Context: an optimization exercise on an open-source flow, tuned for small area. The choices shown serve that exercise and are no tape-out recipe.
Only simulation tests tie the RTL to the original design; equivalence was not proved.
Not every run is shown, and edits may drop behaviour that the tests do not exercise.

==> flow/design.v <==
`timescale 1ns / 1ps
module CPU(
    input clk,
    input rst_n,
    input [7:0] op,
    input [7:0] Data,
    input prog_done,
    output reg [7:0] pos,
    output reg [6:0] seg1,
    output reg [6:0] seg2 
);
    wire rst;
    assign rst = ~rst_n;
    wire clk_bps;
    reg [7:0] R [3:0];
    reg [15:0] dict[31:0];
    wire set;
    reg [3:0] PC;
    reg [3:0] num;
    keyfilter Setfilter(clk, rst, prog_done, set);
    clkDiv ClkDiv(clk, rst, clk_bps);
    segMsg segMsg(clk,num, pos, seg1, seg2);
    always @ (posedge rst or posedge clk) begin
        if(rst) begin
            PC <= 0;
            num <= 0;
            pos <= 8'b00000001;
            {R[0], R[1], R[2], R[3]} <= 0;
            {dict[ 0], dict[ 1], dict[ 2], dict[ 3], dict[ 4], 
             dict[ 5], dict[ 6], dict[ 7], dict[ 8], dict[ 9],
             dict[10], dict[11], dict[12], dict[13], dict[14],
             dict[15], dict[16], dict[17], dict[18], dict[19],
             dict[20], dict[21], dict[22], dict[23], dict[24],
             dict[25], dict[26], dict[27], dict[28], dict[29], dict[30], dict[31]} <= 0;
        end
        else begin
            if(set) begin
                case(op[7:4])
                    4'b0000: begin  
                        R[op[3:2]] <= Data;
                        dict[PC+1] <= Data;
                        PC <= PC + 1;
                    end
                    4'b0001: begin   
                        R[op[3:2]] <= R[op[1:0]];
                        dict[PC+1] <= R[op[1:0]];
                        PC <= PC + 1;
                    end 
                    4'b0010: begin   
                        R[op[3:2]] <= R[op[3:2]] + R[op[1:0]];
                        dict[PC+1] <= R[op[3:2]] + R[op[1:0]];
                        PC <= PC + 1;;
                    end 
                    4'b0011: begin  
                        R[op[3:2]] <= R[op[3:2]] - R[op[1:0]];
                        dict[PC+1] <= R[op[3:2]] - R[op[1:0]];
                        PC <= PC + 1;
                    end
                    4'b0100: begin  
                        dict[PC+1] <= (R[op[1:0]][0] ? R[op[3:2]]<<0 : 0) + 
                                      (R[op[1:0]][1] ? R[op[3:2]]<<1 : 0) +
                                      (R[op[1:0]][2] ? R[op[3:2]]<<2 : 0) +
                                      (R[op[1:0]][3] ? R[op[3:2]]<<3 : 0) +
                                      (R[op[1:0]][4] ? R[op[3:2]]<<4 : 0) +
                                      (R[op[1:0]][5] ? R[op[3:2]]<<5 : 0) +
                                      (R[op[1:0]][6] ? R[op[3:2]]<<6 : 0) +
                                      (R[op[1:0]][7] ? R[op[3:2]]<<7 : 0) ;
                        PC <= PC + 1;
                    end
                    default: ;
                endcase
            end
            if(clk_bps) begin
                pos <= (pos << 1) | (pos >> 7);
            end
            if(op[7:4] == 4'b1111) begin
                case(pos)
                    8'b00000001: num <= dict[op[3:0]]%10;
                    8'b00000010: num <= dict[op[3:0]]/10%10;
                    8'b00000100: num <= dict[op[3:0]]/100%10;
                    8'b00001000: num <= dict[op[3:0]]/1000%10;
                    8'b00010000: num <= dict[op[3:0]]/10000;
                    8'b00100000: num <= op[3:0]%10;
                    8'b01000000: num <= op[3:0]/10%10;
                    8'b10000000: num <= op[3:0]/100;
                    default: num <= 0;
                endcase
            end   
            else begin
                num <= 0;
            end       
        end
    end
endmodule
`timescale 1ns / 1ps
module keyfilter(
    input   wire  clk,
    input   wire  rst,
    input   wire  key_in,
    output  reg   key_flag            
);  
    reg [2:0] cnt_10ms;
    parameter CNT_10MS_MAX=3'd4;
    always @ (posedge clk or posedge rst) begin
        if(rst)
            cnt_10ms<=3'd0;
        else if(!key_in)
            cnt_10ms<=3'd0;
        else if(cnt_10ms==CNT_10MS_MAX && key_in==1)
            cnt_10ms<=CNT_10MS_MAX;
        else
            cnt_10ms<=cnt_10ms+1'b1;
    end
    always @ (posedge clk or posedge rst) begin
        if(rst)
            key_flag<=1'b0;
        else if(cnt_10ms==CNT_10MS_MAX-1'b1)
            key_flag<=1'b1;
        else
            key_flag<=1'b0;
    end
endmodule
`timescale 1ns / 1ps
module clkDiv (
    input  wire clk,
    input  wire rst,
    output wire clk_bps
);
    reg [2:0] cnt_first;
    reg [1:0] cnt_second;
    always @(posedge clk)
        if(rst)
            cnt_first <= 3'd0;
        else if(cnt_first == (3'd4))
            cnt_first <= 3'd0;
        else 
            cnt_first <= cnt_first + 1'b1;
    always @(posedge clk)
        if(rst)
            cnt_second <= 2'd0;
        else if(cnt_second == 2'd2)
            cnt_second <= 2'd0;
        else if(cnt_first == 3'd4)
            cnt_second <= cnt_second + 1'b1;
    assign clk_bps = cnt_second == 2'd2 ? 1'b1 : 1'b0;
endmodule
module segMsg(
    input clk,
    input [3:0] show,
    input [7:0] pos,
    output reg [6:0] seg1,
    output reg [6:0] seg2
);
    always @ (posedge clk) begin 
        if(pos <= 8'b0000_1000) begin
            case (show)
                4'd0: seg1 = 7'b0111111; 
                4'd1: seg1 = 7'b0000110; 
                4'd2: seg1 = 7'b1011011; 
                4'd3: seg1 = 7'b1001111; 
                4'd4: seg1 = 7'b1100110; 
                4'd5: seg1 = 7'b1101101; 
                4'd6: seg1 = 7'b1111101; 
                4'd7: seg1 = 7'b0000111; 
                4'd8: seg1 = 7'b1111111; 
                4'd9: seg1 = 7'b1101111; 
                default: seg1 = 7'b0111111; 
            endcase    
        end  
        else begin
            case (show)
                4'd0: seg2 = 7'b0111111; 
                4'd1: seg2 = 7'b0000110; 
                4'd2: seg2 = 7'b1011011; 
                4'd3: seg2 = 7'b1001111; 
                4'd4: seg2 = 7'b1100110; 
                4'd5: seg2 = 7'b1101101; 
                4'd6: seg2 = 7'b1111101; 
                4'd7: seg2 = 7'b0000111; 
                4'd8: seg2 = 7'b1111111; 
                4'd9: seg2 = 7'b1101111; 
                default: seg2 = 7'b0111111; 
            endcase            
        end  
    end
endmodule
==> flow/run.sh <==
#!/bin/bash
# synth_recipe.tcl (not shown) runs the flow's synth.tcl, then flattens the netlist and writes it again
# the make line also repeats each setting of config.mk as NAME=value (left out here)
make -C /OpenROAD-flow-scripts/flow DESIGN_CONFIG=/design/flow/config.mk WORK_HOME=/design/flow/orfs CLKGATE_MAP_FILE= SYNTH_SCRIPT=/design/flow/synth_recipe.tcl finish
==> flow/config.mk <==
export PLATFORM = sky130hd
export DESIGN_NAME = CPU
export DESIGN_NICKNAME = CPU
export VERILOG_FILES = /design/flow/design.v
export SDC_FILE = /design/flow/constraint.sdc
export NUM_CORES = 4
export LEC_CHECK = 0
export CAP_MARGIN = 20
export CORE_MARGIN = 2
export CORE_UTILIZATION = 40
export SLEW_MARGIN = 20
==> flow/constraint.sdc <==
create_clock -name core_clock -period 150.0 [get_ports {clk}]
set_input_delay 30.0000 -clock core_clock [delete_from_list [all_inputs] [get_ports {clk}]]
set_output_delay 30.0000 -clock core_clock [all_outputs]
set_load 0.01 [all_outputs]
run_1/cell_classes.png
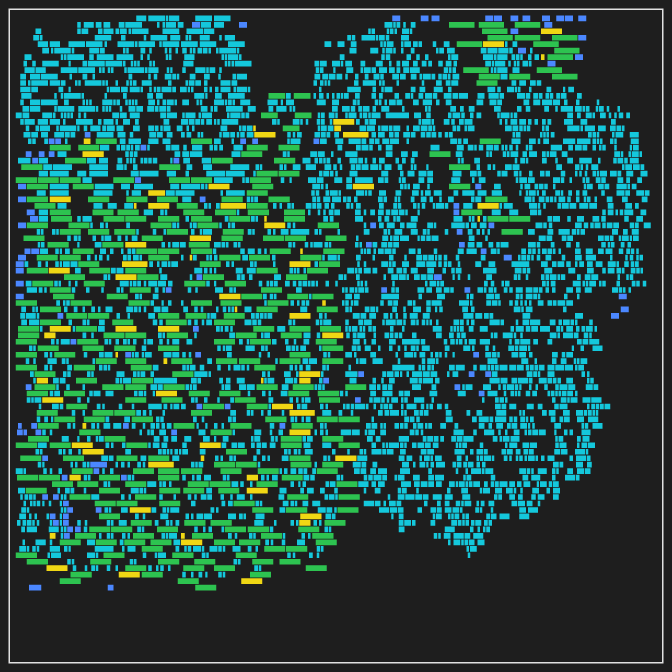
Key: yellow = clock drivers and dummy loads [cells 68]; blue = other buffers and delay cells [cells 106]; green = flip-flops [cells 327]; cyan = all other logic [cells 3094]

run_1/pins.png
The bar under the picture is 100 um long. Pins as bars across the die edge, other pins in grey.
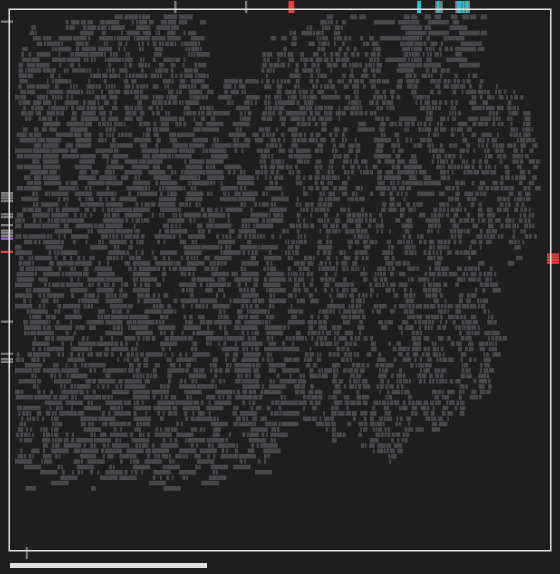
Key: red = `pos` [pins 8, direction output, edge 4 right, 3 top, 1 left]; purple = `prog_done` [pins 1, direction input, edge left]; cyan = `seg2` [pins 7, direction output, edge top]
All pins by edge: 19 top, 17 left, 4 right, 1 bottom.

run_1/zoom.png
Region (122, 67) to (152, 97) um. Cells in grey, sequential cells in the stronger grey; small squares are vias.
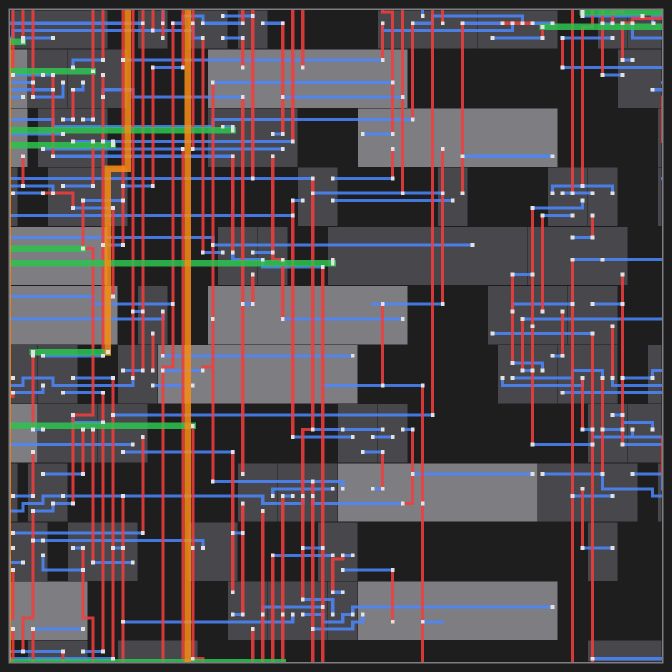
Key: green = met3; orange = met4; red = met2; blue = met1
Netlist names of flops here include `dict` (7). Most frequent: nand2_1 (8), o21ai_0 (8), dfrtp_1 (7). Sequential cells in the window: 7. 53 logic cells have their middle in the window.

==> results.sh, run 1 <==
export IMPL_die_x_um=274.1
export IMPL_worst_path_max_fanout=45
export IMPL_arrival_ns=59.23
export IMPL_fin_nets=3747
export IMPL_die_height_um=274.1
export IMPL_cts_root_buffer="clkbuf_16"
export IMPL_cts_num_sinks=327
export IMPL_viasPerCell=6.085
export IMPL_grt_overflow_total=0
export IMPL_drc=0
export IMPL_period_minus_slack_ns=58.79
export IMPL_drt_iter0_markers=2468
export IMPL_grt_pass1_vias=26490
export IMPL_num_rows=99
export IMPL_postSynthCellCount=3608
export IMPL_seq_area_frac_synth_pct=28.19
export IMPL_synth_seq_cells=327
export IMPL_finalHoldViolations=0
export IMPL_cts_buffer_depth=3
export IMPL_clk_pin_slew_ns=0.06
export IMPL_status="complete, no violations"
export IMPL_antenna_found_initial=0
export IMPL_dr_pass1_iters=6
export IMPL_grt_max_degree=139
export IMPL_cts_buffers_inserted=38
export IMPL_cp_required_ns=150.45
export IMPL_worst_path_buf_inv=6
export IMPL_post_cts_buffers=0
export IMPL_dp_final_hpwl_um=69910
export IMPL_synth_cell_type_count=134
export IMPL_tns_ns=0
export IMPL_fillers=7334
export IMPL_grt_pass1_wl_um=152200
export IMPL_cts_hold_buf=0
export IMPL_ant_nets=0
export IMPL_setup_viol=0
export IMPL_yosys_warnings=6
export IMPL_rsz0062_at_grt="false"
export IMPL_crit_path_end_kind="register"
export IMPL_timing_worst_setup_path_type="in -> reg"
export IMPL_post_drt_wl_per_cell_um=21.14
export IMPL_skew_ns=0.03898
export IMPL_cp_common_cell="ha_1"
export IMPL_dieArea_um2=75150
export IMPL_final_cell_mix="nand2_1, o21ai_0, dfrtp_1, nor2_1, a21oi_1"
export IMPL_post_cts_resized=0
export IMPL_cts_max_level=2
export IMPL_timing_final_crit_share_pct=39.19
==> run 1: cell families (layout without fill, tap and decap cells) <==
logic type               after synthesis  count (layout)  share of synthesized area [%]
flip-flops                           327             327                          28.19
AND/OR/NAND/NOR                     1347            1347                          22.31
XOR/XNOR                             143             143                          4.342
adder cells (fa/ha/maj)              173             173                          8.371
other                                  1               1                        0.01285
AO/OA/AOI/OAI                       1172            1172                          26.48
multiplexers                         145             145                          6.121
buffers and inverters                300             287                          4.166
==> run 1: worst paths after layout <==
| check | start | end | cells past startpoint |
|---|---|---|---|
| max | op[2] | num[3] | 117 |
| min | dict[11][6] | dict[11][6] | 2 |
| max reg2reg | pos[4] | num[3] | 114 |
| min reg2reg | dict[11][6] | dict[11][6] | 2 |
| max in group asynchronous | rst_n | num[3] | 2 |
| min in group asynchronous | rst_n | PC[1] | 1 |
==> run 1: metal layers <==
layer | wire, um | vias up | global-route usage (%)
met4 | 3084 | 0 | 8.252
met3 | 5776 | 183 | 3.398
met5 | 0 | - | 0
met2 | 44250 | 951 | 41.40
li1 | - | 13180 | -
met1 | 43180 | 13400 | 34.82
==> run 1: cells in the mapped netlist, types with 58 or more instances <==
library cell / number / area share (%)
ha_1: 120 / 5.1
xnor2_1: 99 / 3.0
inv_1: 105 / 1.4
o21ai_0: 385 / 6.6
dfrtp_1: 307 / 26
nand3_1: 84 / 1.4
mux2_2: 66 / 2.5
nor2_1: 278 / 3.6
clkbuf_1: 133 / 1.7
nand2_1: 532 / 6.8
and2_1: 58 / 1.2
nor3_1: 88 / 1.5
a21oi_1: 190 / 3.3
==> run 1: area by class of cell <==
class	instances	area [um^2]	share of cell area [%]
Clock inverter	17	232.7	0.7301
Timing Repair Buffer	106	898.4	2.818
Clock buffer	51	1060	3.325
Inverter	113	424.2	1.331
Tap cell	959	1200	3.764
Multi-Input combinational cell	2981	19830	62.22
Sequential cell	327	8229	25.82
==> run 1: sequential cells by signal, summed over array words and instances (netlist names) <==
| register | flops |
|---|---|
| segMsg.seg2 | 7 |
| ClkDiv.cnt_second | 2 |
| Setfilter.key_flag | 1 |
| R | 32 |
| ClkDiv.cnt_first | 3 |
| num | 4 |
| PC | 4 |
| pos | 8 |
| Setfilter.cnt_10ms | 3 |
| segMsg.seg1 | 7 |
| dict | 256 |
==> run 1: through the flow <==
stage / cell area [um^2] / std cells / utilization [%] / worst slack, ns
after detailed placement: 30540 / 4485 / 42.08 / 91.26
after floorplan: 29190 / 3608 / - / 96.70
after CTS: 31840 / 4553 / 43.86 / 91.76
after global placement: 30540 / 4485 / 42.08 / 92.24
after global routing: 31880 / 4554 / 43.92 / 88.85
final: 31880 / 4554 / 43.92 / 91.21
==> run 1: worst reg2reg max path: cells and delay by family (launching register included) <==
kind / cells / cell delay (ns)
buffers and inverters: 4 / 0.63
AOI/OAI and AO/OA: 38 / 9.53
adders and majority gates: 11 / 3.45
muxes: 6 / 1.80
and+or+nand+nor: 48 / 11.57
DFF: 1 / 0.49
xor gates and xnor gates: 7 / 1.27
run_1/final_clocks.png
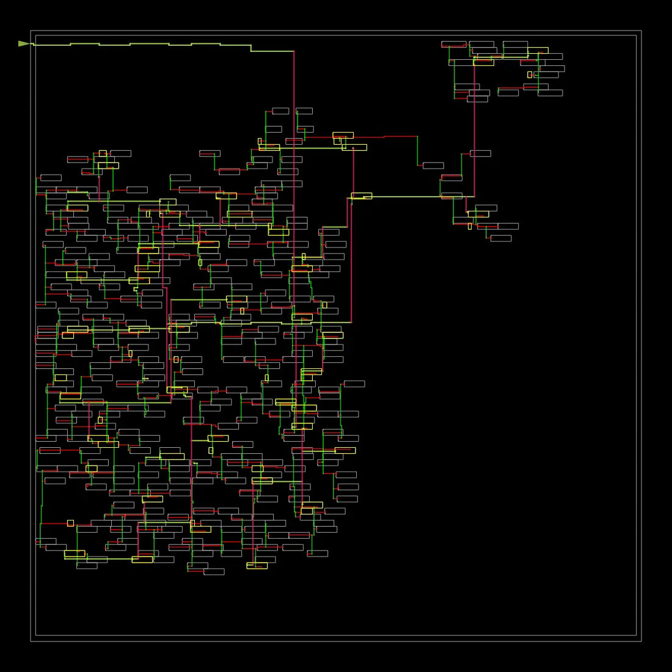

==> run 2: a larger rewrite; changed files in full <==
==> flow/design.v <==
`timescale 1ns / 1ps
module CPU(
    input clk,
    input rst_n,
    input [7:0] op,
    input [7:0] Data,
    input prog_done,
    output [7:0] pos,
    output [6:0] seg1,
    output [6:0] seg2
);
    wire rst = ~rst_n;
    wire set;
    wire clk_bps;
    keyfilter Setfilter(clk, rst, prog_done, set);
    clkDiv ClkDiv(clk, rst, clk_bps);
    reg [2:0] p;
    always @(posedge clk or posedge rst)
        if (rst) p <= 3'd0;
        else if (clk_bps) p <= p + 3'd1;
    assign pos = 8'b1 << p;
    reg [7:0] R0, R1, R2, R3;
    reg [3:0] PC;
    reg full;                        
    wire [3:0] opc = op[7:4];
    wire exec = set & ~opc[3] & (~opc[2] | (opc[1:0] == 2'b00));
    reg [7:0] rx, ry;
    always @* begin
        case (op[3:2]) 2'd0: rx = R0; 2'd1: rx = R1; 2'd2: rx = R2; default: rx = R3; endcase
        case (op[1:0]) 2'd0: ry = R0; 2'd1: ry = R1; 2'd2: ry = R2; default: ry = R3; endcase
    end
    wire sub = opc[0];
    wire [8:0] s = {1'b0, rx} + {sub, ry ^ {8{sub}}} + {8'd0, sub};
    wire [15:0] prod = rx * ry;
    reg [15:0] wdata;
    always @* begin
        case (opc[2:0])
            3'd0: wdata = {8'd0, Data};
            3'd1: wdata = {8'd0, ry};
            3'd2: wdata = {7'd0, s};
            3'd3: wdata = {{7{s[8]}}, s};
            default: wdata = prod;
        endcase
    end
    wire wr_reg = exec & ~opc[2];
    always @(posedge clk or posedge rst)
        if (rst) begin
            R0 <= 8'd0; R1 <= 8'd0; R2 <= 8'd0; R3 <= 8'd0;
            PC <= 4'd0;
            full <= 1'b0;
        end else if (exec) begin
            PC <= PC + 4'd1;
            if (PC == 4'd15) full <= 1'b1;
            if (wr_reg) begin
                case (op[3:2])
                    2'd0: R0 <= wdata[7:0];
                    2'd1: R1 <= wdata[7:0];
                    2'd2: R2 <= wdata[7:0];
                    default: R3 <= wdata[7:0];
                endcase
            end
        end
    reg [15:0] dict [1:15];
    genvar k;
    generate
        for (k = 1; k < 16; k = k + 1) begin : g_dict
            always @(posedge clk)
                if (exec && PC == k - 1)
                    dict[k] <= wdata;
        end
    endgenerate
    wire [3:0] a = op[3:0];
    wire valid = (a != 4'd0) & (full | (a <= PC));
    reg [15:0] v;
    integer i;
    always @* begin
        v = 16'd0;
        for (i = 1; i < 16; i = i + 1)
            if (a == i) v = dict[i];
        if (!valid) v = 16'd0;
    end
    function [19:0] bin2bcd(input [15:0] b);
        integer x, y;
        reg [35:0] t;
        begin
            t = {20'd0, b};
            for (x = 0; x < 16; x = x + 1) begin
                for (y = 0; y < 5; y = y + 1)
                    if (t[16 + 4*y +: 4] >= 4'd5) t[16 + 4*y +: 4] = t[16 + 4*y +: 4] + 4'd3;
                t = t << 1;
            end
            bin2bcd = t[35:16];
        end
    endfunction
    wire [19:0] bcd = bin2bcd(v);
    reg [3:0] dig;
    always @* begin
        case (p)
            3'd0: dig = bcd[3:0];
            3'd1: dig = bcd[7:4];
            3'd2: dig = bcd[11:8];
            3'd3: dig = bcd[15:12];
            3'd4: dig = bcd[19:16];
            3'd5: dig = (a >= 4'd10) ? a - 4'd10 : a;
            3'd6: dig = {3'd0, a >= 4'd10};
            default: dig = 4'd0;
        endcase
    end
    reg [3:0] num;
    always @(posedge clk or posedge rst)
        if (rst) num <= 4'd0;
        else num <= (opc == 4'b1111) ? dig : 4'd0;
    segMsg segMsg(clk, num, p[2], seg1, seg2);
endmodule
`timescale 1ns / 1ps
module keyfilter(
    input   wire  clk,
    input   wire  rst,
    input   wire  key_in,
    output  reg   key_flag
);
    reg [2:0] cnt_10ms;
    always @ (posedge clk or posedge rst) begin
        if(rst)
            cnt_10ms <= 3'd0;
        else if(!key_in)
            cnt_10ms <= 3'd0;
        else if(cnt_10ms != 3'd4)
            cnt_10ms <= cnt_10ms + 1'b1;
    end
    always @ (posedge clk or posedge rst) begin
        if(rst)
            key_flag <= 1'b0;
        else
            key_flag <= cnt_10ms == 3'd3;
    end
endmodule
`timescale 1ns / 1ps
module clkDiv (
    input  wire clk,
    input  wire rst,
    output wire clk_bps
);
    reg [3:0] cnt;
    always @(posedge clk)
        if (rst)
            cnt <= 4'd0;
        else if (cnt == 4'd10)
            cnt <= 4'd1;
        else
            cnt <= cnt + 4'd1;
    assign clk_bps = cnt == 4'd10;
endmodule
module segMsg(
    input clk,
    input [3:0] show,
    input hi,                
    output reg [6:0] seg1,
    output reg [6:0] seg2
);
    reg [6:0] pat;
    always @* begin
        case (show)
            4'd1: pat = 7'b0000110;
            4'd2: pat = 7'b1011011;
            4'd3: pat = 7'b1001111;
            4'd4: pat = 7'b1100110;
            4'd5: pat = 7'b1101101;
            4'd6: pat = 7'b1111101;
            4'd7: pat = 7'b0000111;
            4'd8: pat = 7'b1111111;
            4'd9: pat = 7'b1101111;
            default: pat = 7'b0111111;
        endcase
    end
    always @(posedge clk) begin
        if (!hi) seg1 <= pat;
        else     seg2 <= pat;
    end
endmodule
==> flow/config.mk <==
export PLATFORM = sky130hd
export DESIGN_NAME = CPU
export DESIGN_NICKNAME = CPU
export VERILOG_FILES = /design/flow/design.v
export SDC_FILE = /design/flow/constraint.sdc
export NUM_CORES = 4
export LEC_CHECK = 0
export ABC_AREA = 1
export CAP_MARGIN = 20
export CORE_MARGIN = 2
export CORE_UTILIZATION = 40
export SLEW_MARGIN = 20
run_2/final_clocks.png
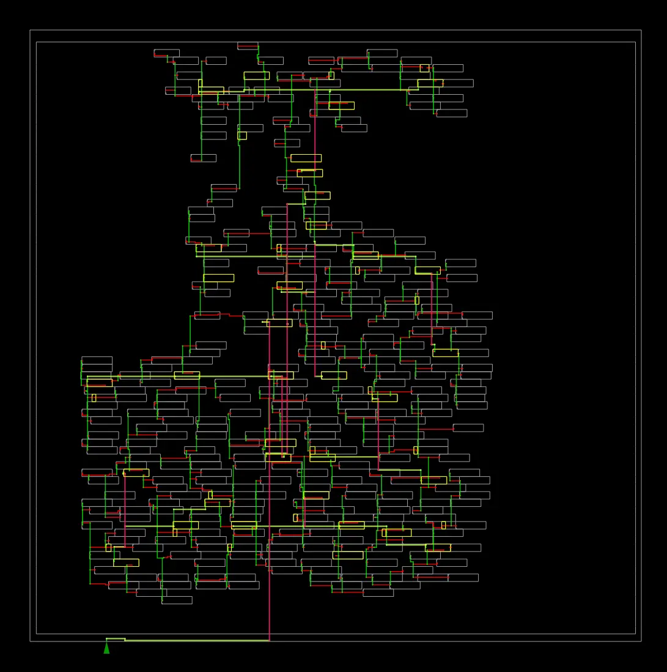
Layout Skew: 0.009994 ns
Sink Count: 306
sequential cell count: 306
CLK BUF: 36

==> results.sh, run 2 <==
export IMPL_status="complete, no violations"
export IMPL_cp_required_ns=150.50
export IMPL_synthMostInstantiatedCell="nand2_1"
export IMPL_num_rows=79
export IMPL_seq_area_frac_synth_pct=46.87
export IMPL_dr_pass1_iters=7
export IMPL_dp_final_hpwl_um=31880
export IMPL_largest_reg_flops=240
export IMPL_synth_xor_area_share_pct=1.396
export IMPL_period_minus_slack_ns=41.44
export IMPL_place_ws_ns=108.09
export IMPL_cts_hold_buf=0
export IMPL_crit_path_end_kind="register"
export IMPL_worst_path_buf_inv=18
export IMPL_cts_root_buffer="clkbuf_16"
export IMPL_tns_ns=0
export IMPL_post_cts_buffers=0
export IMPL_cts_buffer_depth=3
export IMPL_viasPerCell=5.150
export IMPL_worst_path_max_fanout=18
export IMPL_synth_top_area_cell="edfxtp_1"
export IMPL_fillers=4395
export IMPL_post_drt_wl_per_cell_um=16.15
export IMPL_cts_max_level=1
export IMPL_yosys_area_share_simple_pct=24.85
export IMPL_synth_fa_ha_area_share_pct=11.01
export IMPL_die_x_um=222.0
export IMPL_arrival_ns=41.94
export IMPL_synth_cell_type_count=68
export IMPL_timing_final_crit_share_pct=27.63
export IMPL_final_util_pct=45.28
export IMPL_synth_seq_cells=306
export IMPL_synth_mux_area_share_pct=0.8887
export IMPL_cts_buffers_inserted=29
export IMPL_synth_top_cell_area_share_pct=40.13
export IMPL_post_cts_resized=0
export IMPL_yosys_top_cells_count="nand2_1, inv_1, edfxtp_1"
export IMPL_fin_nets=2275
export IMPL_setup_viol=0
export IMPL_regMostFlops="dict"
export IMPL_rsz0062_at_grt="false"
export IMPL_grt_pass1_wl_um=72320
export IMPL_drt_iter0_markers=994
export IMPL_timing_worst_setup_path_type="in -> reg"
export IMPL_clk_pin_slew_ns=0.06
export IMPL_grt_max_degree=52
export IMPL_yosys_warnings=5
export IMPL_ant_nets=0
export IMPL_cp_common_cell="nand2_1"
export IMPL_synthTopCellsByArea="edfxtp_1, nand2_1, ha_1"
export IMPL_final_cell_mix="nand2_1, inv_1, edfxtp_1, nand3_1, ha_1"
export IMPL_antenna_found_initial=1
run_2/cell_classes.png
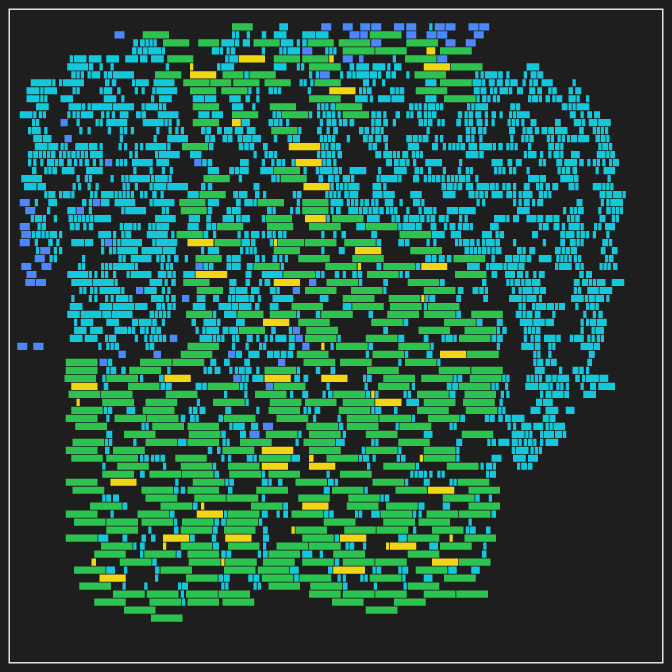
Key: cyan = all other logic [cells 1710]; green = flip-flops [cells 306]; blue = other buffers and delay cells [cells 64]; yellow = clock drivers and dummy loads [cells 53]

[run 2: metrics by stage]
step / cell area, um^2 / cells / hold slack (ns)
2_1_floorplan: 19010 / 2051 / 0.4279
3_3_place_gp: 20210 / 2687 / 0.4539
3_5_place_dp: 20220 / 2687 / 0.4536
4_1_cts: 21170 / 2740 / 0.4761
5_1_grt: 21170 / 2740 / 0.5129
6_report: 21170 / 2740 / 0.4694
[run 2: layer usage]
| layer | wire [um] | GRT usage, % | vias to the layer above |
|---|---|---|---|
| met5 | 0 | 0 | - |
| met2 | 21470 | 32.20 | 284 |
| li1 | - | - | 7051 |
| met3 | 1871 | 1.550 | 35 |
| met1 | 20140 | 23.82 | 6742 |
| met4 | 762 | 4.294 | 0 |
[run 2: cell type report]
| type | instances | area, um^2 | share of cell area, % |
|---|---|---|---|
| clock buffers | 36 | 752.0 | 3.552 |
| clock inverters | 17 | 198.9 | 0.9397 |
| inverters | 300 | 1137 | 5.372 |
| multi-input cells | 1410 | 8840 | 41.75 |
| flip-flops and latches | 306 | 8909 | 42.08 |
| well taps | 607 | 759.5 | 3.587 |
| repair buffers | 64 | 575.6 | 2.719 |
[run 2: logic make-up after synthesis]
logic type	after synthesis
buffers and inverters	335
AOI/OAI and AO/OA	252
adders and majority gates	145
and+or+nand+nor	972
DFF	306
xor gates and xnor gates	26
muxes	15
[run 2: worst min-delay path: cells and delay by family, from the launching register on]
family / cells / cell delay [ns]
DFF: 1 / 0.32
AOI/OAI and AO/OA: 1 / 0.06
buffers and inverters: 1 / 0.05
[run 2: final timing paths]
| kind | cells after the start | end | start | slack, ns |
|---|---|---|---|---|
| setup / recovery | 89 | num[2] | op[0] | 108.56 |
| hold reg to reg | 2 | full | full | 0.47 |
| hold / removal | 2 | full | full | 0.47 |
| min in group asynchronous | 2 | p[2] | rst_n | 29.55 |
| max in group asynchronous | 2 | R2[5] | rst_n | 120.02 |
| setup reg to reg | 90 | num[2] | PC[1] | 138.94 |
run_2/zoom.png
Region (96, 52) to (126, 82) um. Cells in grey, sequential cells in the stronger grey; small squares are vias.
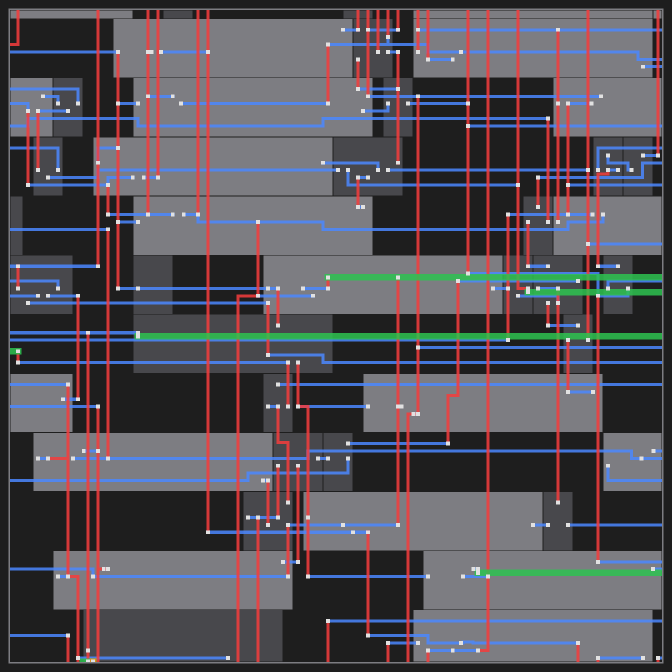

==> run 3, diff against run 2 <==
--- a/flow/design.v
+++ b/flow/design.v
@@ -32,5 +32,32 @@
     wire sub = opc[0];
     wire [8:0] s = {1'b0, rx} + {sub, ry ^ {8{sub}}} + {8'd0, sub};
-    wire [15:0] prod = rx * ry;
+    wire [15:0] prod;
+    wire [7:0] ms [0:7];
+    wire [7:0] mc [0:7];
+    assign ms[0] = rx & {8{ry[0]}};
+    assign mc[0] = 8'd0;
+    assign prod[0] = ms[0][0];
+    genvar mi, mj;
+    generate
+        for (mi = 1; mi < 8; mi = mi + 1) begin : g_mrow
+            for (mj = 0; mj < 8; mj = mj + 1) begin : g_mcol
+                wire a_in = (mj == 7) ? 1'b0 : ms[mi-1][mj+1];
+                wire b_in = rx[mj] & ry[mi];
+                wire c_in = mc[mi-1][mj];
+                assign ms[mi][mj] = a_in ^ b_in ^ c_in;
+                assign mc[mi][mj] = (a_in & b_in) | (a_in & c_in) | (b_in & c_in);
+            end
+            assign prod[mi] = ms[mi][0];
+        end
+    endgenerate
+    wire [7:0] mcc;
+    wire [7:0] mss = {1'b0, ms[7][7:1]};
+    generate
+        for (mj = 0; mj < 8; mj = mj + 1) begin : g_mfin
+            wire ci = (mj == 0) ? 1'b0 : mcc[mj-1];
+            assign prod[8+mj] = mss[mj] ^ mc[7][mj] ^ ci;
+            assign mcc[mj] = (mss[mj] & mc[7][mj]) | (mss[mj] & ci) | (mc[7][mj] & ci);
+        end
+    endgenerate
     reg [15:0] wdata;
     always @* begin
@@ -80,4 +107,15 @@
         if (!valid) v = 16'd0;
     end
+    function [3:0] add3(input [3:0] i);
+        case (i)
+            4'd5: add3 = 4'd8;
+            4'd6: add3 = 4'd9;
+            4'd7: add3 = 4'd10;
+            4'd8: add3 = 4'd11;
+            4'd9: add3 = 4'd12;
+            4'd10, 4'd11, 4'd12, 4'd13, 4'd14, 4'd15: add3 = 4'bxxxx;
+            default: add3 = i;
+        endcase
+    endfunction
     function [19:0] bin2bcd(input [15:0] b);
         integer x, y;
@@ -86,6 +124,7 @@
             t = {20'd0, b};
             for (x = 0; x < 16; x = x + 1) begin
-                for (y = 0; y < 5; y = y + 1)
-                    if (t[16 + 4*y +: 4] >= 4'd5) t[16 + 4*y +: 4] = t[16 + 4*y +: 4] + 4'd3;
+                for (y = 0; y < 4; y = y + 1)
+                    if (x >= 3 + 3*y + (y == 3))
+                        t[16 + 4*y +: 4] = add3(t[16 + 4*y +: 4]);
                 t = t << 1;
             end
@@ -156,10 +195,14 @@
     input [3:0] show,
     input hi,                
-    output reg [6:0] seg1,
-    output reg [6:0] seg2
-);
-    reg [6:0] pat;
-    always @* begin
-        case (show)
+    output [6:0] seg1,
+    output [6:0] seg2
+);
+    reg [3:0] d1, d2;
+    always @(posedge clk) begin
+        if (!hi) d1 <= show;
+        else     d2 <= show;
+    end
+    function [6:0] pat(input [3:0] d);
+        case (d)
             4'd1: pat = 7'b0000110;
             4'd2: pat = 7'b1011011;
@@ -171,10 +214,9 @@
             4'd8: pat = 7'b1111111;
             4'd9: pat = 7'b1101111;
-            default: pat = 7'b0111111;
-        endcase
-    end
-    always @(posedge clk) begin
-        if (!hi) seg1 <= pat;
-        else     seg2 <= pat;
-    end
-endmodule
+            4'd0: pat = 7'b0111111;
+            default: pat = 7'bxxxxxxx;
+        endcase
+    endfunction
+    assign seg1 = pat(d1);
+    assign seg2 = pat(d2);
+endmodule
--- a/flow/config.mk
+++ b/flow/config.mk
@@ -10,3 +10,4 @@
 export CORE_MARGIN = 2
 export CORE_UTILIZATION = 40
+export CTS_BUF_LIST = sky130_fd_sc_hd__clkbuf_4
 export SLEW_MARGIN = 20
run_3/zoom.png
Region (92, 49) to (122, 79) um. Cells in grey, sequential cells in the stronger grey; small squares are vias.
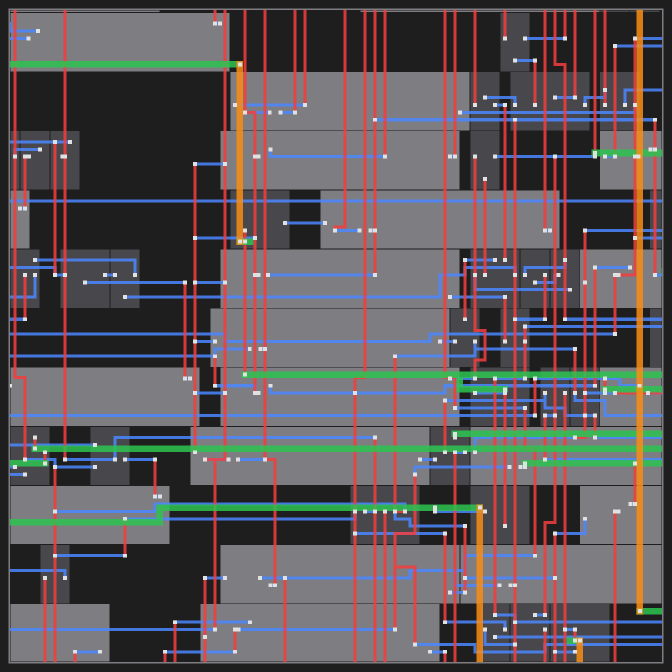
Key: blue = met1; green = met3; red = met2; orange = met4
Netlist names of flops here include `dict` (14). Sequential cells in the window: 14. Most frequent: edfxtp_1 (14), nand2_1 (10). 42 logic cells have their middle in the window.

==> results.sh, run 3 <==
export IMPL_cts_root_buffer="clkbuf_4"
export IMPL_core_um2=43270
export IMPL_slew_headroom_pct=28.78
export IMPL_synthMostInstantiatedCell="nand2_1"
export IMPL_timing_fmax_mhz=26.02
export IMPL_clock_latency_ns=0.74
export IMPL_start_kind="primary input"
export IMPL_die_x_um=213.7
export IMPL_met2_usage_pct=34.05
export IMPL_gr_usage_met3_pct=4.584
export IMPL_place_ws_ns=110.88
export IMPL_antenna_found_initial=1
export IMPL_synth_area_um2=17600
export IMPL_crit_path_end_kind="register"
export IMPL_timing_worst_setup_path_type="in -> reg"
export IMPL_postSynthCellCount=1937
export IMPL_regMostFlops="dict"
export IMPL_largest_reg_flops=240
export IMPL_cp_required_ns=150.33
export IMPL_async_reset_ff_share_pct=15.29
export IMPL_synth_edff_count=248
export IMPL_instances_no_fill=2700
export IMPL_grt_util_all_layers_pct=20.82
export IMPL_tns_ns=0
export IMPL_synth_top_area_cell="edfxtp_1"
export IMPL_syn_avg_cell_area_um2=9.084
export IMPL_drt_iter0_markers=900
export IMPL_dr_pass1_iters=6
export IMPL_num_rows=76
export IMPL_dp_cells=2556
export IMPL_seq_area_frac_synth_pct=51.20
export IMPL_die_height_um=213.7
export IMPL_min_path_type="reg -> reg"
export IMPL_areaGrowthSynthToFinish_pct=12.52
export IMPL_synth_seq_cells=314
export IMPL_timing_final_crit_share_pct=25.63
export IMPL_synth_top_cell_area_share_pct=42.32
export IMPL_routabilityCongestion=0.8880
export IMPL_post_cts_buffers=0
export IMPL_setup_viol=0
export IMPL_worstMarginPinSlew_ns=1.061
export IMPL_drive_gt1_share_pct=14.10
export IMPL_cts_hold_buf=0
export IMPL_cts_max_level=3
export IMPL_fin_nets=2167
export IMPL_place_port_buffers=40
export IMPL_synth_cell_type_count=54
export IMPL_dieArea_um2=45680
export IMPL_grt_pass1_wl_um=72980
export IMPL_vias=13670
export IMPL_initial_core_util_pct=40.67
export IMPL_synthTopCellsByArea="edfxtp_1, nand2_1, dfrtp_1"
export IMPL_drc=0
export IMPL_cap_violations=0
export IMPL_yosys_top_cells_count="nand2_1, edfxtp_1, inv_1"
export IMPL_skew_ns=0.05743
export IMPL_fin_ws_ns=111.56
export IMPL_period_minus_slack_ns=38.44
export IMPL_ioPinCount=41
export IMPL_finalHoldViolations=0
export IMPL_clk_pin_slew_ns=0.07
export IMPL_cts_buffer_depth=3
export IMPL_wirelength_um=45720
export IMPL_rrSetupSlack_ns=141.79
export IMPL_cts_buffers_inserted=81
export IMPL_holdWs_ns=0.4731
export IMPL_viasPerCell=5.061
export IMPL_cts_num_sinks=314
export IMPL_rsz0062_at_grt="false"
export IMPL_use_met1_pct=27.46
export IMPL_cts_tree="done"
export IMPL_arrival_ns=38.77
export IMPL_dp_final_hpwl_um=31950
export IMPL_grt_max_degree=52
export IMPL_final_cell_mix="nand2_1, edfxtp_1, inv_1, nor2_1, nand3_1"
export IMPL_grt_overflow_total=0
export IMPL_post_drt_wl_per_cell_um=16.93
export IMPL_status="complete, no violations"
export IMPL_post_cts_resized=0
export IMPL_yosys_most_used_dff="edfxtp_1"
export IMPL_ant_nets=0
export IMPL_drv_slew=0
export IMPL_grt_busiest_layer="met2"
export IMPL_grt_pass1_vias=13580
export IMPL_final_common_cell="nand2_1"
export IMPL_yosys_warnings=5
export IMPL_worst_path_max_fanout=16
run_3/registers.png
Other sequential cells in the stronger grey, the rest of the logic in the fainter grey.
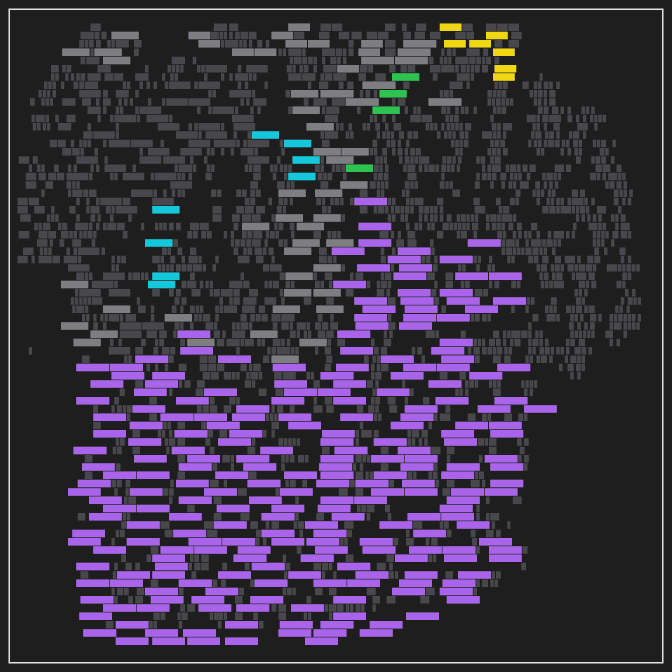
Key: purple = `dict` [placed flops 240]; yellow = `seg2` [placed flops 7, where top right]; green = `num` [placed flops 4, where top middle]; cyan = `R3` [placed flops 8]

-- run 3: cell types whose count changed in the layout (fill, tap and decap cells not counted), sizes merged, moves of 14 or more --
cell and delta:
clkbuf +78, dfxtp +14, ha -63, inv -28, mux2 -15, nand2 -27
nand3 -56, nand4 -17, nor2 +89
-- run 3: logic make-up (layout without fill, tap and decap cells) --
| group | count (synthesis) | after routing | share of synthesized area (%) |
|---|---|---|---|
| compound gates | 258 | 258 | 8.974 |
| mux | 2 | 2 | 0.1138 |
| xor+xnor | 12 | 12 | 0.5973 |
| fa+ha+maj | 94 | 94 | 8.775 |
| buf+inv | 309 | 486 | 6.819 |
| flops | 314 | 314 | 51.20 |
| simple gates | 948 | 948 | 23.52 |
| other cells | 0 | 1 | 0 |
-- run 3: layout make-up --
class | instances | area (um^2)
diodes | 1 | 2.502
clock buffers | 114 | 855.8
clock inverters | 29 | 138.9
fillers | 4151 | 23470
inverters | 272 | 1021
multi-input cells | 1314 | 7412
flip-flops and latches | 314 | 9009
well taps | 585 | 732.0
repair buffers | 71 | 628.1
-- run 3: critical path, stage by stage --
cell             delay (ns)
clkdlybuf4s50_1        0.86
nand2_1                0.47
o21ai_1                0.96
nor2_1                 0.12
ha_1                   0.32
inv_1                  0.05
fa_1                   0.47
inv_1                  0.05
fa_1                   0.39
fa_1                   0.46
fa_1                   0.56
fa_1                   0.43
fa_1                   0.50
ha_1                   0.14
inv_1                  0.05
fa_1                   0.41
inv_1                  0.08
fa_1                   0.21
inv_1                  0.07
fa_1                   0.44
fa_1                   0.45
fa_1                   0.36
inv_1                  0.08
fa_1                   0.41
nand2_1                0.08
nand2_1                0.31
-- run 3: path summary, 6_finish.rpt --
kind | startpoint | to | depth (start not counted)
setup / recovery | op[0] | dict[11][14] | 26
hold / removal | full | full | 2
setup reg to reg | R2[1] | dict[11][14] | 26
hold reg to reg | full | full | 2
max in group asynchronous | rst_n | R0[3] | 2
min in group asynchronous | rst_n | R3[0] | 2
-- run 3: metal layers --
metal	vias up	part of all wire (%)
met4	0	2.5
li1	6747	-
met3	78	6.4
met1	6445	45
met5	-	0
met2	396	46
-- run 3: metrics by stage --
step,utilization [%],instance area [um^2]
6_report,45.76,19800
5_1_grt,45.76,19800
4_1_cts,45.75,19800
3_5_place_dp,43.46,18800
3_3_place_gp,43.46,18800
2_1_floorplan,-,17600
run_3/final_congestion.png
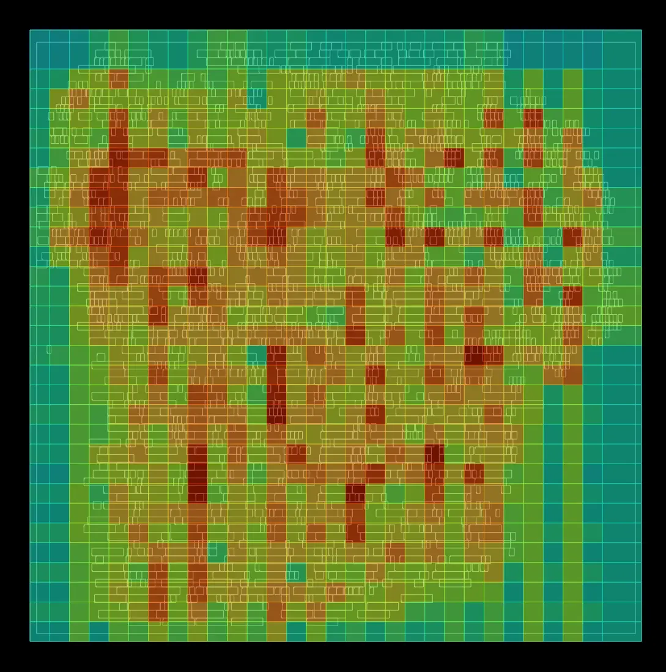

==> run 4, diff against run 3 <==
--- a/flow/config.mk
+++ b/flow/config.mk
@@ -10,4 +10,3 @@
 export CORE_MARGIN = 2
 export CORE_UTILIZATION = 40
-export CTS_BUF_LIST = sky130_fd_sc_hd__clkbuf_4
 export SLEW_MARGIN = 20
run_4/final_congestion.png
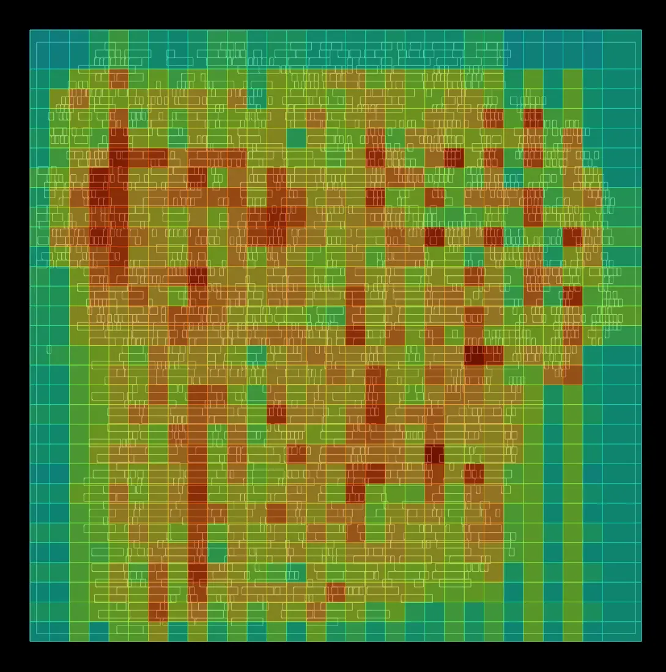
fin util: 46.01%
met2 usage: 33.46%
Total GRT Usage: 20.62%

run_4/zoom.png
Region (92, 49) to (122, 79) um. Cells in grey, sequential cells in the stronger grey; small squares are vias.
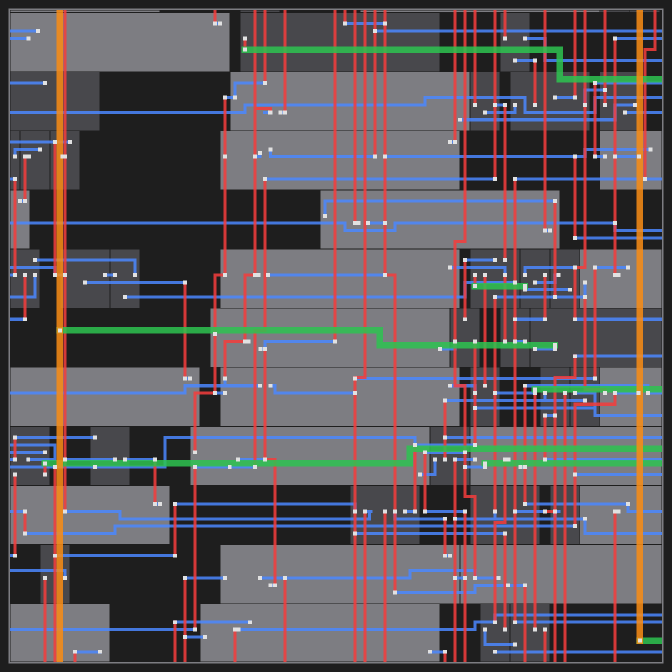
Key: blue = met1; green = met3; orange = met4; red = met2
Netlist names of flops here include `dict` (14). 42 logic cells have their middle in the window. Most frequent: edfxtp_1 (14), nand2_1 (10). Sequential cells in the window: 14.

==> results.sh, run 4 <==
export IMPL_ant_nets=0
export IMPL_grt_pass1_wl_um=72290
export IMPL_place_ws_ns=110.88
export IMPL_worstHoldStart="full"
export IMPL_crit_path_end_kind="register"
export IMPL_fillers=4091
export IMPL_min_path_type="reg -> reg"
export IMPL_drv_slew=0
export IMPL_final_common_cell="nand2_1"
export IMPL_path_delay_family="adder cells"
export IMPL_viasPerCell=5.080
export IMPL_vias=13300
export IMPL_areaGrowthSynthToFinish_pct=13.14
export IMPL_yosys_most_used_dff="edfxtp_1"
export IMPL_synth_top_cell_area_share_pct=42.32
export IMPL_grt_pass1_vias=13120
export IMPL_finalHoldViolations=0
export IMPL_cts_num_sinks=314
export IMPL_cp_common_cell="fa_1"
export IMPL_async_reset_ff_share_pct=15.29
export IMPL_cts_tree="done"
export IMPL_postSynthCellCount=1937
export IMPL_cts_buffer_depth=3
export IMPL_worst_path_buf_inv=7
export IMPL_antenna_found_initial=0
export IMPL_synth_edff_count=248
export IMPL_final_cell_area_um2=19910
export IMPL_tns_ns=0
export IMPL_skew_ns=0.02610
export IMPL_cts_hold_buf=0
export IMPL_yosys_top_cells_count="nand2_1, edfxtp_1, inv_1"
export IMPL_final_cell_mix="nand2_1, edfxtp_1, inv_1, nor2_1, nand3_1"
export IMPL_die_height_um=213.7
export IMPL_grt_overflow_total=0
export IMPL_dp_cells=2556
export IMPL_dp_final_hpwl_um=31950
export IMPL_timing_fmax_mhz=25.93
export IMPL_initial_core_util_pct=40.67
export IMPL_ioPinCount=41
export IMPL_drt_iter0_markers=945
export IMPL_status="complete, no violations"
export IMPL_worst_path_max_fanout=16
export IMPL_fin_ws_ns=111.43
export IMPL_timing_rr_start="R2[1]"
export IMPL_place_port_buffers=40
export IMPL_worstMarginPinSlew_ns=1.065
export IMPL_period_minus_slack_ns=38.57
export IMPL_dr_pass1_iters=5
export IMPL_num_rows=76
export IMPL_drc=0
export IMPL_cts_root_buffer="clkbuf_16"
export IMPL_regMostFlops="dict"
export IMPL_wirelength_um=45410
export IMPL_cp_startpoint="op[0]"
export IMPL_synthMostInstantiatedCell="nand2_1"
export IMPL_timing_final_crit_share_pct=25.71
export IMPL_syn_avg_cell_area_um2=9.084
export IMPL_cap_violations=0
export IMPL_slew_headroom_pct=28.51
export IMPL_largest_reg_flops=240
export IMPL_rsz0062_at_grt="false"
export IMPL_cp_required_ns=150.16
export IMPL_post_drt_wl_per_cell_um=17.34
export IMPL_fin_nets=2120
export IMPL_synth_area_um2=17600
export IMPL_cts_max_level=2
export IMPL_post_cts_resized=0
export IMPL_placed_cell_area_um2=18800
export IMPL_die_x_um=213.7
export IMPL_seq_area_frac_synth_pct=51.20
export IMPL_synth_top_area_cell="edfxtp_1"
export IMPL_setup_viol=0
export IMPL_clock_latency_ns=0.54
export IMPL_holdWs_ns=0.4757
export IMPL_num_antenna_cells=0
export IMPL_arrival_ns=38.73
export IMPL_cts_buffers_inserted=34
export IMPL_post_cts_buffers=0
export IMPL_yosys_warnings=5
export IMPL_synth_cell_type_count=54
export IMPL_start_kind="primary input"
export IMPL_core_um2=43270
[run 4: cell counts after synthesis]
No cell type changed its count.
[run 4: kinds of logic after synthesis]
logic type,Yosys count,synth area share (%)
simple gates,948,23.52
flops,314,51.20
buf+inv,309,6.819
compound gates,258,8.974
fa+ha+maj,94,8.775
xor+xnor,12,0.5973
mux,2,0.1138
[run 4: worst register-to-register path, cell delays in order, from the launching register on]
cell,delay (ns)
dfrtp_1,0.43
o21ai_0,0.19
o221ai_1,0.14
o21ai_1,0.59
nor2_1,0.13
ha_1,0.32
inv_1,0.05
fa_1,0.47
inv_1,0.05
fa_1,0.39
fa_1,0.46
fa_1,0.56
fa_1,0.43
fa_1,0.50
ha_1,0.14
inv_1,0.05
fa_1,0.41
inv_1,0.09
fa_1,0.20
inv_1,0.07
fa_1,0.44
fa_1,0.45
fa_1,0.36
inv_1,0.08
fa_1,0.42
nand2_1,0.08
nand2_1,0.29
[run 4: layout make-up]
cell class	instances	area, um^2	area share, %
clock inverters	21	186.4	0.9365
clock buffers	41	919.6	4.619
flip-flops and latches	314	9009	45.25
well taps	585	732.0	3.677
multi-input cells	1314	7412	37.23
repair buffers	71	628.1	3.155
inverters	272	1021	5.129
[run 4: worst paths after layout]
kind,to,slack (ns),depth (start not counted)
max,dict[13][14],111.43,26
min,full,0.48,2
max reg2reg,dict[13][14],141.82,26
min reg2reg,full,0.48,2
max in group asynchronous,R1[4],119.95,2
min in group asynchronous,num[2],29.57,2
[run 4: metal layers]
layer  vias to the layer above  GRT usage, %  wire [um]
met2                       324         33.46      20650
met5                         -             0          0
met4                         0         7.256       1484
met3                        79         3.940       2658
li1                       6595             -          -
met1                      6302         27.72      20620
run_4/final_clocks.png
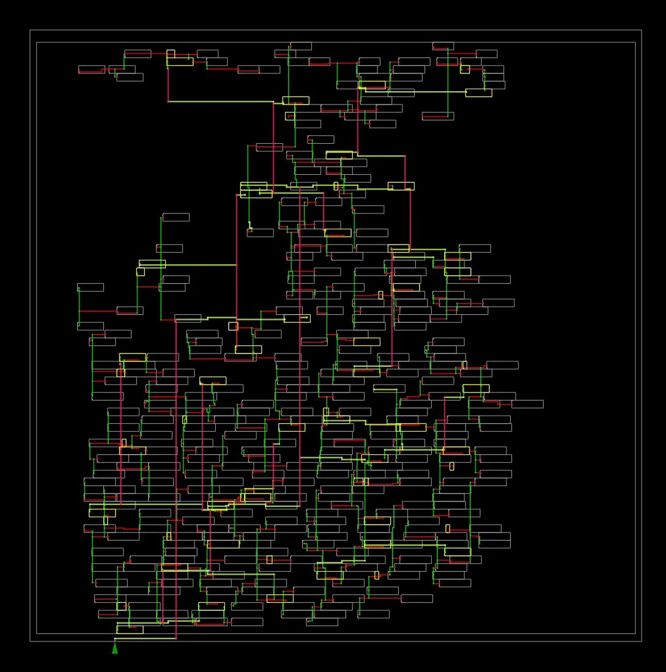

## Run 5: files that changed since run 4, shown whole
removed: flow/run.sh
==> flow/design.v <==
`timescale 1ns / 1ps
module CPU(
    input clk,
    input rst_n,
    input [7:0] op,
    input [7:0] Data,
    input prog_done,
    output [7:0] pos,
    output [6:0] seg1,
    output [6:0] seg2
);
    wire rst = ~rst_n;
    wire set;
    wire clk_bps;
    keyfilter Setfilter(clk, rst, prog_done, set);
    clkDiv ClkDiv(clk, rst, clk_bps);
    reg [2:0] p;
    always @(posedge clk or posedge rst)
        if (rst) p <= 3'd0;
        else if (clk_bps) p <= p + 3'd1;
    assign pos = 8'b1 << p;
    reg [7:0] R0, R1, R2, R3;
    reg [3:0] PC;
    reg full;                        
    wire [3:0] opc = op[7:4];
    wire exec = set & ~opc[3] & (~opc[2] | (opc[1:0] == 2'b00));
    reg [7:0] rx, ry;
    always @* begin
        case (op[3:2]) 2'd0: rx = R0; 2'd1: rx = R1; 2'd2: rx = R2; default: rx = R3; endcase
        case (op[1:0]) 2'd0: ry = R0; 2'd1: ry = R1; 2'd2: ry = R2; default: ry = R3; endcase
    end
    wire sub = opc[0];
    wire [8:0] s;
    wire [8:0] ac;
    assign ac[0] = sub;
    genvar aj;
    generate
        for (aj = 0; aj < 8; aj = aj + 1) begin : g_add
            fa u_fa(.a(rx[aj]), .b(ry[aj] ^ sub), .c(ac[aj]), .s(s[aj]), .co(ac[aj+1]));
        end
    endgenerate
    assign s[8] = ac[8] ^ sub;
    wire [15:0] prod_n;
    wire [7:0] ms [0:7];             
    wire [7:0] mc [0:7];             
    wire [7:0] pp_n [0:7];
    genvar mi, mj;
    generate
        for (mi = 0; mi < 8; mi = mi + 1) begin : g_pp
            assign pp_n[mi] = ~(rx & {8{ry[mi]}});
        end
    endgenerate
    assign ms[0] = pp_n[0];
    assign prod_n[0] = ms[0][0];
    generate
        for (mj = 0; mj < 8; mj = mj + 1) begin : g_mrow1
            if (mj == 7) begin : g_top
                assign ms[1][7] = pp_n[1][7];
                assign mc[1][7] = 1'b1;
            end else begin : g_ha
                han u_ha(.a(ms[0][mj+1]), .b(pp_n[1][mj]), .s(ms[1][mj]), .co(mc[1][mj]));
            end
        end
        assign prod_n[1] = ms[1][0];
        for (mi = 2; mi < 8; mi = mi + 1) begin : g_mrow
            for (mj = 0; mj < 8; mj = mj + 1) begin : g_mcol
                if (mj == 7) begin : g_top
                    han u_ha(.a(pp_n[mi][7]), .b(mc[mi-1][7]), .s(ms[mi][7]), .co(mc[mi][7]));
                end else begin : g_fa
                    fa u_fa(.a(ms[mi-1][mj+1]), .b(pp_n[mi][mj]), .c(mc[mi-1][mj]),
                            .s(ms[mi][mj]), .co(mc[mi][mj]));
                end
            end
            assign prod_n[mi] = ms[mi][0];
        end
    endgenerate
    wire [7:0] mcc;
    generate
        for (mj = 0; mj < 8; mj = mj + 1) begin : g_mfin
            if (mj == 0) begin : g_ha
                han u_ha(.a(ms[7][1]), .b(mc[7][0]), .s(prod_n[8]), .co(mcc[0]));
            end else if (mj == 7) begin : g_top
                han u_ha(.a(mc[7][7]), .b(mcc[6]), .s(prod_n[15]), .co(mcc[7]));
            end else begin : g_fa
                fa u_fa(.a(ms[7][mj+1]), .b(mc[7][mj]), .c(mcc[mj-1]), .s(prod_n[8+mj]), .co(mcc[mj]));
            end
        end
    endgenerate
    wire [15:0] prod = ~prod_n;
    reg [15:0] wdata;
    always @* begin
        case (opc[2:0])
            3'd0: wdata = {8'd0, Data};
            3'd1: wdata = {8'd0, ry};
            3'd2: wdata = {7'd0, s};
            3'd3: wdata = {{7{s[8]}}, s};
            default: wdata = prod;
        endcase
    end
    wire wr_reg = exec & ~opc[2];
    always @(posedge clk or posedge rst)
        if (rst) begin
            R0 <= 8'd0; R1 <= 8'd0; R2 <= 8'd0; R3 <= 8'd0;
            PC <= 4'd0;
            full <= 1'b0;
        end else if (exec) begin
            PC <= PC + 4'd1;
            if (PC == 4'd15) full <= 1'b1;
            if (wr_reg) begin
                case (op[3:2])
                    2'd0: R0 <= wdata[7:0];
                    2'd1: R1 <= wdata[7:0];
                    2'd2: R2 <= wdata[7:0];
                    default: R3 <= wdata[7:0];
                endcase
            end
        end
    reg [15:0] dict [1:15];
    genvar k;
    generate
        for (k = 1; k < 16; k = k + 1) begin : g_dict
            always @(posedge clk)
                if (exec && PC == k - 1)
                    dict[k] <= wdata;
        end
    endgenerate
    wire [3:0] a = op[3:0];
    wire [15:1] sel;
    generate
        for (k = 1; k < 16; k = k + 1) begin : g_sel
            assign sel[k] = (a == k) & (full | (PC >= k));
        end
    endgenerate
    wire [15:0] v;
    genvar b;
    generate
        for (b = 0; b < 16; b = b + 1) begin : g_rd
            wire [4:0] y;
            for (k = 0; k < 5; k = k + 1) begin : g_grp
                rdsel3 u_sel(
                    .d({dict[3*k+3][b], dict[3*k+2][b], dict[3*k+1][b]}),
                    .s(sel[3*k+3:3*k+1]),
                    .y(y[k]));
            end
            rdnand5 u_or(.y(y), .v(v[b]));
        end
    endgenerate
    function [3:0] add3(input [3:0] i);
        case (i)
            4'd5: add3 = 4'd8;
            4'd6: add3 = 4'd9;
            4'd7: add3 = 4'd10;
            4'd8: add3 = 4'd11;
            4'd9: add3 = 4'd12;
            4'd10, 4'd11, 4'd12, 4'd13, 4'd14, 4'd15: add3 = 4'bxxxx;
            default: add3 = i;
        endcase
    endfunction
    function [19:0] bin2bcd(input [15:0] b);
        integer x, y;
        reg [35:0] t;
        begin
            t = {20'd0, b};
            for (x = 0; x < 16; x = x + 1) begin
                for (y = 0; y < 4; y = y + 1)
                    if (x >= 3 + 3*y + (y == 3))
                        t[16 + 4*y +: 4] = add3(t[16 + 4*y +: 4]);
                t = t << 1;
            end
            bin2bcd = t[35:16];
        end
    endfunction
    wire [19:0] bcd = bin2bcd(v);
    reg [3:0] dig;
    always @* begin
        case (p)
            3'd0: dig = bcd[3:0];
            3'd1: dig = bcd[7:4];
            3'd2: dig = bcd[11:8];
            3'd3: dig = bcd[15:12];
            3'd4: dig = bcd[19:16];
            3'd5: dig = (a >= 4'd10) ? a - 4'd10 : a;
            3'd6: dig = {3'd0, a >= 4'd10};
            default: dig = 4'd0;
        endcase
    end
    reg [3:0] num;
    always @(posedge clk or posedge rst)
        if (rst) num <= 4'd0;
        else num <= (opc == 4'b1111) ? dig : 4'd0;
    segMsg segMsg(clk, num, p[2], seg1, seg2);
endmodule
module rdsel3(
    input [2:0] d,
    input [2:0] s,
    output y
);
    assign y = ~((d[0] & s[0]) | (d[1] & s[1]) | (d[2] & s[2]));
endmodule
module rdnand5(
    input [4:0] y,
    output v
);
    assign v = ~&y;
endmodule
module fa(
    input a,
    input b,
    input c,
    output s,
    output co
);
    assign s = a ^ b ^ c;
    assign co = (a & b) | (a & c) | (b & c);
endmodule
module han(
    input a,
    input b,
    output s,
    output co
);
    xnor2m u_s(.a(a), .b(b), .y(s));
    or2m u_c(.a(a), .b(b), .y(co));
endmodule
module xnor2m(
    input a,
    input b,
    output y
);
    assign y = ~(a ^ b);
endmodule
module or2m(
    input a,
    input b,
    output y
);
    assign y = a | b;
endmodule
`timescale 1ns / 1ps
module keyfilter(
    input   wire  clk,
    input   wire  rst,
    input   wire  key_in,
    output  reg   key_flag
);
    reg [2:0] cnt_10ms;
    always @ (posedge clk or posedge rst) begin
        if(rst)
            cnt_10ms <= 3'd0;
        else if(!key_in)
            cnt_10ms <= 3'd0;
        else if(cnt_10ms != 3'd4)
            cnt_10ms <= cnt_10ms + 1'b1;
    end
    always @ (posedge clk or posedge rst) begin
        if(rst)
            key_flag <= 1'b0;
        else
            key_flag <= cnt_10ms == 3'd3;
    end
endmodule
`timescale 1ns / 1ps
module clkDiv (
    input  wire clk,
    input  wire rst,
    output wire clk_bps
);
    reg [3:0] cnt;
    always @(posedge clk)
        if (rst)
            cnt <= 4'd0;
        else if (cnt == 4'd10)
            cnt <= 4'd1;
        else
            cnt <= cnt + 4'd1;
    assign clk_bps = cnt == 4'd10;
endmodule
module segMsg(
    input clk,
    input [3:0] show,
    input hi,                
    output [6:0] seg1,
    output [6:0] seg2
);
    reg [3:0] d1, d2;
    always @(posedge clk) begin
        if (!hi) d1 <= show;
        else     d2 <= show;
    end
    segdec u_dec1(.d(d1), .seg(seg1));
    segdec u_dec2(.d(d2), .seg(seg2));
endmodule
module segdec(
    input [3:0] d,
    output reg [6:0] seg
);
    always @* begin
        case (d)
            4'd0: seg = 7'b0111111;
            4'd1: seg = 7'b0000110;
            4'd2: seg = 7'b1011011;
            4'd3: seg = 7'b1001111;
            4'd4: seg = 7'b1100110;
            4'd5: seg = 7'b1101101;
            4'd6: seg = 7'b1111101;
            4'd7: seg = 7'b0000111;
            4'd8: seg = 7'b1111111;
            4'd9: seg = 7'b1101111;
            default: seg = 7'bxxxxxxx;
        endcase
    end
endmodule
==> flow/flow/run.sh <==
#!/bin/bash
# Own layout flow: the standard flow (standard.sh) with these changes:
#  - synthesis maps the logic with an area-oriented ABC script (flow/area.abc);
#    synth_recipe.tcl is otherwise unchanged, and registers are mapped before abc,
#    so they are the standard synthesis's registers;
#  - ports are buffered with the smallest buffer;
#  - clock tree: small clock buffers, larger sink clusters, no dummy loads.
# make's output goes to flow_make.log here; each tool's full log is under orfs/logs.
set -euo pipefail
W=$(pwd)
TARGET=${OWN_FLOW_TARGET:-finish}
{
  head -n 1 synth_recipe.tcl
  cat <<EOT
proc abc {args} {
  set i [lsearch -exact \$args -script]
  if { \$i >= 0 } { lset args [expr {\$i + 1}] $W/flow/area.abc }
  yosys abc {*}\$args
}
EOT
  tail -n +2 synth_recipe.tcl
} > own_synth.tcl
source flow/knobs.sh
bash standard.sh SYNTH_SCRIPT=$W/own_synth.tcl "${KNOBS[@]}" $TARGET > flow_make.log 2>&1
==> flow/flow/area.abc <==
strash
dch
amap
strash
dch
amap
topo
stime -c
==> flow/flow/knobs.sh <==
KNOBS=(
  "BUFFER_PORTS_ARGS=-buffer_cell sky130_fd_sc_hd__buf_1"
  "CTS_ARGS=-sink_clustering_enable -repair_clock_nets -dont_use_dummy_load -buf_list {sky130_fd_sc_hd__clkbuf_8} -sink_clustering_size 16 -sink_clustering_max_diameter 50"
)
==> flow/standard.sh <==
#!/bin/bash
# synth_recipe.tcl (not shown) runs the flow's synth.tcl, then flattens the netlist and writes it again
# the make line also repeats each setting of config.mk as NAME=value (left out here)
make -C /OpenROAD-flow-scripts/flow DESIGN_CONFIG=/design/flow/config.mk WORK_HOME=/design/flow/orfs CLKGATE_MAP_FILE= SYNTH_SCRIPT=/design/flow/synth_recipe.tcl "${@:-finish}"
==> flow/config.mk <==
export PLATFORM = sky130hd
export DESIGN_NAME = CPU
export DESIGN_NICKNAME = CPU
export VERILOG_FILES = /design/flow/design.v
export SDC_FILE = /design/flow/constraint.sdc
export NUM_CORES = 4
export LEC_CHECK = 0
export ABC_AREA = 1
export CAP_MARGIN = 20
export CORE_MARGIN = 2
export CORE_UTILIZATION = 40
export SLEW_MARGIN = 20
export SYNTH_HIERARCHICAL = 1
run_5/final_clocks.png
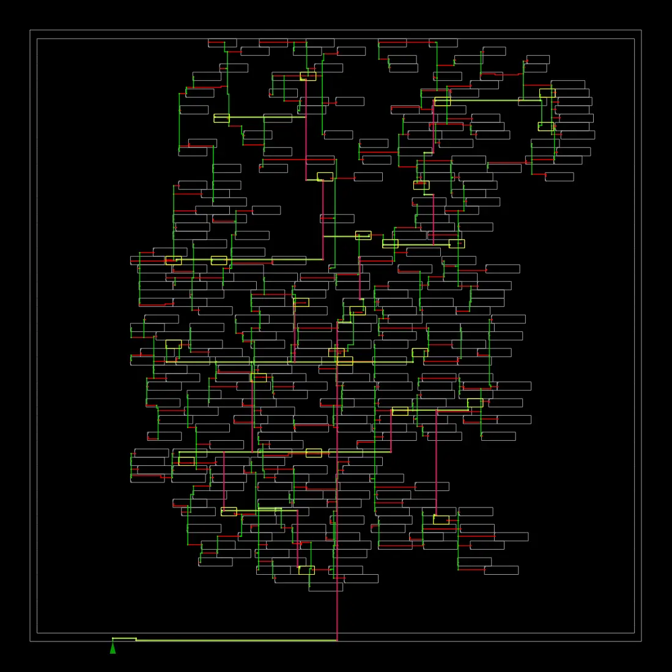
Layout Skew: 0.05765 ns
CLK BUF: 26
Num CTS Buffers: 26

run_5/pins.png
The bar under the picture is 50 um long. Pins as bars across the die edge, other pins in grey.
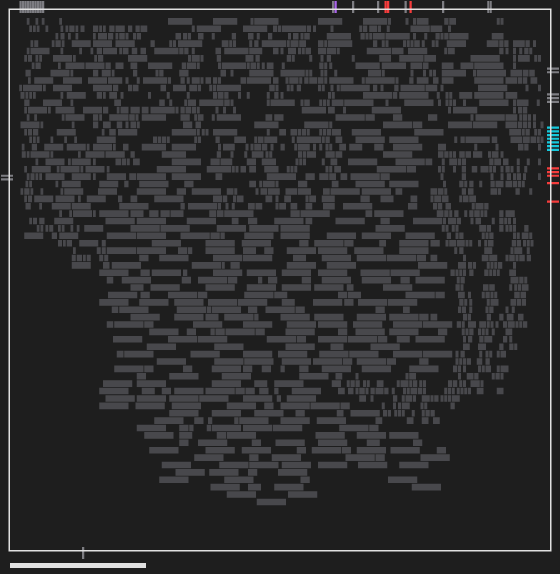
Key: cyan = `seg2` [pins 7, direction output, edge right]; red = `pos` [pins 8, direction output, edge 5 right, 3 top]; purple = `prog_done` [pins 1, direction input, edge top]

==> results.sh, run 5 <==
export IMPL_routabilityCongestion=0.8679
export IMPL_crit_path_end_kind="register"
export IMPL_placed_cell_area_um2=16390
export IMPL_regMostFlops="dict"
export IMPL_grt_pass1_vias=10630
export IMPL_arrival_ns=43.46
export IMPL_final_cell_mix="edfxtp_1, nor2_1, clkinv_1, nand2_1, o21ai_0"
export IMPL_clock_latency_ns=0.57
export IMPL_post_cts_resized=0
export IMPL_crit_slowest_cell="o21ai_0"
export IMPL_areaGrowthSynthToFinish_pct=10.56
export IMPL_synth_area_um2=15160
export IMPL_core_um2=37490
export IMPL_grt_max_degree=46
export IMPL_dieArea_um2=39470
export IMPL_instances_no_fill=1941
export IMPL_worstMarginPinSlew_ns=1.147
export IMPL_worstHoldStart="num[0]"
export IMPL_die_x_um=198.7
export IMPL_period_minus_slack_ns=43.03
export IMPL_cp_startpoint="op[1]"
export IMPL_worst_path_buf_inv=15
export IMPL_antenna_found_initial=1
export IMPL_rsz0062_at_grt="false"
export IMPL_cap_violations=0
export IMPL_vias=11000
export IMPL_cp_common_cell="nor2_1"
export IMPL_die_height_um=198.7
export IMPL_cts_tree="done"
export IMPL_post_drt_wl_per_cell_um=19.66
export IMPL_dr_pass1_iters=12
export IMPL_drive_gt1_share_pct=6.438
export IMPL_cts_num_sinks=300
export IMPL_final_cell_area_um2=16760
export IMPL_final_common_cell="edfxtp_1"
export IMPL_grt_overflow_total=0
export IMPL_drv_slew=0
export IMPL_finalHoldViolations=0
export IMPL_setup_viol=0
export IMPL_dp_cells=1914
export IMPL_timing_rr_start="PC[1]"
export IMPL_drt_iter0_markers=1232
export IMPL_timing_final_crit_share_pct=28.69
export IMPL_initial_core_util_pct=40.44
export IMPL_cts_max_level=1
export IMPL_clk_pin_slew_ns=0.07
export IMPL_yosys_warnings=13
export IMPL_cts_hold_buf=0
export IMPL_largest_reg_flops=240
export IMPL_start_kind="primary input"
export IMPL_cp_required_ns=150.43
export IMPL_grt_util_all_layers_pct=19.43
export IMPL_ant_nets=0
export IMPL_tns_ns=0
export IMPL_fin_nets=1534
export IMPL_worst_path_max_fanout=16
export IMPL_cts_buffer_depth=3
export IMPL_syn_avg_cell_area_um2=11.52
export IMPL_post_cts_buffers=0
export IMPL_path_delay_family="compound AO/OA/AOI/OAI gates"
export IMPL_timing_worst_setup_path_type="in -> reg"
export IMPL_wirelength_um=38160
export IMPL_dp_final_hpwl_um=26700
export IMPL_ioPinCount=41
export IMPL_min_path_type="reg -> reg"
export IMPL_drc=0
export IMPL_place_port_buffers=40
export IMPL_grt_pass1_wl_um=59260
export IMPL_viasPerCell=5.666
export IMPL_cts_root_buffer="clkbuf_8"
export IMPL_postSynthCellCount=1316
export IMPL_slew_headroom_pct=23.54
export IMPL_status="complete, no violations"
export IMPL_max_stage_delay_ns=0.60
export IMPL_holdWs_ns=0.4293
-- run 5: cell count changes in the layout (fill, tap and decap cells not counted), moves of 28 or more --
cell             change
nand2_1            -371
inv_1              -237
clkinv_1           +148
nand3_1            -100
a222oi_1            +83
o22ai_1             +44
nand4_1             -40
buf_1               +39
clkdlybuf4s50_1     -39
clkbuf_16           -36
nand2_2             -36
inv_2               -32
o21ai_1             -28
-- run 5: worst register-to-register path: cells and delay by family (launching register included) --
family | cells | cell delay [ns]
buf+inv | 14 | 2.22
simple gates | 21 | 2.44
fa+ha+maj | 1 | 0.30
flops | 1 | 0.46
compound gates | 27 | 8.56
-- run 5: through the flow --
stage / setup slack (ns) / util (%)
after global routing: 105.09 / 44.70
after global placement: 107.35 / 43.73
after detailed placement: 106.65 / 43.73
after floorplan: 108.59 / -
final: 106.97 / 44.71
after CTS: 107.16 / 44.69
-- run 5: metal layers --
| metal | vias up | track usage, % | part of all wire, % |
|---|---|---|---|
| li1 | 5199 | - | - |
| met1 | 5434 | 27.59 | 45 |
| met2 | 318 | 31.93 | 47 |
| met3 | 46 | 2.425 | 6.3 |
| met4 | 0 | 4.533 | 1.7 |
| met5 | - | 0 | 0 |
-- run 5: final cells by class --
cell class,count,area (um^2)
fillers,3520,20730
flip-flops and latches,300,8728
multi-input cells,859,5947
well taps,511,639.4
inverters,159,596.8
repair buffers,85,489.2
clock buffers,26,357.8
diodes,1,2.502
-- run 5: final timing paths --
check,endpoint,slack [ns],cells past startpoint
max in group asynchronous,Setfilter.key_flag,119.84,4
hold reg to reg,segMsg.d2[0],0.43,0
setup / recovery,num[1],106.97,62
hold / removal,segMsg.d2[0],0.43,0
min in group asynchronous,p[1],29.53,2
setup reg to reg,num[1],135.97,63
run_5/registers.png
Other sequential cells in the stronger grey, the rest of the logic in the fainter grey.
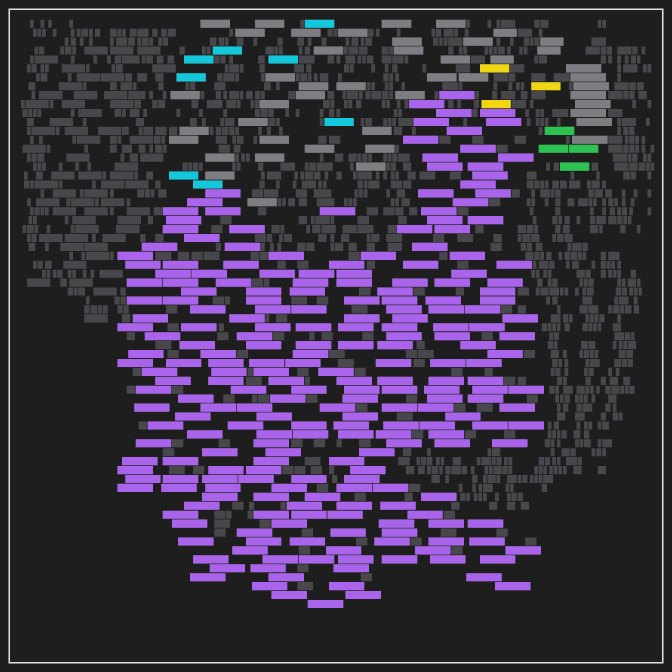

==> run 6, diff against run 5 <==
--- a/flow/design.v
+++ b/flow/design.v
@@ -30,15 +30,10 @@
         case (op[1:0]) 2'd0: ry = R0; 2'd1: ry = R1; 2'd2: ry = R2; default: ry = R3; endcase
     end
-    wire sub = opc[0];
-    wire [8:0] s;
-    wire [8:0] ac;
-    assign ac[0] = sub;
-    genvar aj;
-    generate
-        for (aj = 0; aj < 8; aj = aj + 1) begin : g_add
-            fa u_fa(.a(rx[aj]), .b(ry[aj] ^ sub), .c(ac[aj]), .s(s[aj]), .co(ac[aj+1]));
-        end
-    endgenerate
-    assign s[8] = ac[8] ^ sub;
+    wire is_mul = opc[2];
+    wire is_sub = ~opc[2] & opc[1] & opc[0];
+    wire [7:0] my = {ry[7:1] & {7{is_mul}}, is_mul ? ry[0] : opc[1]};
+    wire [7:0] mz = is_mul ? 8'd0 :
+                    opc[1] ? (ry ^ {8{opc[0]}}) :
+                    opc[0] ? ry : Data;
     wire [15:0] prod_n;
     wire [7:0] ms [0:7];             
@@ -48,9 +43,14 @@
     generate
         for (mi = 0; mi < 8; mi = mi + 1) begin : g_pp
-            assign pp_n[mi] = ~(rx & {8{ry[mi]}});
+            if (mi == 1) begin : g_z
+                assign pp_n[1] = ~((rx & {8{my[1]}}) | {1'b0, mz[7:1]});
+            end else begin : g_p
+                assign pp_n[mi] = ~(rx & {8{my[mi]}});
+            end
         end
     endgenerate
+    wire k0_n;
+    fa u_bit0(.a(pp_n[0][0]), .b(~mz[0]), .c(~is_sub), .s(prod_n[0]), .co(k0_n));
     assign ms[0] = pp_n[0];
-    assign prod_n[0] = ms[0][0];
     generate
         for (mj = 0; mj < 8; mj = mj + 1) begin : g_mrow1
@@ -58,4 +58,6 @@
                 assign ms[1][7] = pp_n[1][7];
                 assign mc[1][7] = 1'b1;
+            end else if (mj == 0) begin : g_fa
+                fa u_fa(.a(ms[0][1]), .b(pp_n[1][0]), .c(k0_n), .s(ms[1][0]), .co(mc[1][0]));
             end else begin : g_ha
                 han u_ha(.a(ms[0][mj+1]), .b(pp_n[1][mj]), .s(ms[1][mj]), .co(mc[1][mj]));
@@ -87,15 +89,6 @@
         end
     endgenerate
-    wire [15:0] prod = ~prod_n;
-    reg [15:0] wdata;
-    always @* begin
-        case (opc[2:0])
-            3'd0: wdata = {8'd0, Data};
-            3'd1: wdata = {8'd0, ry};
-            3'd2: wdata = {7'd0, s};
-            3'd3: wdata = {{7{s[8]}}, s};
-            default: wdata = prod;
-        endcase
-    end
+    wire [15:0] mp = ~prod_n;
+    wire [15:0] wdata = {mp[15:9] | {7{is_sub & ~mp[8]}}, mp[8] ^ is_sub, mp[7:0]};
     wire wr_reg = exec & ~opc[2];
     always @(posedge clk or posedge rst)
--- a/flow/flow/run.sh
+++ b/flow/flow/run.sh
@@ -1,7 +1,9 @@
 #!/bin/bash
 # Own layout flow: the standard flow (standard.sh) with these changes:
-#  - synthesis maps the logic with an area-oriented ABC script (flow/area.abc);
-#    synth_recipe.tcl is otherwise unchanged, and registers are mapped before abc,
-#    so they are the standard synthesis's registers;
+#  - synthesis maps the logic with an area-oriented ABC script (flow/area.abc),
+#    and looks for full adders only in the module fa (elsewhere extract_fa
+#    turns random logic into half-adder cells plus inverters); synth_recipe.tcl
+#    is otherwise unchanged, and registers are mapped before both steps, so they
+#    are the standard synthesis's registers;
 #  - ports are buffered with the smallest buffer;
 #  - clock tree: small clock buffers, larger sink clusters, no dummy loads.
@@ -18,4 +20,5 @@
   yosys abc {*}\$args
 }
+proc extract_fa {args} { yosys extract_fa {*}\$args fa }
 EOT
   tail -n +2 synth_recipe.tcl
==> flow/flow/area.abc (replaced) <==
strash
dch
amap
strash
dch
amap
strash
dch
amap
topo
stime -c
run_6/registers.png
Other sequential cells in the stronger grey, the rest of the logic in the fainter grey.
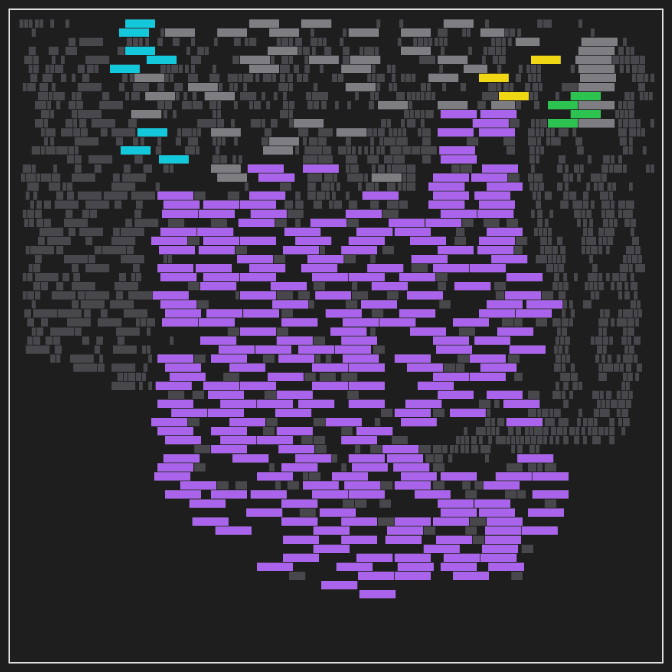
Key: green = `num` [placed flops 4, where top right]; cyan = `R3` [placed flops 8, where top left]; yellow = `p` [placed flops 3]; purple = `dict` [placed flops 240]

run_6/final_congestion.png
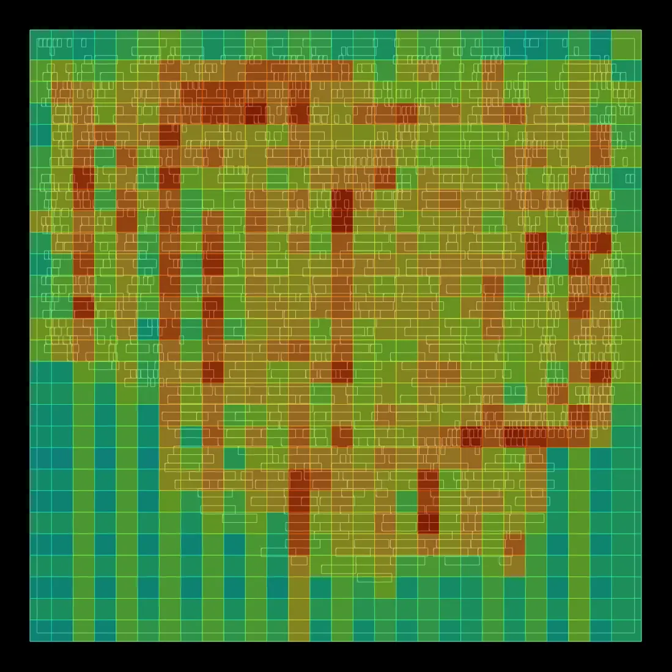
met3 usage: 2.819%
Total GRT Usage: 18.90%
routing usage on met1: 27.05%

==> results.sh, run 6 <==
export IMPL_status="complete, no violations"
export IMPL_syn_avg_cell_area_um2=11.66
export IMPL_synth_area_um2=14720
export IMPL_antenna_found_initial=0
export IMPL_initial_core_util_pct=40.41
export IMPL_register_area_um2=8728
export IMPL_ant_nets=0
export IMPL_post_cts_buffers=0
export IMPL_dr_pass1_iters=7
export IMPL_place_port_buffers=40
export IMPL_cts_buffer_depth=3
export IMPL_cts_hold_buf=0
export IMPL_slew_headroom_pct=28.34
export IMPL_cap_violations=0
export IMPL_rsz0062_at_grt="false"
export IMPL_drc=0
export IMPL_cts_max_level=1
export IMPL_dieArea_um2=38360
export IMPL_worst_path_max_fanout=16
export IMPL_min_path_type="reg -> reg"
export IMPL_die_x_um=195.9
export IMPL_arrival_ns=43.75
export IMPL_timing_worst_setup_path_type="in -> reg"
export IMPL_met3WireLength_um=2283
export IMPL_drt_iter0_markers=961
export IMPL_vias=10820
export IMPL_cts_buffers_inserted=28
export IMPL_cp_required_ns=150.43
export IMPL_period_minus_slack_ns=43.32
export IMPL_yosys_warnings=13
export IMPL_viasPerCell=5.876
export IMPL_dp_cells=1813
export IMPL_areaGrowthSynthToFinish_pct=10.18
export IMPL_die_height_um=195.9
export IMPL_cts_num_sinks=300
export IMPL_postSynthCellCount=1263
export IMPL_grt_pass1_wl_um=57690
export IMPL_dp_final_hpwl_um=25870
export IMPL_post_drt_wl_per_cell_um=19.57
export IMPL_clock_latency_ns=0.57
export IMPL_final_cell_area_um2=16220
export IMPL_grt_pass1_vias=10550
export IMPL_fin_nets=1444
export IMPL_wirelength_um=36030
export IMPL_placed_cell_area_um2=15830
export IMPL_max_stage_delay_ns=0.59
export IMPL_core_um2=36430
export IMPL_wl_met2_um=16960
export IMPL_crit_path_end_kind="register"
export IMPL_timing_fmax_mhz=23.09
export IMPL_final_util_pct=44.53
export IMPL_start_kind="primary input"
export IMPL_multi_input_area_um2=5539
export IMPL_instances_no_fill=1841
export IMPL_cts_root_buffer="clkbuf_8"
export IMPL_top_layer_used="met4"
export IMPL_worstMarginPinSlew_ns=1.072
export IMPL_largest_reg_flops=240
export IMPL_final_cell_mix="edfxtp_1, nor2_1, clkinv_1, o21ai_0, a222oi_1"
export IMPL_crit_slowest_cell="o21ai_0"
export IMPL_drv_slew=0
export IMPL_drive_gt1_share_pct=5.972
export IMPL_wl_met1_um=16300
export IMPL_tns_ns=0
export IMPL_timing_final_crit_share_pct=28.88
export IMPL_finalHoldViolations=0
export IMPL_setup_viol=0
export IMPL_post_cts_resized=0
export IMPL_fillers=3385
export IMPL_routabilityCongestion=0.9219
export IMPL_ioPinCount=41
export IMPL_clk_pin_slew_ns=0.07
export IMPL_regMostFlops="dict"
export IMPL_num_rows=70
export IMPL_grt_max_degree=53
export IMPL_final_common_cell="edfxtp_1"
export IMPL_cts_tree="done"
export IMPL_holdWs_ns=0.4528
export IMPL_num_antenna_cells=0
export IMPL_skew_ns=0.03625
export IMPL_grt_overflow_total=0
## run 6: changes by cell type in the layout (fill, tap and decap cells not counted), sizes merged, moves of 17 or more
| cell | before | now |
|---|---|---|
| clkinv | 159 | 142 |
| ha | 28 | 0 |
| nand2 | 115 | 62 |
| nor2 | 183 | 200 |
| o21ai | 109 | 90 |
| or3 | 1 | 55 |
## run 6: path summary, 6_finish.rpt
check,start,end,slack (ns),cells past startpoint
min in group asynchronous,rst_n,p[2],29.51,2
worst min register to register,num[2],segMsg.d1[2],0.45,0
worst max register to register,PC[3],num[3],135.88,60
worst max-delay path,op[3],num[3],106.68,61
max in group asynchronous,rst_n,Setfilter.cnt_10ms[1],119.82,4
worst min-delay path,num[2],segMsg.d1[2],0.45,0
## run 6: cell type report
class                           count  share of cell area, %
Sequential cell                   300                  53.80
Multi-Input combinational cell    823                  34.14
Tap cell                          468                  3.609
Inverter                          142                  3.286
Timing Repair Buffer               80                  2.784
Clock buffer                       28                  2.375
## run 6: per-layer routing
metal / up-vias / track usage [%]
met4: 0 / 3.367
li1: 5069 / -
met3: 40 / 2.819
met5: - / 0
met2: 340 / 31.07
met1: 5368 / 27.05
## run 6: critical path, delay by kind of cell
kind / cells / cell delay [ns]
simple gates: 18 / 2.45
buf+inv: 14 / 2.64
compound gates: 29 / 8.64
## run 6: per-stage QoR
stage	setup WS (ns)
after floorplan	108.85
after global placement	107.44
after detailed placement	106.52
after CTS	107.05
after global routing	104.93
final	106.68
run_6/zoom.png
Region (83, 44) to (113, 74) um. Cells in grey, sequential cells in the stronger grey; small squares are vias.
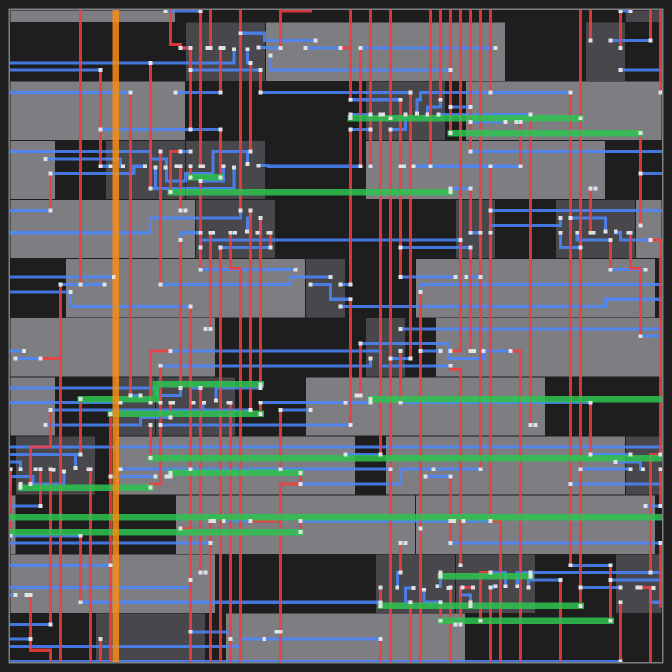

==> run 7, diff against run 6 <==
--- a/flow/design.v
+++ b/flow/design.v
@@ -37,6 +37,4 @@
                     opc[0] ? ry : Data;
     wire [15:0] prod_n;
-    wire [7:0] ms [0:7];             
-    wire [7:0] mc [0:7];             
     wire [7:0] pp_n [0:7];
     genvar mi, mj;
@@ -50,43 +48,80 @@
         end
     endgenerate
-    wire k0_n;
-    fa u_bit0(.a(pp_n[0][0]), .b(~mz[0]), .c(~is_sub), .s(prod_n[0]), .co(k0_n));
-    assign ms[0] = pp_n[0];
-    generate
-        for (mj = 0; mj < 8; mj = mj + 1) begin : g_mrow1
-            if (mj == 7) begin : g_top
-                assign ms[1][7] = pp_n[1][7];
-                assign mc[1][7] = 1'b1;
-            end else if (mj == 0) begin : g_fa
-                fa u_fa(.a(ms[0][1]), .b(pp_n[1][0]), .c(k0_n), .s(ms[1][0]), .co(mc[1][0]));
-            end else begin : g_ha
-                han u_ha(.a(ms[0][mj+1]), .b(pp_n[1][mj]), .s(ms[1][mj]), .co(mc[1][mj]));
-            end
-        end
-        assign prod_n[1] = ms[1][0];
-        for (mi = 2; mi < 8; mi = mi + 1) begin : g_mrow
-            for (mj = 0; mj < 8; mj = mj + 1) begin : g_mcol
-                if (mj == 7) begin : g_top
-                    han u_ha(.a(pp_n[mi][7]), .b(mc[mi-1][7]), .s(ms[mi][7]), .co(mc[mi][7]));
-                end else begin : g_fa
-                    fa u_fa(.a(ms[mi-1][mj+1]), .b(pp_n[mi][mj]), .c(mc[mi-1][mj]),
-                            .s(ms[mi][mj]), .co(mc[mi][mj]));
-                end
-            end
-            assign prod_n[mi] = ms[mi][0];
-        end
-    endgenerate
-    wire [7:0] mcc;
-    generate
-        for (mj = 0; mj < 8; mj = mj + 1) begin : g_mfin
-            if (mj == 0) begin : g_ha
-                han u_ha(.a(ms[7][1]), .b(mc[7][0]), .s(prod_n[8]), .co(mcc[0]));
-            end else if (mj == 7) begin : g_top
-                han u_ha(.a(mc[7][7]), .b(mcc[6]), .s(prod_n[15]), .co(mcc[7]));
-            end else begin : g_fa
-                fa u_fa(.a(ms[7][mj+1]), .b(mc[7][mj]), .c(mcc[mj-1]), .s(prod_n[8+mj]), .co(mcc[mj]));
-            end
-        end
-    endgenerate
+    wire d_n1, d_n2, d_n3, d_n4, d_n5, d_n6, d_n7, d_n8, d_n9, d_n10, d_n11, d_n12, d_n13, d_n14, d_n15, d_n16, d_n17, d_n18, d_n19, d_n20, d_n21, d_n22, d_n23, d_n24, d_n25, d_n26, d_n27, d_n28, d_n29, d_n30, d_n31, d_n32, d_n33, d_n34, d_n35, d_n36, d_n37, d_n38, d_n39, d_n40, d_n41, d_n42, d_n43, d_n44, d_n45, d_n46, d_n47, d_n48, d_n49, d_n50, d_n51, d_n52, d_n53, d_n54, d_n55, d_n56, d_n57, d_n58, d_n59, d_n60, d_n61, d_n62, d_n63, d_n64, d_n65, d_n66, d_n67, d_n68, d_n69, d_n70, d_n71, d_n72, d_n73, d_n74, d_n75, d_n76, d_n77, d_n78, d_n79, d_n80, d_n81, d_n82, d_n83, d_n84, d_n85, d_n86, d_n87, d_n88, d_n89, d_n90, d_n91, d_n92, d_n93, d_n94, d_n95, d_n96, d_n97, d_n98, d_n99, d_n100, d_n101, d_n102, d_n103, d_n104, d_n105, d_n106, d_n107, d_n108, d_n109, d_n110, d_n111, d_n112, d_n113, d_n114;
+    wire d_w0_s, d_w0_c;
+    fa u_d0(.a(pp_n[0][0]), .b(~mz[0]), .c(~is_sub), .s(d_w0_s), .co(d_w0_c));
+    han u_d_n1(.a(pp_n[0][6]), .b(pp_n[1][5]), .s(d_n1), .co(d_n2));
+    fa u_d_n3(.a(pp_n[0][7]), .b(pp_n[1][6]), .c(pp_n[2][5]), .s(d_n3), .co(d_n4));
+    han u_d_n5(.a(pp_n[3][4]), .b(pp_n[4][3]), .s(d_n5), .co(d_n6));
+    fa u_d_n7(.a(pp_n[1][7]), .b(pp_n[2][6]), .c(pp_n[3][5]), .s(d_n7), .co(d_n8));
+    han u_d_n9(.a(pp_n[4][4]), .b(pp_n[5][3]), .s(d_n9), .co(d_n10));
+    fa u_d_n11(.a(pp_n[2][7]), .b(pp_n[3][6]), .c(pp_n[4][5]), .s(d_n11), .co(d_n12));
+    han u_d_n13(.a(pp_n[0][4]), .b(pp_n[1][3]), .s(d_n13), .co(d_n14));
+    fa u_d_n15(.a(pp_n[0][5]), .b(pp_n[1][4]), .c(pp_n[2][3]), .s(d_n15), .co(d_n16));
+    han u_d_n17(.a(pp_n[3][2]), .b(pp_n[4][1]), .s(d_n17), .co(d_n18));
+    fa u_d_n19(.a(d_n1), .b(pp_n[2][4]), .c(pp_n[3][3]), .s(d_n19), .co(d_n20));
+    fa u_d_n21(.a(pp_n[4][2]), .b(pp_n[5][1]), .c(pp_n[6][0]), .s(d_n21), .co(d_n22));
+    fa u_d_n23(.a(d_n3), .b(d_n5), .c(pp_n[5][2]), .s(d_n23), .co(d_n24));
+    fa u_d_n25(.a(pp_n[6][1]), .b(pp_n[7][0]), .c(d_n2), .s(d_n25), .co(d_n26));
+    fa u_d_n27(.a(d_n7), .b(d_n9), .c(pp_n[6][2]), .s(d_n27), .co(d_n28));
+    fa u_d_n29(.a(pp_n[7][1]), .b(d_n4), .c(d_n6), .s(d_n29), .co(d_n30));
+    fa u_d_n31(.a(d_n11), .b(pp_n[5][4]), .c(pp_n[6][3]), .s(d_n31), .co(d_n32));
+    fa u_d_n33(.a(pp_n[7][2]), .b(d_n8), .c(d_n10), .s(d_n33), .co(d_n34));
+    fa u_d_n35(.a(pp_n[3][7]), .b(pp_n[4][6]), .c(pp_n[5][5]), .s(d_n35), .co(d_n36));
+    fa u_d_n37(.a(pp_n[6][4]), .b(pp_n[7][3]), .c(d_n12), .s(d_n37), .co(d_n38));
+    fa u_d_n39(.a(pp_n[4][7]), .b(pp_n[5][6]), .c(pp_n[6][5]), .s(d_n39), .co(d_n40));
+    han u_d_n41(.a(pp_n[0][3]), .b(pp_n[1][2]), .s(d_n41), .co(d_n42));
+    fa u_d_n43(.a(d_n13), .b(pp_n[2][2]), .c(pp_n[3][1]), .s(d_n43), .co(d_n44));
+    fa u_d_n45(.a(d_n15), .b(d_n17), .c(pp_n[5][0]), .s(d_n45), .co(d_n46));
+    fa u_d_n47(.a(d_n19), .b(d_n21), .c(d_n16), .s(d_n47), .co(d_n48));
+    fa u_d_n49(.a(d_n23), .b(d_n25), .c(d_n20), .s(d_n49), .co(d_n50));
+    fa u_d_n51(.a(d_n27), .b(d_n29), .c(d_n24), .s(d_n51), .co(d_n52));
+    fa u_d_n53(.a(d_n31), .b(d_n33), .c(d_n28), .s(d_n53), .co(d_n54));
+    fa u_d_n55(.a(d_n35), .b(d_n37), .c(d_n32), .s(d_n55), .co(d_n56));
+    fa u_d_n57(.a(d_n39), .b(pp_n[7][4]), .c(d_n36), .s(d_n57), .co(d_n58));
+    fa u_d_n59(.a(pp_n[5][7]), .b(pp_n[6][6]), .c(pp_n[7][5]), .s(d_n59), .co(d_n60));
+    han u_d_n61(.a(pp_n[0][1]), .b(pp_n[1][0]), .s(d_n61), .co(d_n62));
+    fa u_d_n63(.a(pp_n[0][2]), .b(pp_n[1][1]), .c(pp_n[2][0]), .s(d_n63), .co(d_n64));
+    fa u_d_n65(.a(d_n41), .b(pp_n[2][1]), .c(pp_n[3][0]), .s(d_n65), .co(d_n66));
+    fa u_d_n67(.a(d_n43), .b(pp_n[4][0]), .c(d_n42), .s(d_n67), .co(d_n68));
+    fa u_d_n69(.a(d_n45), .b(d_n14), .c(d_n44), .s(d_n69), .co(d_n70));
+    fa u_d_n71(.a(d_n47), .b(d_n18), .c(d_n46), .s(d_n71), .co(d_n72));
+    fa u_d_n73(.a(d_n49), .b(d_n22), .c(d_n48), .s(d_n73), .co(d_n74));
+    fa u_d_n75(.a(d_n51), .b(d_n26), .c(d_n50), .s(d_n75), .co(d_n76));
+    fa u_d_n77(.a(d_n53), .b(d_n30), .c(d_n52), .s(d_n77), .co(d_n78));
+    fa u_d_n79(.a(d_n55), .b(d_n34), .c(d_n54), .s(d_n79), .co(d_n80));
+    fa u_d_n81(.a(d_n57), .b(d_n38), .c(d_n56), .s(d_n81), .co(d_n82));
+    fa u_d_n83(.a(d_n59), .b(d_n40), .c(d_n58), .s(d_n83), .co(d_n84));
+    fa u_d_n85(.a(pp_n[6][7]), .b(pp_n[7][6]), .c(d_n60), .s(d_n85), .co(d_n86));
+    han u_d_n87(.a(d_n61), .b(d_w0_c), .s(d_n87), .co(d_n88));
+    fa u_d_n89(.a(d_n63), .b(d_n62), .c(d_n88), .s(d_n89), .co(d_n90));
+    fa u_d_n91(.a(d_n65), .b(d_n64), .c(d_n90), .s(d_n91), .co(d_n92));
+    fa u_d_n93(.a(d_n67), .b(d_n66), .c(d_n92), .s(d_n93), .co(d_n94));
+    fa u_d_n95(.a(d_n69), .b(d_n68), .c(d_n94), .s(d_n95), .co(d_n96));
+    fa u_d_n97(.a(d_n71), .b(d_n70), .c(d_n96), .s(d_n97), .co(d_n98));
+    fa u_d_n99(.a(d_n73), .b(d_n72), .c(d_n98), .s(d_n99), .co(d_n100));
+    fa u_d_n101(.a(d_n75), .b(d_n74), .c(d_n100), .s(d_n101), .co(d_n102));
+    fa u_d_n103(.a(d_n77), .b(d_n76), .c(d_n102), .s(d_n103), .co(d_n104));
+    fa u_d_n105(.a(d_n79), .b(d_n78), .c(d_n104), .s(d_n105), .co(d_n106));
+    fa u_d_n107(.a(d_n81), .b(d_n80), .c(d_n106), .s(d_n107), .co(d_n108));
+    fa u_d_n109(.a(d_n83), .b(d_n82), .c(d_n108), .s(d_n109), .co(d_n110));
+    fa u_d_n111(.a(d_n85), .b(d_n84), .c(d_n110), .s(d_n111), .co(d_n112));
+    fa u_d_n113(.a(pp_n[7][7]), .b(d_n86), .c(d_n112), .s(d_n113), .co(d_n114));
+    assign prod_n[0] = d_w0_s;
+    assign prod_n[1] = d_n87;
+    assign prod_n[2] = d_n89;
+    assign prod_n[3] = d_n91;
+    assign prod_n[4] = d_n93;
+    assign prod_n[5] = d_n95;
+    assign prod_n[6] = d_n97;
+    assign prod_n[7] = d_n99;
+    assign prod_n[8] = d_n101;
+    assign prod_n[9] = d_n103;
+    assign prod_n[10] = d_n105;
+    assign prod_n[11] = d_n107;
+    assign prod_n[12] = d_n109;
+    assign prod_n[13] = d_n111;
+    assign prod_n[14] = d_n113;
+    assign prod_n[15] = d_n114;
     wire [15:0] mp = ~prod_n;
     wire [15:0] wdata = {mp[15:9] | {7{is_sub & ~mp[8]}}, mp[8] ^ is_sub, mp[7:0]};
run_7/zoom.png
Region (83, 44) to (113, 74) um. Cells in grey, sequential cells in the stronger grey; small squares are vias.
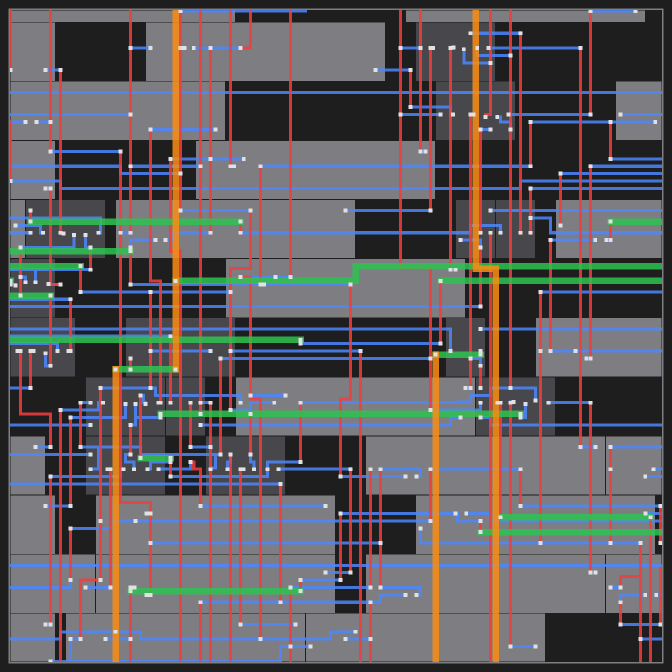
Key: orange = met4; blue = met1; red = met2; green = met3
28 logic cells have their middle in the window. Most frequent: edfxtp_1 (14), a222oi_1 (9), nand3_1 (4). Netlist names of flops here include `dict` (14). Sequential cells in the window: 14.

run_7/pins.png
The bar under the picture is 50 um long. Pins as bars across the die edge, other pins in grey.
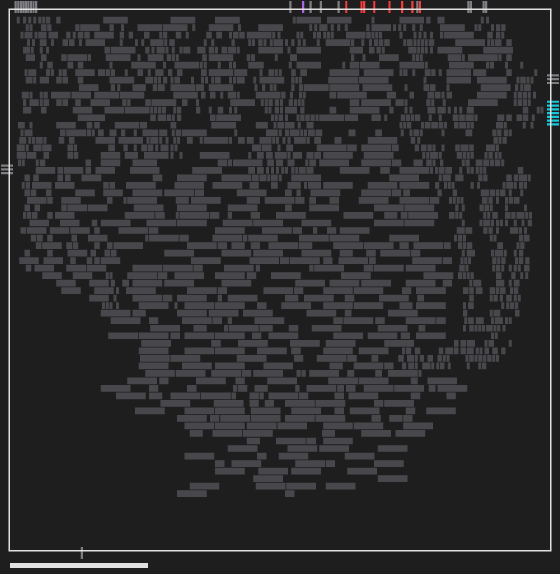
Key: cyan = `seg2` [pins 7, direction output, edge right]; red = `pos` [pins 8, direction output, edge top]; purple = `prog_done` [pins 1, direction input, edge top]

==> results.sh, run 7 <==
export IMPL_status="complete, no violations"
export IMPL_seq_area_frac_synth_pct=59.57
export IMPL_cts_root_buffer="clkbuf_8"
export IMPL_yosys_most_used_dff="edfxtp_1"
export IMPL_die_x_um=195.4
export IMPL_instances_no_fill=1820
export IMPL_timing_final_crit_share_pct=28.20
export IMPL_timing_fmax_mhz=23.64
export IMPL_ioPinCount=41
export IMPL_rr_worst_depth=59
export IMPL_num_rows=70
export IMPL_place_port_buffers=40
export IMPL_die_height_um=195.4
export IMPL_period_minus_slack_ns=42.31
export IMPL_grt_pass1_vias=10620
export IMPL_cts_tree="done"
export IMPL_routabilityCongestion=0.8981
export IMPL_worst_hold_path_endpoint="segMsg.d1[2]"
export IMPL_cap_violations=0
export IMPL_gr_usage_met3_pct=2.142
export IMPL_postSynthCellCount=1245
export IMPL_register_area_um2=8728
export IMPL_worstHoldStart="num[2]"
export IMPL_min_path_type="reg -> reg"
export IMPL_final_cell_mix="edfxtp_1, nor2_1, clkinv_1, a222oi_1, o21ai_0"
export IMPL_use_met1_pct=27.14
export IMPL_holdWs_ns=0.4602
export IMPL_grt_pass1_wl_um=57910
export IMPL_final_common_cell="edfxtp_1"
export IMPL_grt_overflow_total=0
export IMPL_wirelength_um=36290
export IMPL_grt_busiest_layer="met2"
export IMPL_placed_cell_area_um2=15730
export IMPL_worstSetupPathDepth=58
export IMPL_finalHoldViolations=0
export IMPL_ant_nets=0
export IMPL_core_um2=36350
export IMPL_clock_latency_ns=0.56
export IMPL_antenna_found_initial=0
export IMPL_yosys_top_cells_count="edfxtp_1, nor2_1, clkinv_1"
export IMPL_cts_max_level=1
export IMPL_num_antenna_cells=0
export IMPL_fin_nets=1423
export IMPL_arrival_ns=42.78
export IMPL_slew_headroom_pct=27.53
export IMPL_cts_buffer_depth=3
export IMPL_skew_ns=0.04428
export IMPL_drc=0
export IMPL_fillers=3340
export IMPL_clk_pin_slew_ns=0.08
export IMPL_areaGrowthSynthToFinish_pct=10.32
export IMPL_synth_top_area_cell="edfxtp_1"
export IMPL_setup_viol=0
export IMPL_crit_path_end_kind="register"
export IMPL_dp_cells=1791
export IMPL_start_kind="primary input"
export IMPL_worstMarginPinSlew_ns=1.084
export IMPL_synth_edff_count=248
export IMPL_final_cell_area_um2=16160
export IMPL_holdPathStages=0
export IMPL_syn_avg_cell_area_um2=11.77
export IMPL_rsz0062_at_grt="false"
export IMPL_cts_buffers_inserted=28
export IMPL_post_drt_wl_per_cell_um=19.94
export IMPL_synthMostInstantiatedCell="edfxtp_1"
export IMPL_cts_num_sinks=300
export IMPL_largest_reg_flops=240
export IMPL_async_reset_ff_share_pct=16.00
export IMPL_drt_iter0_markers=1133
export IMPL_yosys_warnings=13
export IMPL_cp_common_cell="clkinv_1"
export IMPL_drive_gt1_share_pct=6.065
export IMPL_drv_slew=0
export IMPL_worst_path_max_fanout=16
export IMPL_cp_required_ns=150.47
export IMPL_synth_cell_type_count=38
export IMPL_post_cts_resized=0
export IMPL_dieArea_um2=38180
export IMPL_worst_path_buf_inv=14
-- run 7: routing by layer --
metal	up-vias	share of wire, %	routed length [um]
li1	5026	-	-
met1	5322	45	16280
met2	319	48	17290
met3	53	5.8	2120
met4	0	1.7	602
met5	-	0	0
-- run 7: worst reg2reg max path: cells and delay by family, from the launching register on --
kind | cells | cell delay (ns)
AO/OA/AOI/OAI | 29 | 8.08
buffers and inverters | 13 | 2.01
flip-flops | 1 | 0.44
AND/OR/NAND/NOR | 17 | 2.53
-- run 7: area by class of cell --
class | instances | share of cell area, %
sequential | 300 | 54.00
multi-input combinational | 799 | 33.73
tap | 468 | 3.623
inverter | 146 | 3.390
timing repair buffer | 79 | 2.872
clock buffer | 28 | 2.384
-- run 7: cell families after synthesis --
group	count (synthesis)	synth area share [%]
buf+inv	146	3.740
simple gates	400	12.57
flops	300	59.57
fa+ha+maj	50	6.832
compound gates	349	17.28
-- run 7: per-stage QoR --
stage,utilization [%],setup slack [ns]
global placement,43.27,107.84
detailed placement,43.27,107.20
global route,44.47,106.06
floorplan,-,109.25
CTS,44.33,107.81
finish,44.47,107.69
-- run 7: worst max-delay path by stage --
stage          startpoint  endpoint
2_1_floorplan       op[2]    num[1]
3_3_place_gp        op[3]    num[1]
3_5_place_dp        op[3]    num[1]
4_1_cts             op[3]    num[1]
5_1_grt             op[3]    num[1]
6_report            op[3]    num[1]
-- run 7: per-module statistics from Yosys (local to each module, per instance), a selection --
module     cells inside  flops+latches  area (um^2)  times used
CPU                 987            284        11850           1
keyfilter            14              4        143.9           1
clkDiv               17              4        138.9           1
segdec               16              0        78.83           2
fa                    1              0        20.02          50
rdnand5               2              0        12.51          16
rdsel3                1              0        10.01          80
xnor2m                2              0        8.758           8
run_7/final_congestion.png
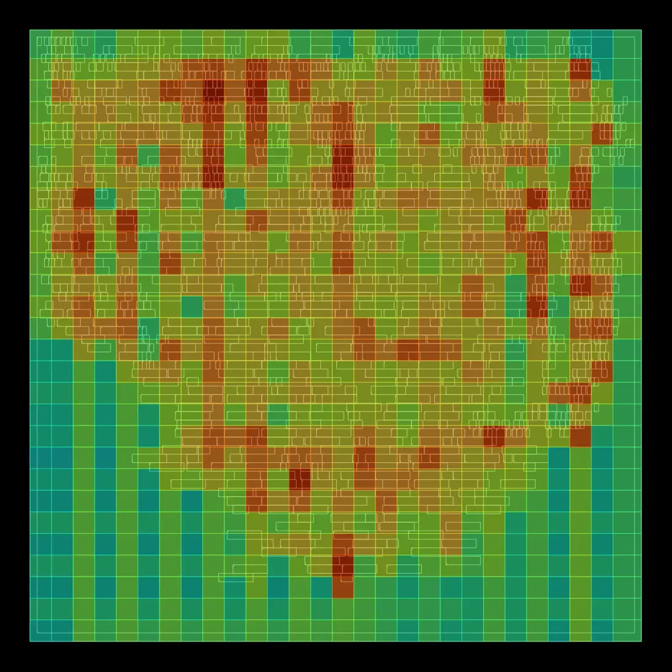

==> run 8, diff against run 7 <==
==> flow/flow/area.abc (replaced) <==
strash
&get -n
&deepsyn -T 20
&put
dch
amap
strash
dch
amap
topo
stime -c
run_8/final_congestion.png
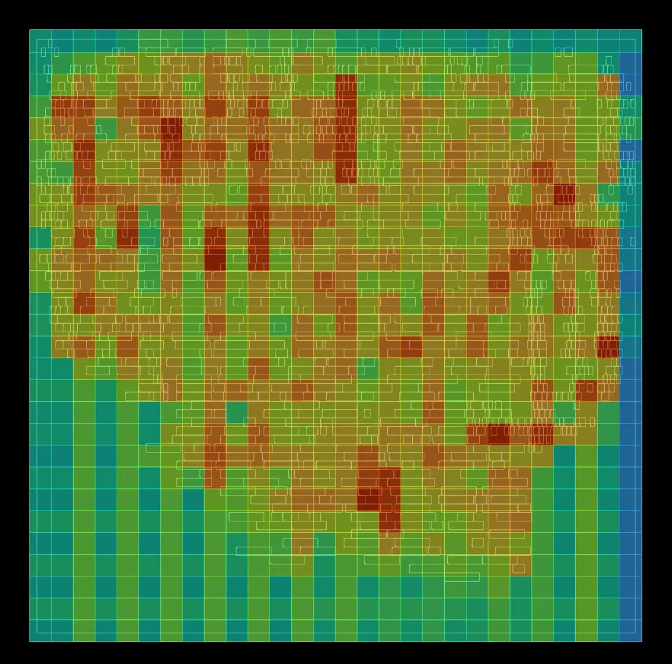
met3 usage: 2.092%
Total GRT Usage: 18.95%
Routed WL per cell: 20.15 um
most used routing layer: met2
fin util: 44.55%

run_8/zoom.png
Region (82, 43) to (112, 73) um. Cells in grey, sequential cells in the stronger grey; small squares are vias.
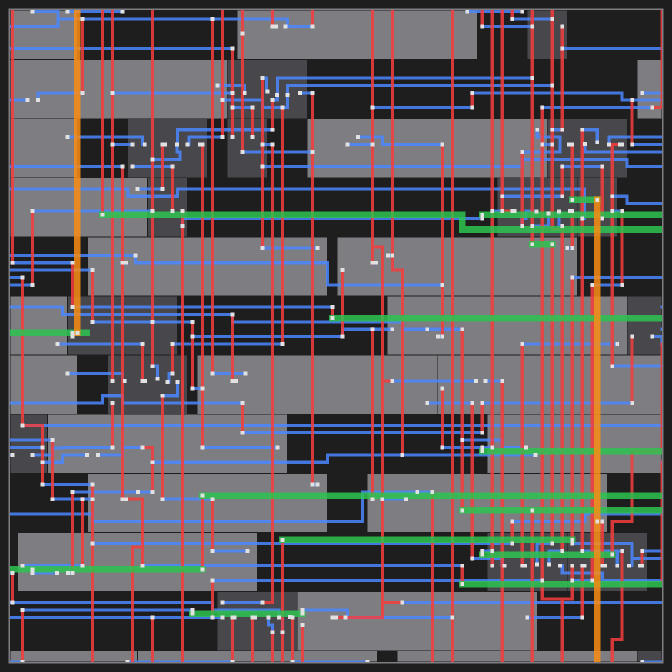
Key: orange = met4; red = met2; green = met3; blue = met1
Most frequent: edfxtp_1 (15), a222oi_1 (8), nand3_1 (6). 30 logic cells have their middle in the window. Netlist names of flops here include `dict` (15). Sequential cells in the window: 15.

==> results.sh, run 8 <==
export IMPL_cts_max_level=1
export IMPL_post_cts_resized=0
export IMPL_slew_headroom_pct=37.53
export IMPL_cp_required_ns=150.42
export IMPL_synth_top_cell_area_share_pct=51.87
export IMPL_num_antenna_cells=0
export IMPL_drive_gt1_share_pct=5.851
export IMPL_viasPerCell=5.801
export IMPL_rsz0062_at_grt="false"
export IMPL_seq_area_frac_synth_pct=60.80
export IMPL_synth_seq_cells=300
export IMPL_initial_core_util_pct=40.46
export IMPL_largest_reg_flops=240
export IMPL_async_reset_ff_share_pct=16.00
export IMPL_synthMostInstantiatedCell="edfxtp_1"
export IMPL_clock_latency_ns=0.57
export IMPL_multi_input_area_um2=5180
export IMPL_yosys_warnings=13
export IMPL_final_cell_mix="edfxtp_1, nor2_1, clkinv_1, o21ai_0, a222oi_1"
export IMPL_grt_overflow_total=0
export IMPL_holdWs_ns=0.4450
export IMPL_period_minus_slack_ns=41.41
export IMPL_vias=10310
export IMPL_worstMarginPinSlew_ns=0.9371
export IMPL_cts_hold_buf=0
export IMPL_status="complete, no violations"
export IMPL_register_area_um2=8728
export IMPL_timing_final_crit_share_pct=27.60
export IMPL_syn_avg_cell_area_um2=11.90
export IMPL_ioPinCount=41
export IMPL_place_port_buffers=40
export IMPL_start_kind="primary input"
export IMPL_wirelength_um=35810
export IMPL_cap_violations=0
export IMPL_timing_worst_setup_path_type="in -> reg"
export IMPL_dp_final_hpwl_um=25210
export IMPL_synth_area_um2=14360
export IMPL_tns_ns=0
export IMPL_drc=0
export IMPL_cts_root_buffer="clkbuf_8"
export IMPL_synth_cell_type_count=35
export IMPL_dr_pass1_iters=9
export IMPL_grt_pass1_wl_um=56300
export IMPL_core_um2=35480
export IMPL_min_path_type="reg -> reg"
export IMPL_grt_max_degree=51
export IMPL_synth_top_area_cell="edfxtp_1"
export IMPL_dieArea_um2=37420
export IMPL_finalHoldViolations=0
export IMPL_die_height_um=193.5
export IMPL_arrival_ns=41.83
export IMPL_cts_buffers_inserted=27
export IMPL_synth_edff_count=248
export IMPL_areaGrowthSynthToFinish_pct=10.10
export IMPL_grt_pass1_vias=10250
export IMPL_antenna_found_initial=0
export IMPL_setup_viol=0
export IMPL_ant_nets=0
export IMPL_crit_slowest_cell="nand2_1"
export IMPL_routabilityCongestion=0.8705
export IMPL_die_x_um=193.5
export IMPL_yosys_top_cells_count="edfxtp_1, nor2_1, clkinv_1"
export IMPL_yosys_most_used_dff="edfxtp_1"
export IMPL_cts_tree="done"
export IMPL_fillers=3272
export IMPL_post_cts_buffers=0
export IMPL_drv_slew=0
## run 8: cell count changes in the layout (fill, tap and decap cells not counted), sizes merged, moves of 8 or more
cell    previous run  this run
o21ai             82        91
o32ai             15         4
clkinv           146       128
nor2             199       176
a221oi            17         7
nand2             54        80
o32a               8         0
or2               21        29
## run 8: layout make-up
class	instances	area share [%]
sequential	300	55.22
clock buffer	27	2.351
timing repair buffer	83	2.968
tap	461	3.649
multi-input combinational	778	32.77
inverter	128	3.040
## run 8: critical path: cells and delay by family
kind / cells / cell delay (ns)
AND/OR/NAND/NOR: 25 / 3.62
buffers and inverters: 14 / 2.45
AO/OA/AOI/OAI: 24 / 5.73
## run 8: routing by layer
layer / GRT usage [%] / up-vias / wire, um
li1: - / 4843 / -
met1: 26.52 / 5066 / 15200
met2: 32.08 / 359 / 17560
met3: 2.092 / 40 / 2496
met4: 3.958 / 0 / 553
met5: 0 / - / 0
## run 8: logic make-up (layout without fill, tap and decap cells)
| kind of cell | Yosys count | after routing | share of synthesized area [%] |
|---|---|---|---|
| AOI/OAI and AO/OA | 325 | 325 | 15.92 |
| and+or+nand+nor | 403 | 403 | 12.96 |
| adders and majority gates | 50 | 50 | 6.972 |
| DFF | 300 | 300 | 60.80 |
| buffers and inverters | 128 | 238 | 3.347 |
## run 8: worst paths after layout
path                         from            endpoint  cells after the start
min in group asynchronous   rst_n                p[2]                      2
min                        num[0]        segMsg.d1[0]                      0
max reg2reg                 PC[2]              num[3]                     63
max                         op[1]              num[3]                     63
min reg2reg                num[0]        segMsg.d1[0]                      0
max in group asynchronous   rst_n  Setfilter.key_flag                      4
## run 8: modules after synthesis, one instance, submodules excluded, excerpt
module / flip-flops and latches / times used
keyfilter: 4 / 1
segMsg: 8 / 1
CPU: 284 / 1
rdnand5: 0 / 16
fa: 0 / 50
segdec: 0 / 2
rdsel3: 0 / 80
or2m: 0 / 8
clkDiv: 4 / 1
xnor2m: 0 / 8
## run 8: stage by stage
step | instances | setup slack [ns] | area, um^2
finish | 1777 | 108.59 | 15810
global route | 1777 | 106.81 | 15810
CTS | 1776 | 108.88 | 15800
detailed placement | 1749 | 108.33 | 15430
global placement | 1748 | 108.89 | 15420
floorplan | 1206 | 109.26 | 14360

==> layout pictures side by side <==
Sequential cells coloured by netlist name.
Other sequential cells in the stronger grey, the rest of the logic in the fainter grey.
Plate I
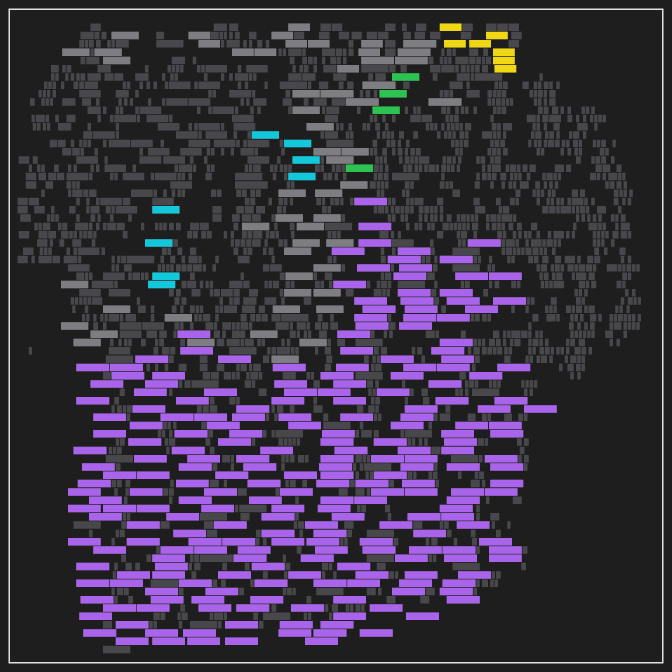
Plate II
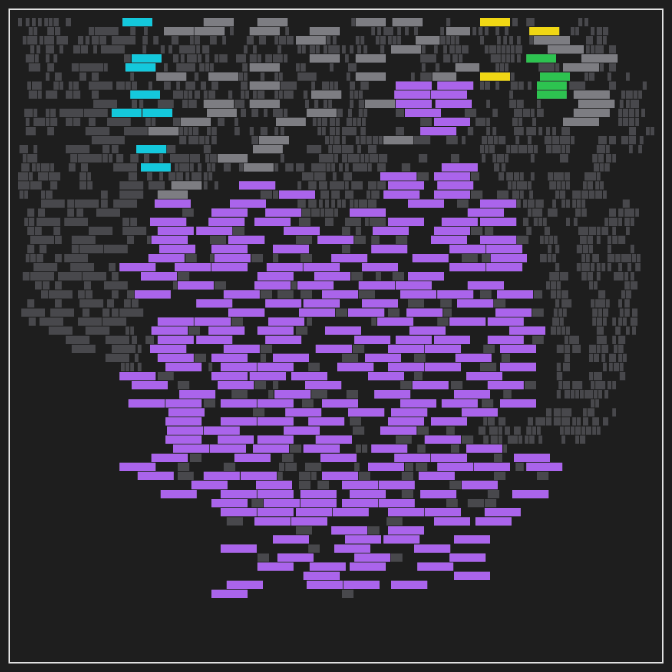
Plate III
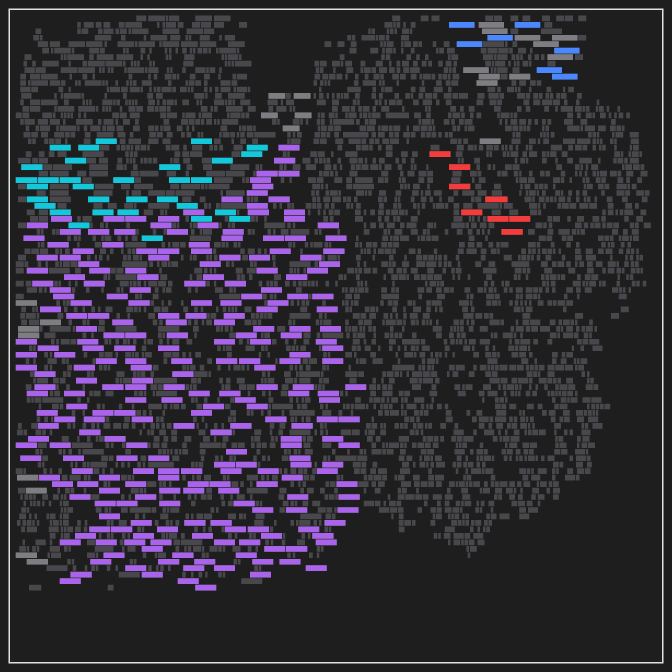
| picture | from |
|---|---|
| Plate III | run 1 |
| Plate I | run 4 |
| Plate II | run 7 |

Key to Plate I:
Key: cyan = `R3` [placed flops 8]; purple = `dict` [placed flops 240]; green = `num` [placed flops 4, where top middle]; yellow = `seg2` [placed flops 7, where top right]
Another 55 sequential cells are not coloured.


## Gallery

Track usage over the die.
(a)
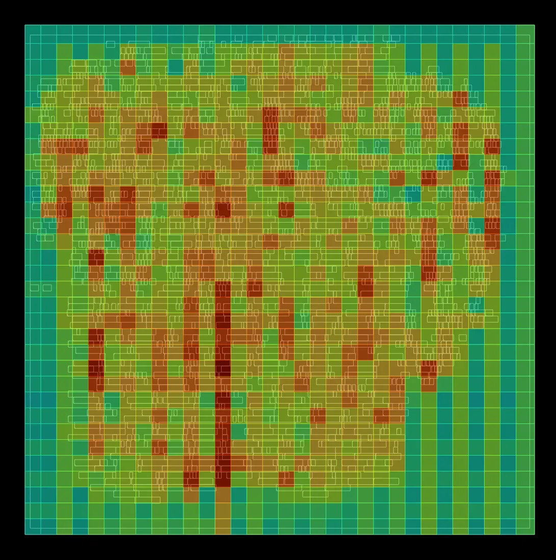
(b)
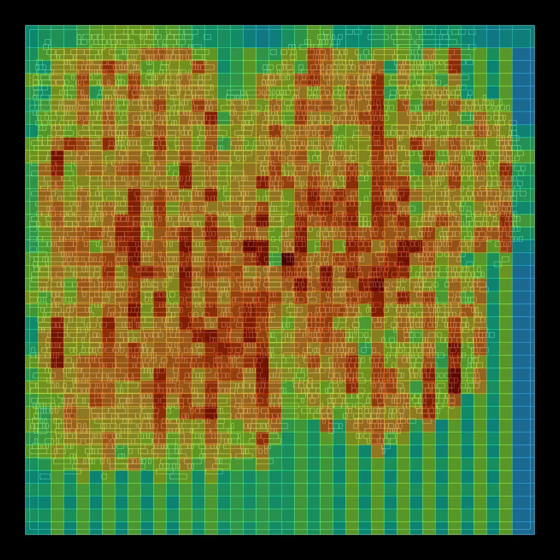
(c)
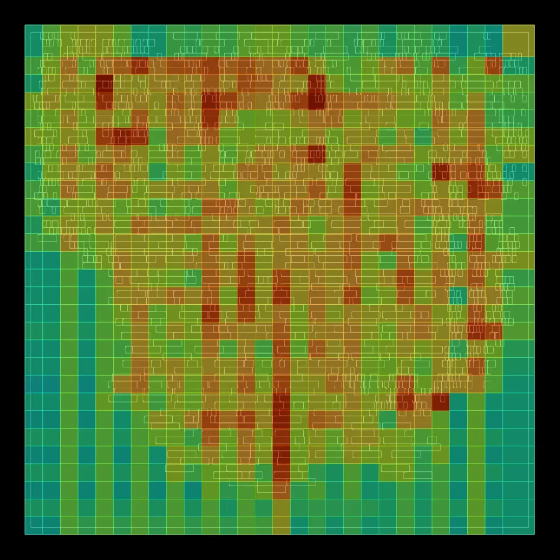
The one with the highest track usage is (b).
(a) is run 2.
(c) is run 5.
(b) is run 1.

-- what the ideal ports hide --
The results above use ideal ports. As a check the final layouts listed here were re-extracted and re-timed, cells and wires unchanged. Step 1, drivers: a clkbuf_16 drives clk and a buf_2 each remaining input, both assumed. Step 2 times the ports against the registers' clock, not the clock port: input delays grow and output delays shrink by t, the midpoint of the rising clock arrivals with the driver on. Three values: ideal, step 1, step 2; two values: the first two.
run	shift t [ns]	setup slack, ns	worst setup path after step 2	latest minus earliest clock arrival (ns)	pins driven straight from the clock port
run 1	0.633	91.214 / 91.252 / 90.619	input to register	0.039 / 0.040	1
run 2	0.610	108.557 / 108.534 / 107.924	input to register	0.015 / 0.016	1
run 3	0.750	111.562 / 111.557 / 110.807	input to register	0.068 / 0.068	1
run 4	0.587	111.432 / 111.435 / 110.847	input to register	0.033 / 0.033	1
run 5	0.585	106.967 / 106.985 / 106.400	input to register	0.058 / 0.057	1
run 6	0.601	106.684 / 106.700 / 106.099	input to register	0.051 / 0.051	1
run 7	0.589	107.694 / 107.706 / 107.117	input to register	0.054 / 0.054	1
run 8	0.592	108.593 / 108.613 / 108.021	input to register	0.065 / 0.065	1
After both steps setup and hold are still met in every run listed. The setup slack of run 3, which loses most, moves by -0.005 ns with the drivers and by -0.755 ns with both steps.
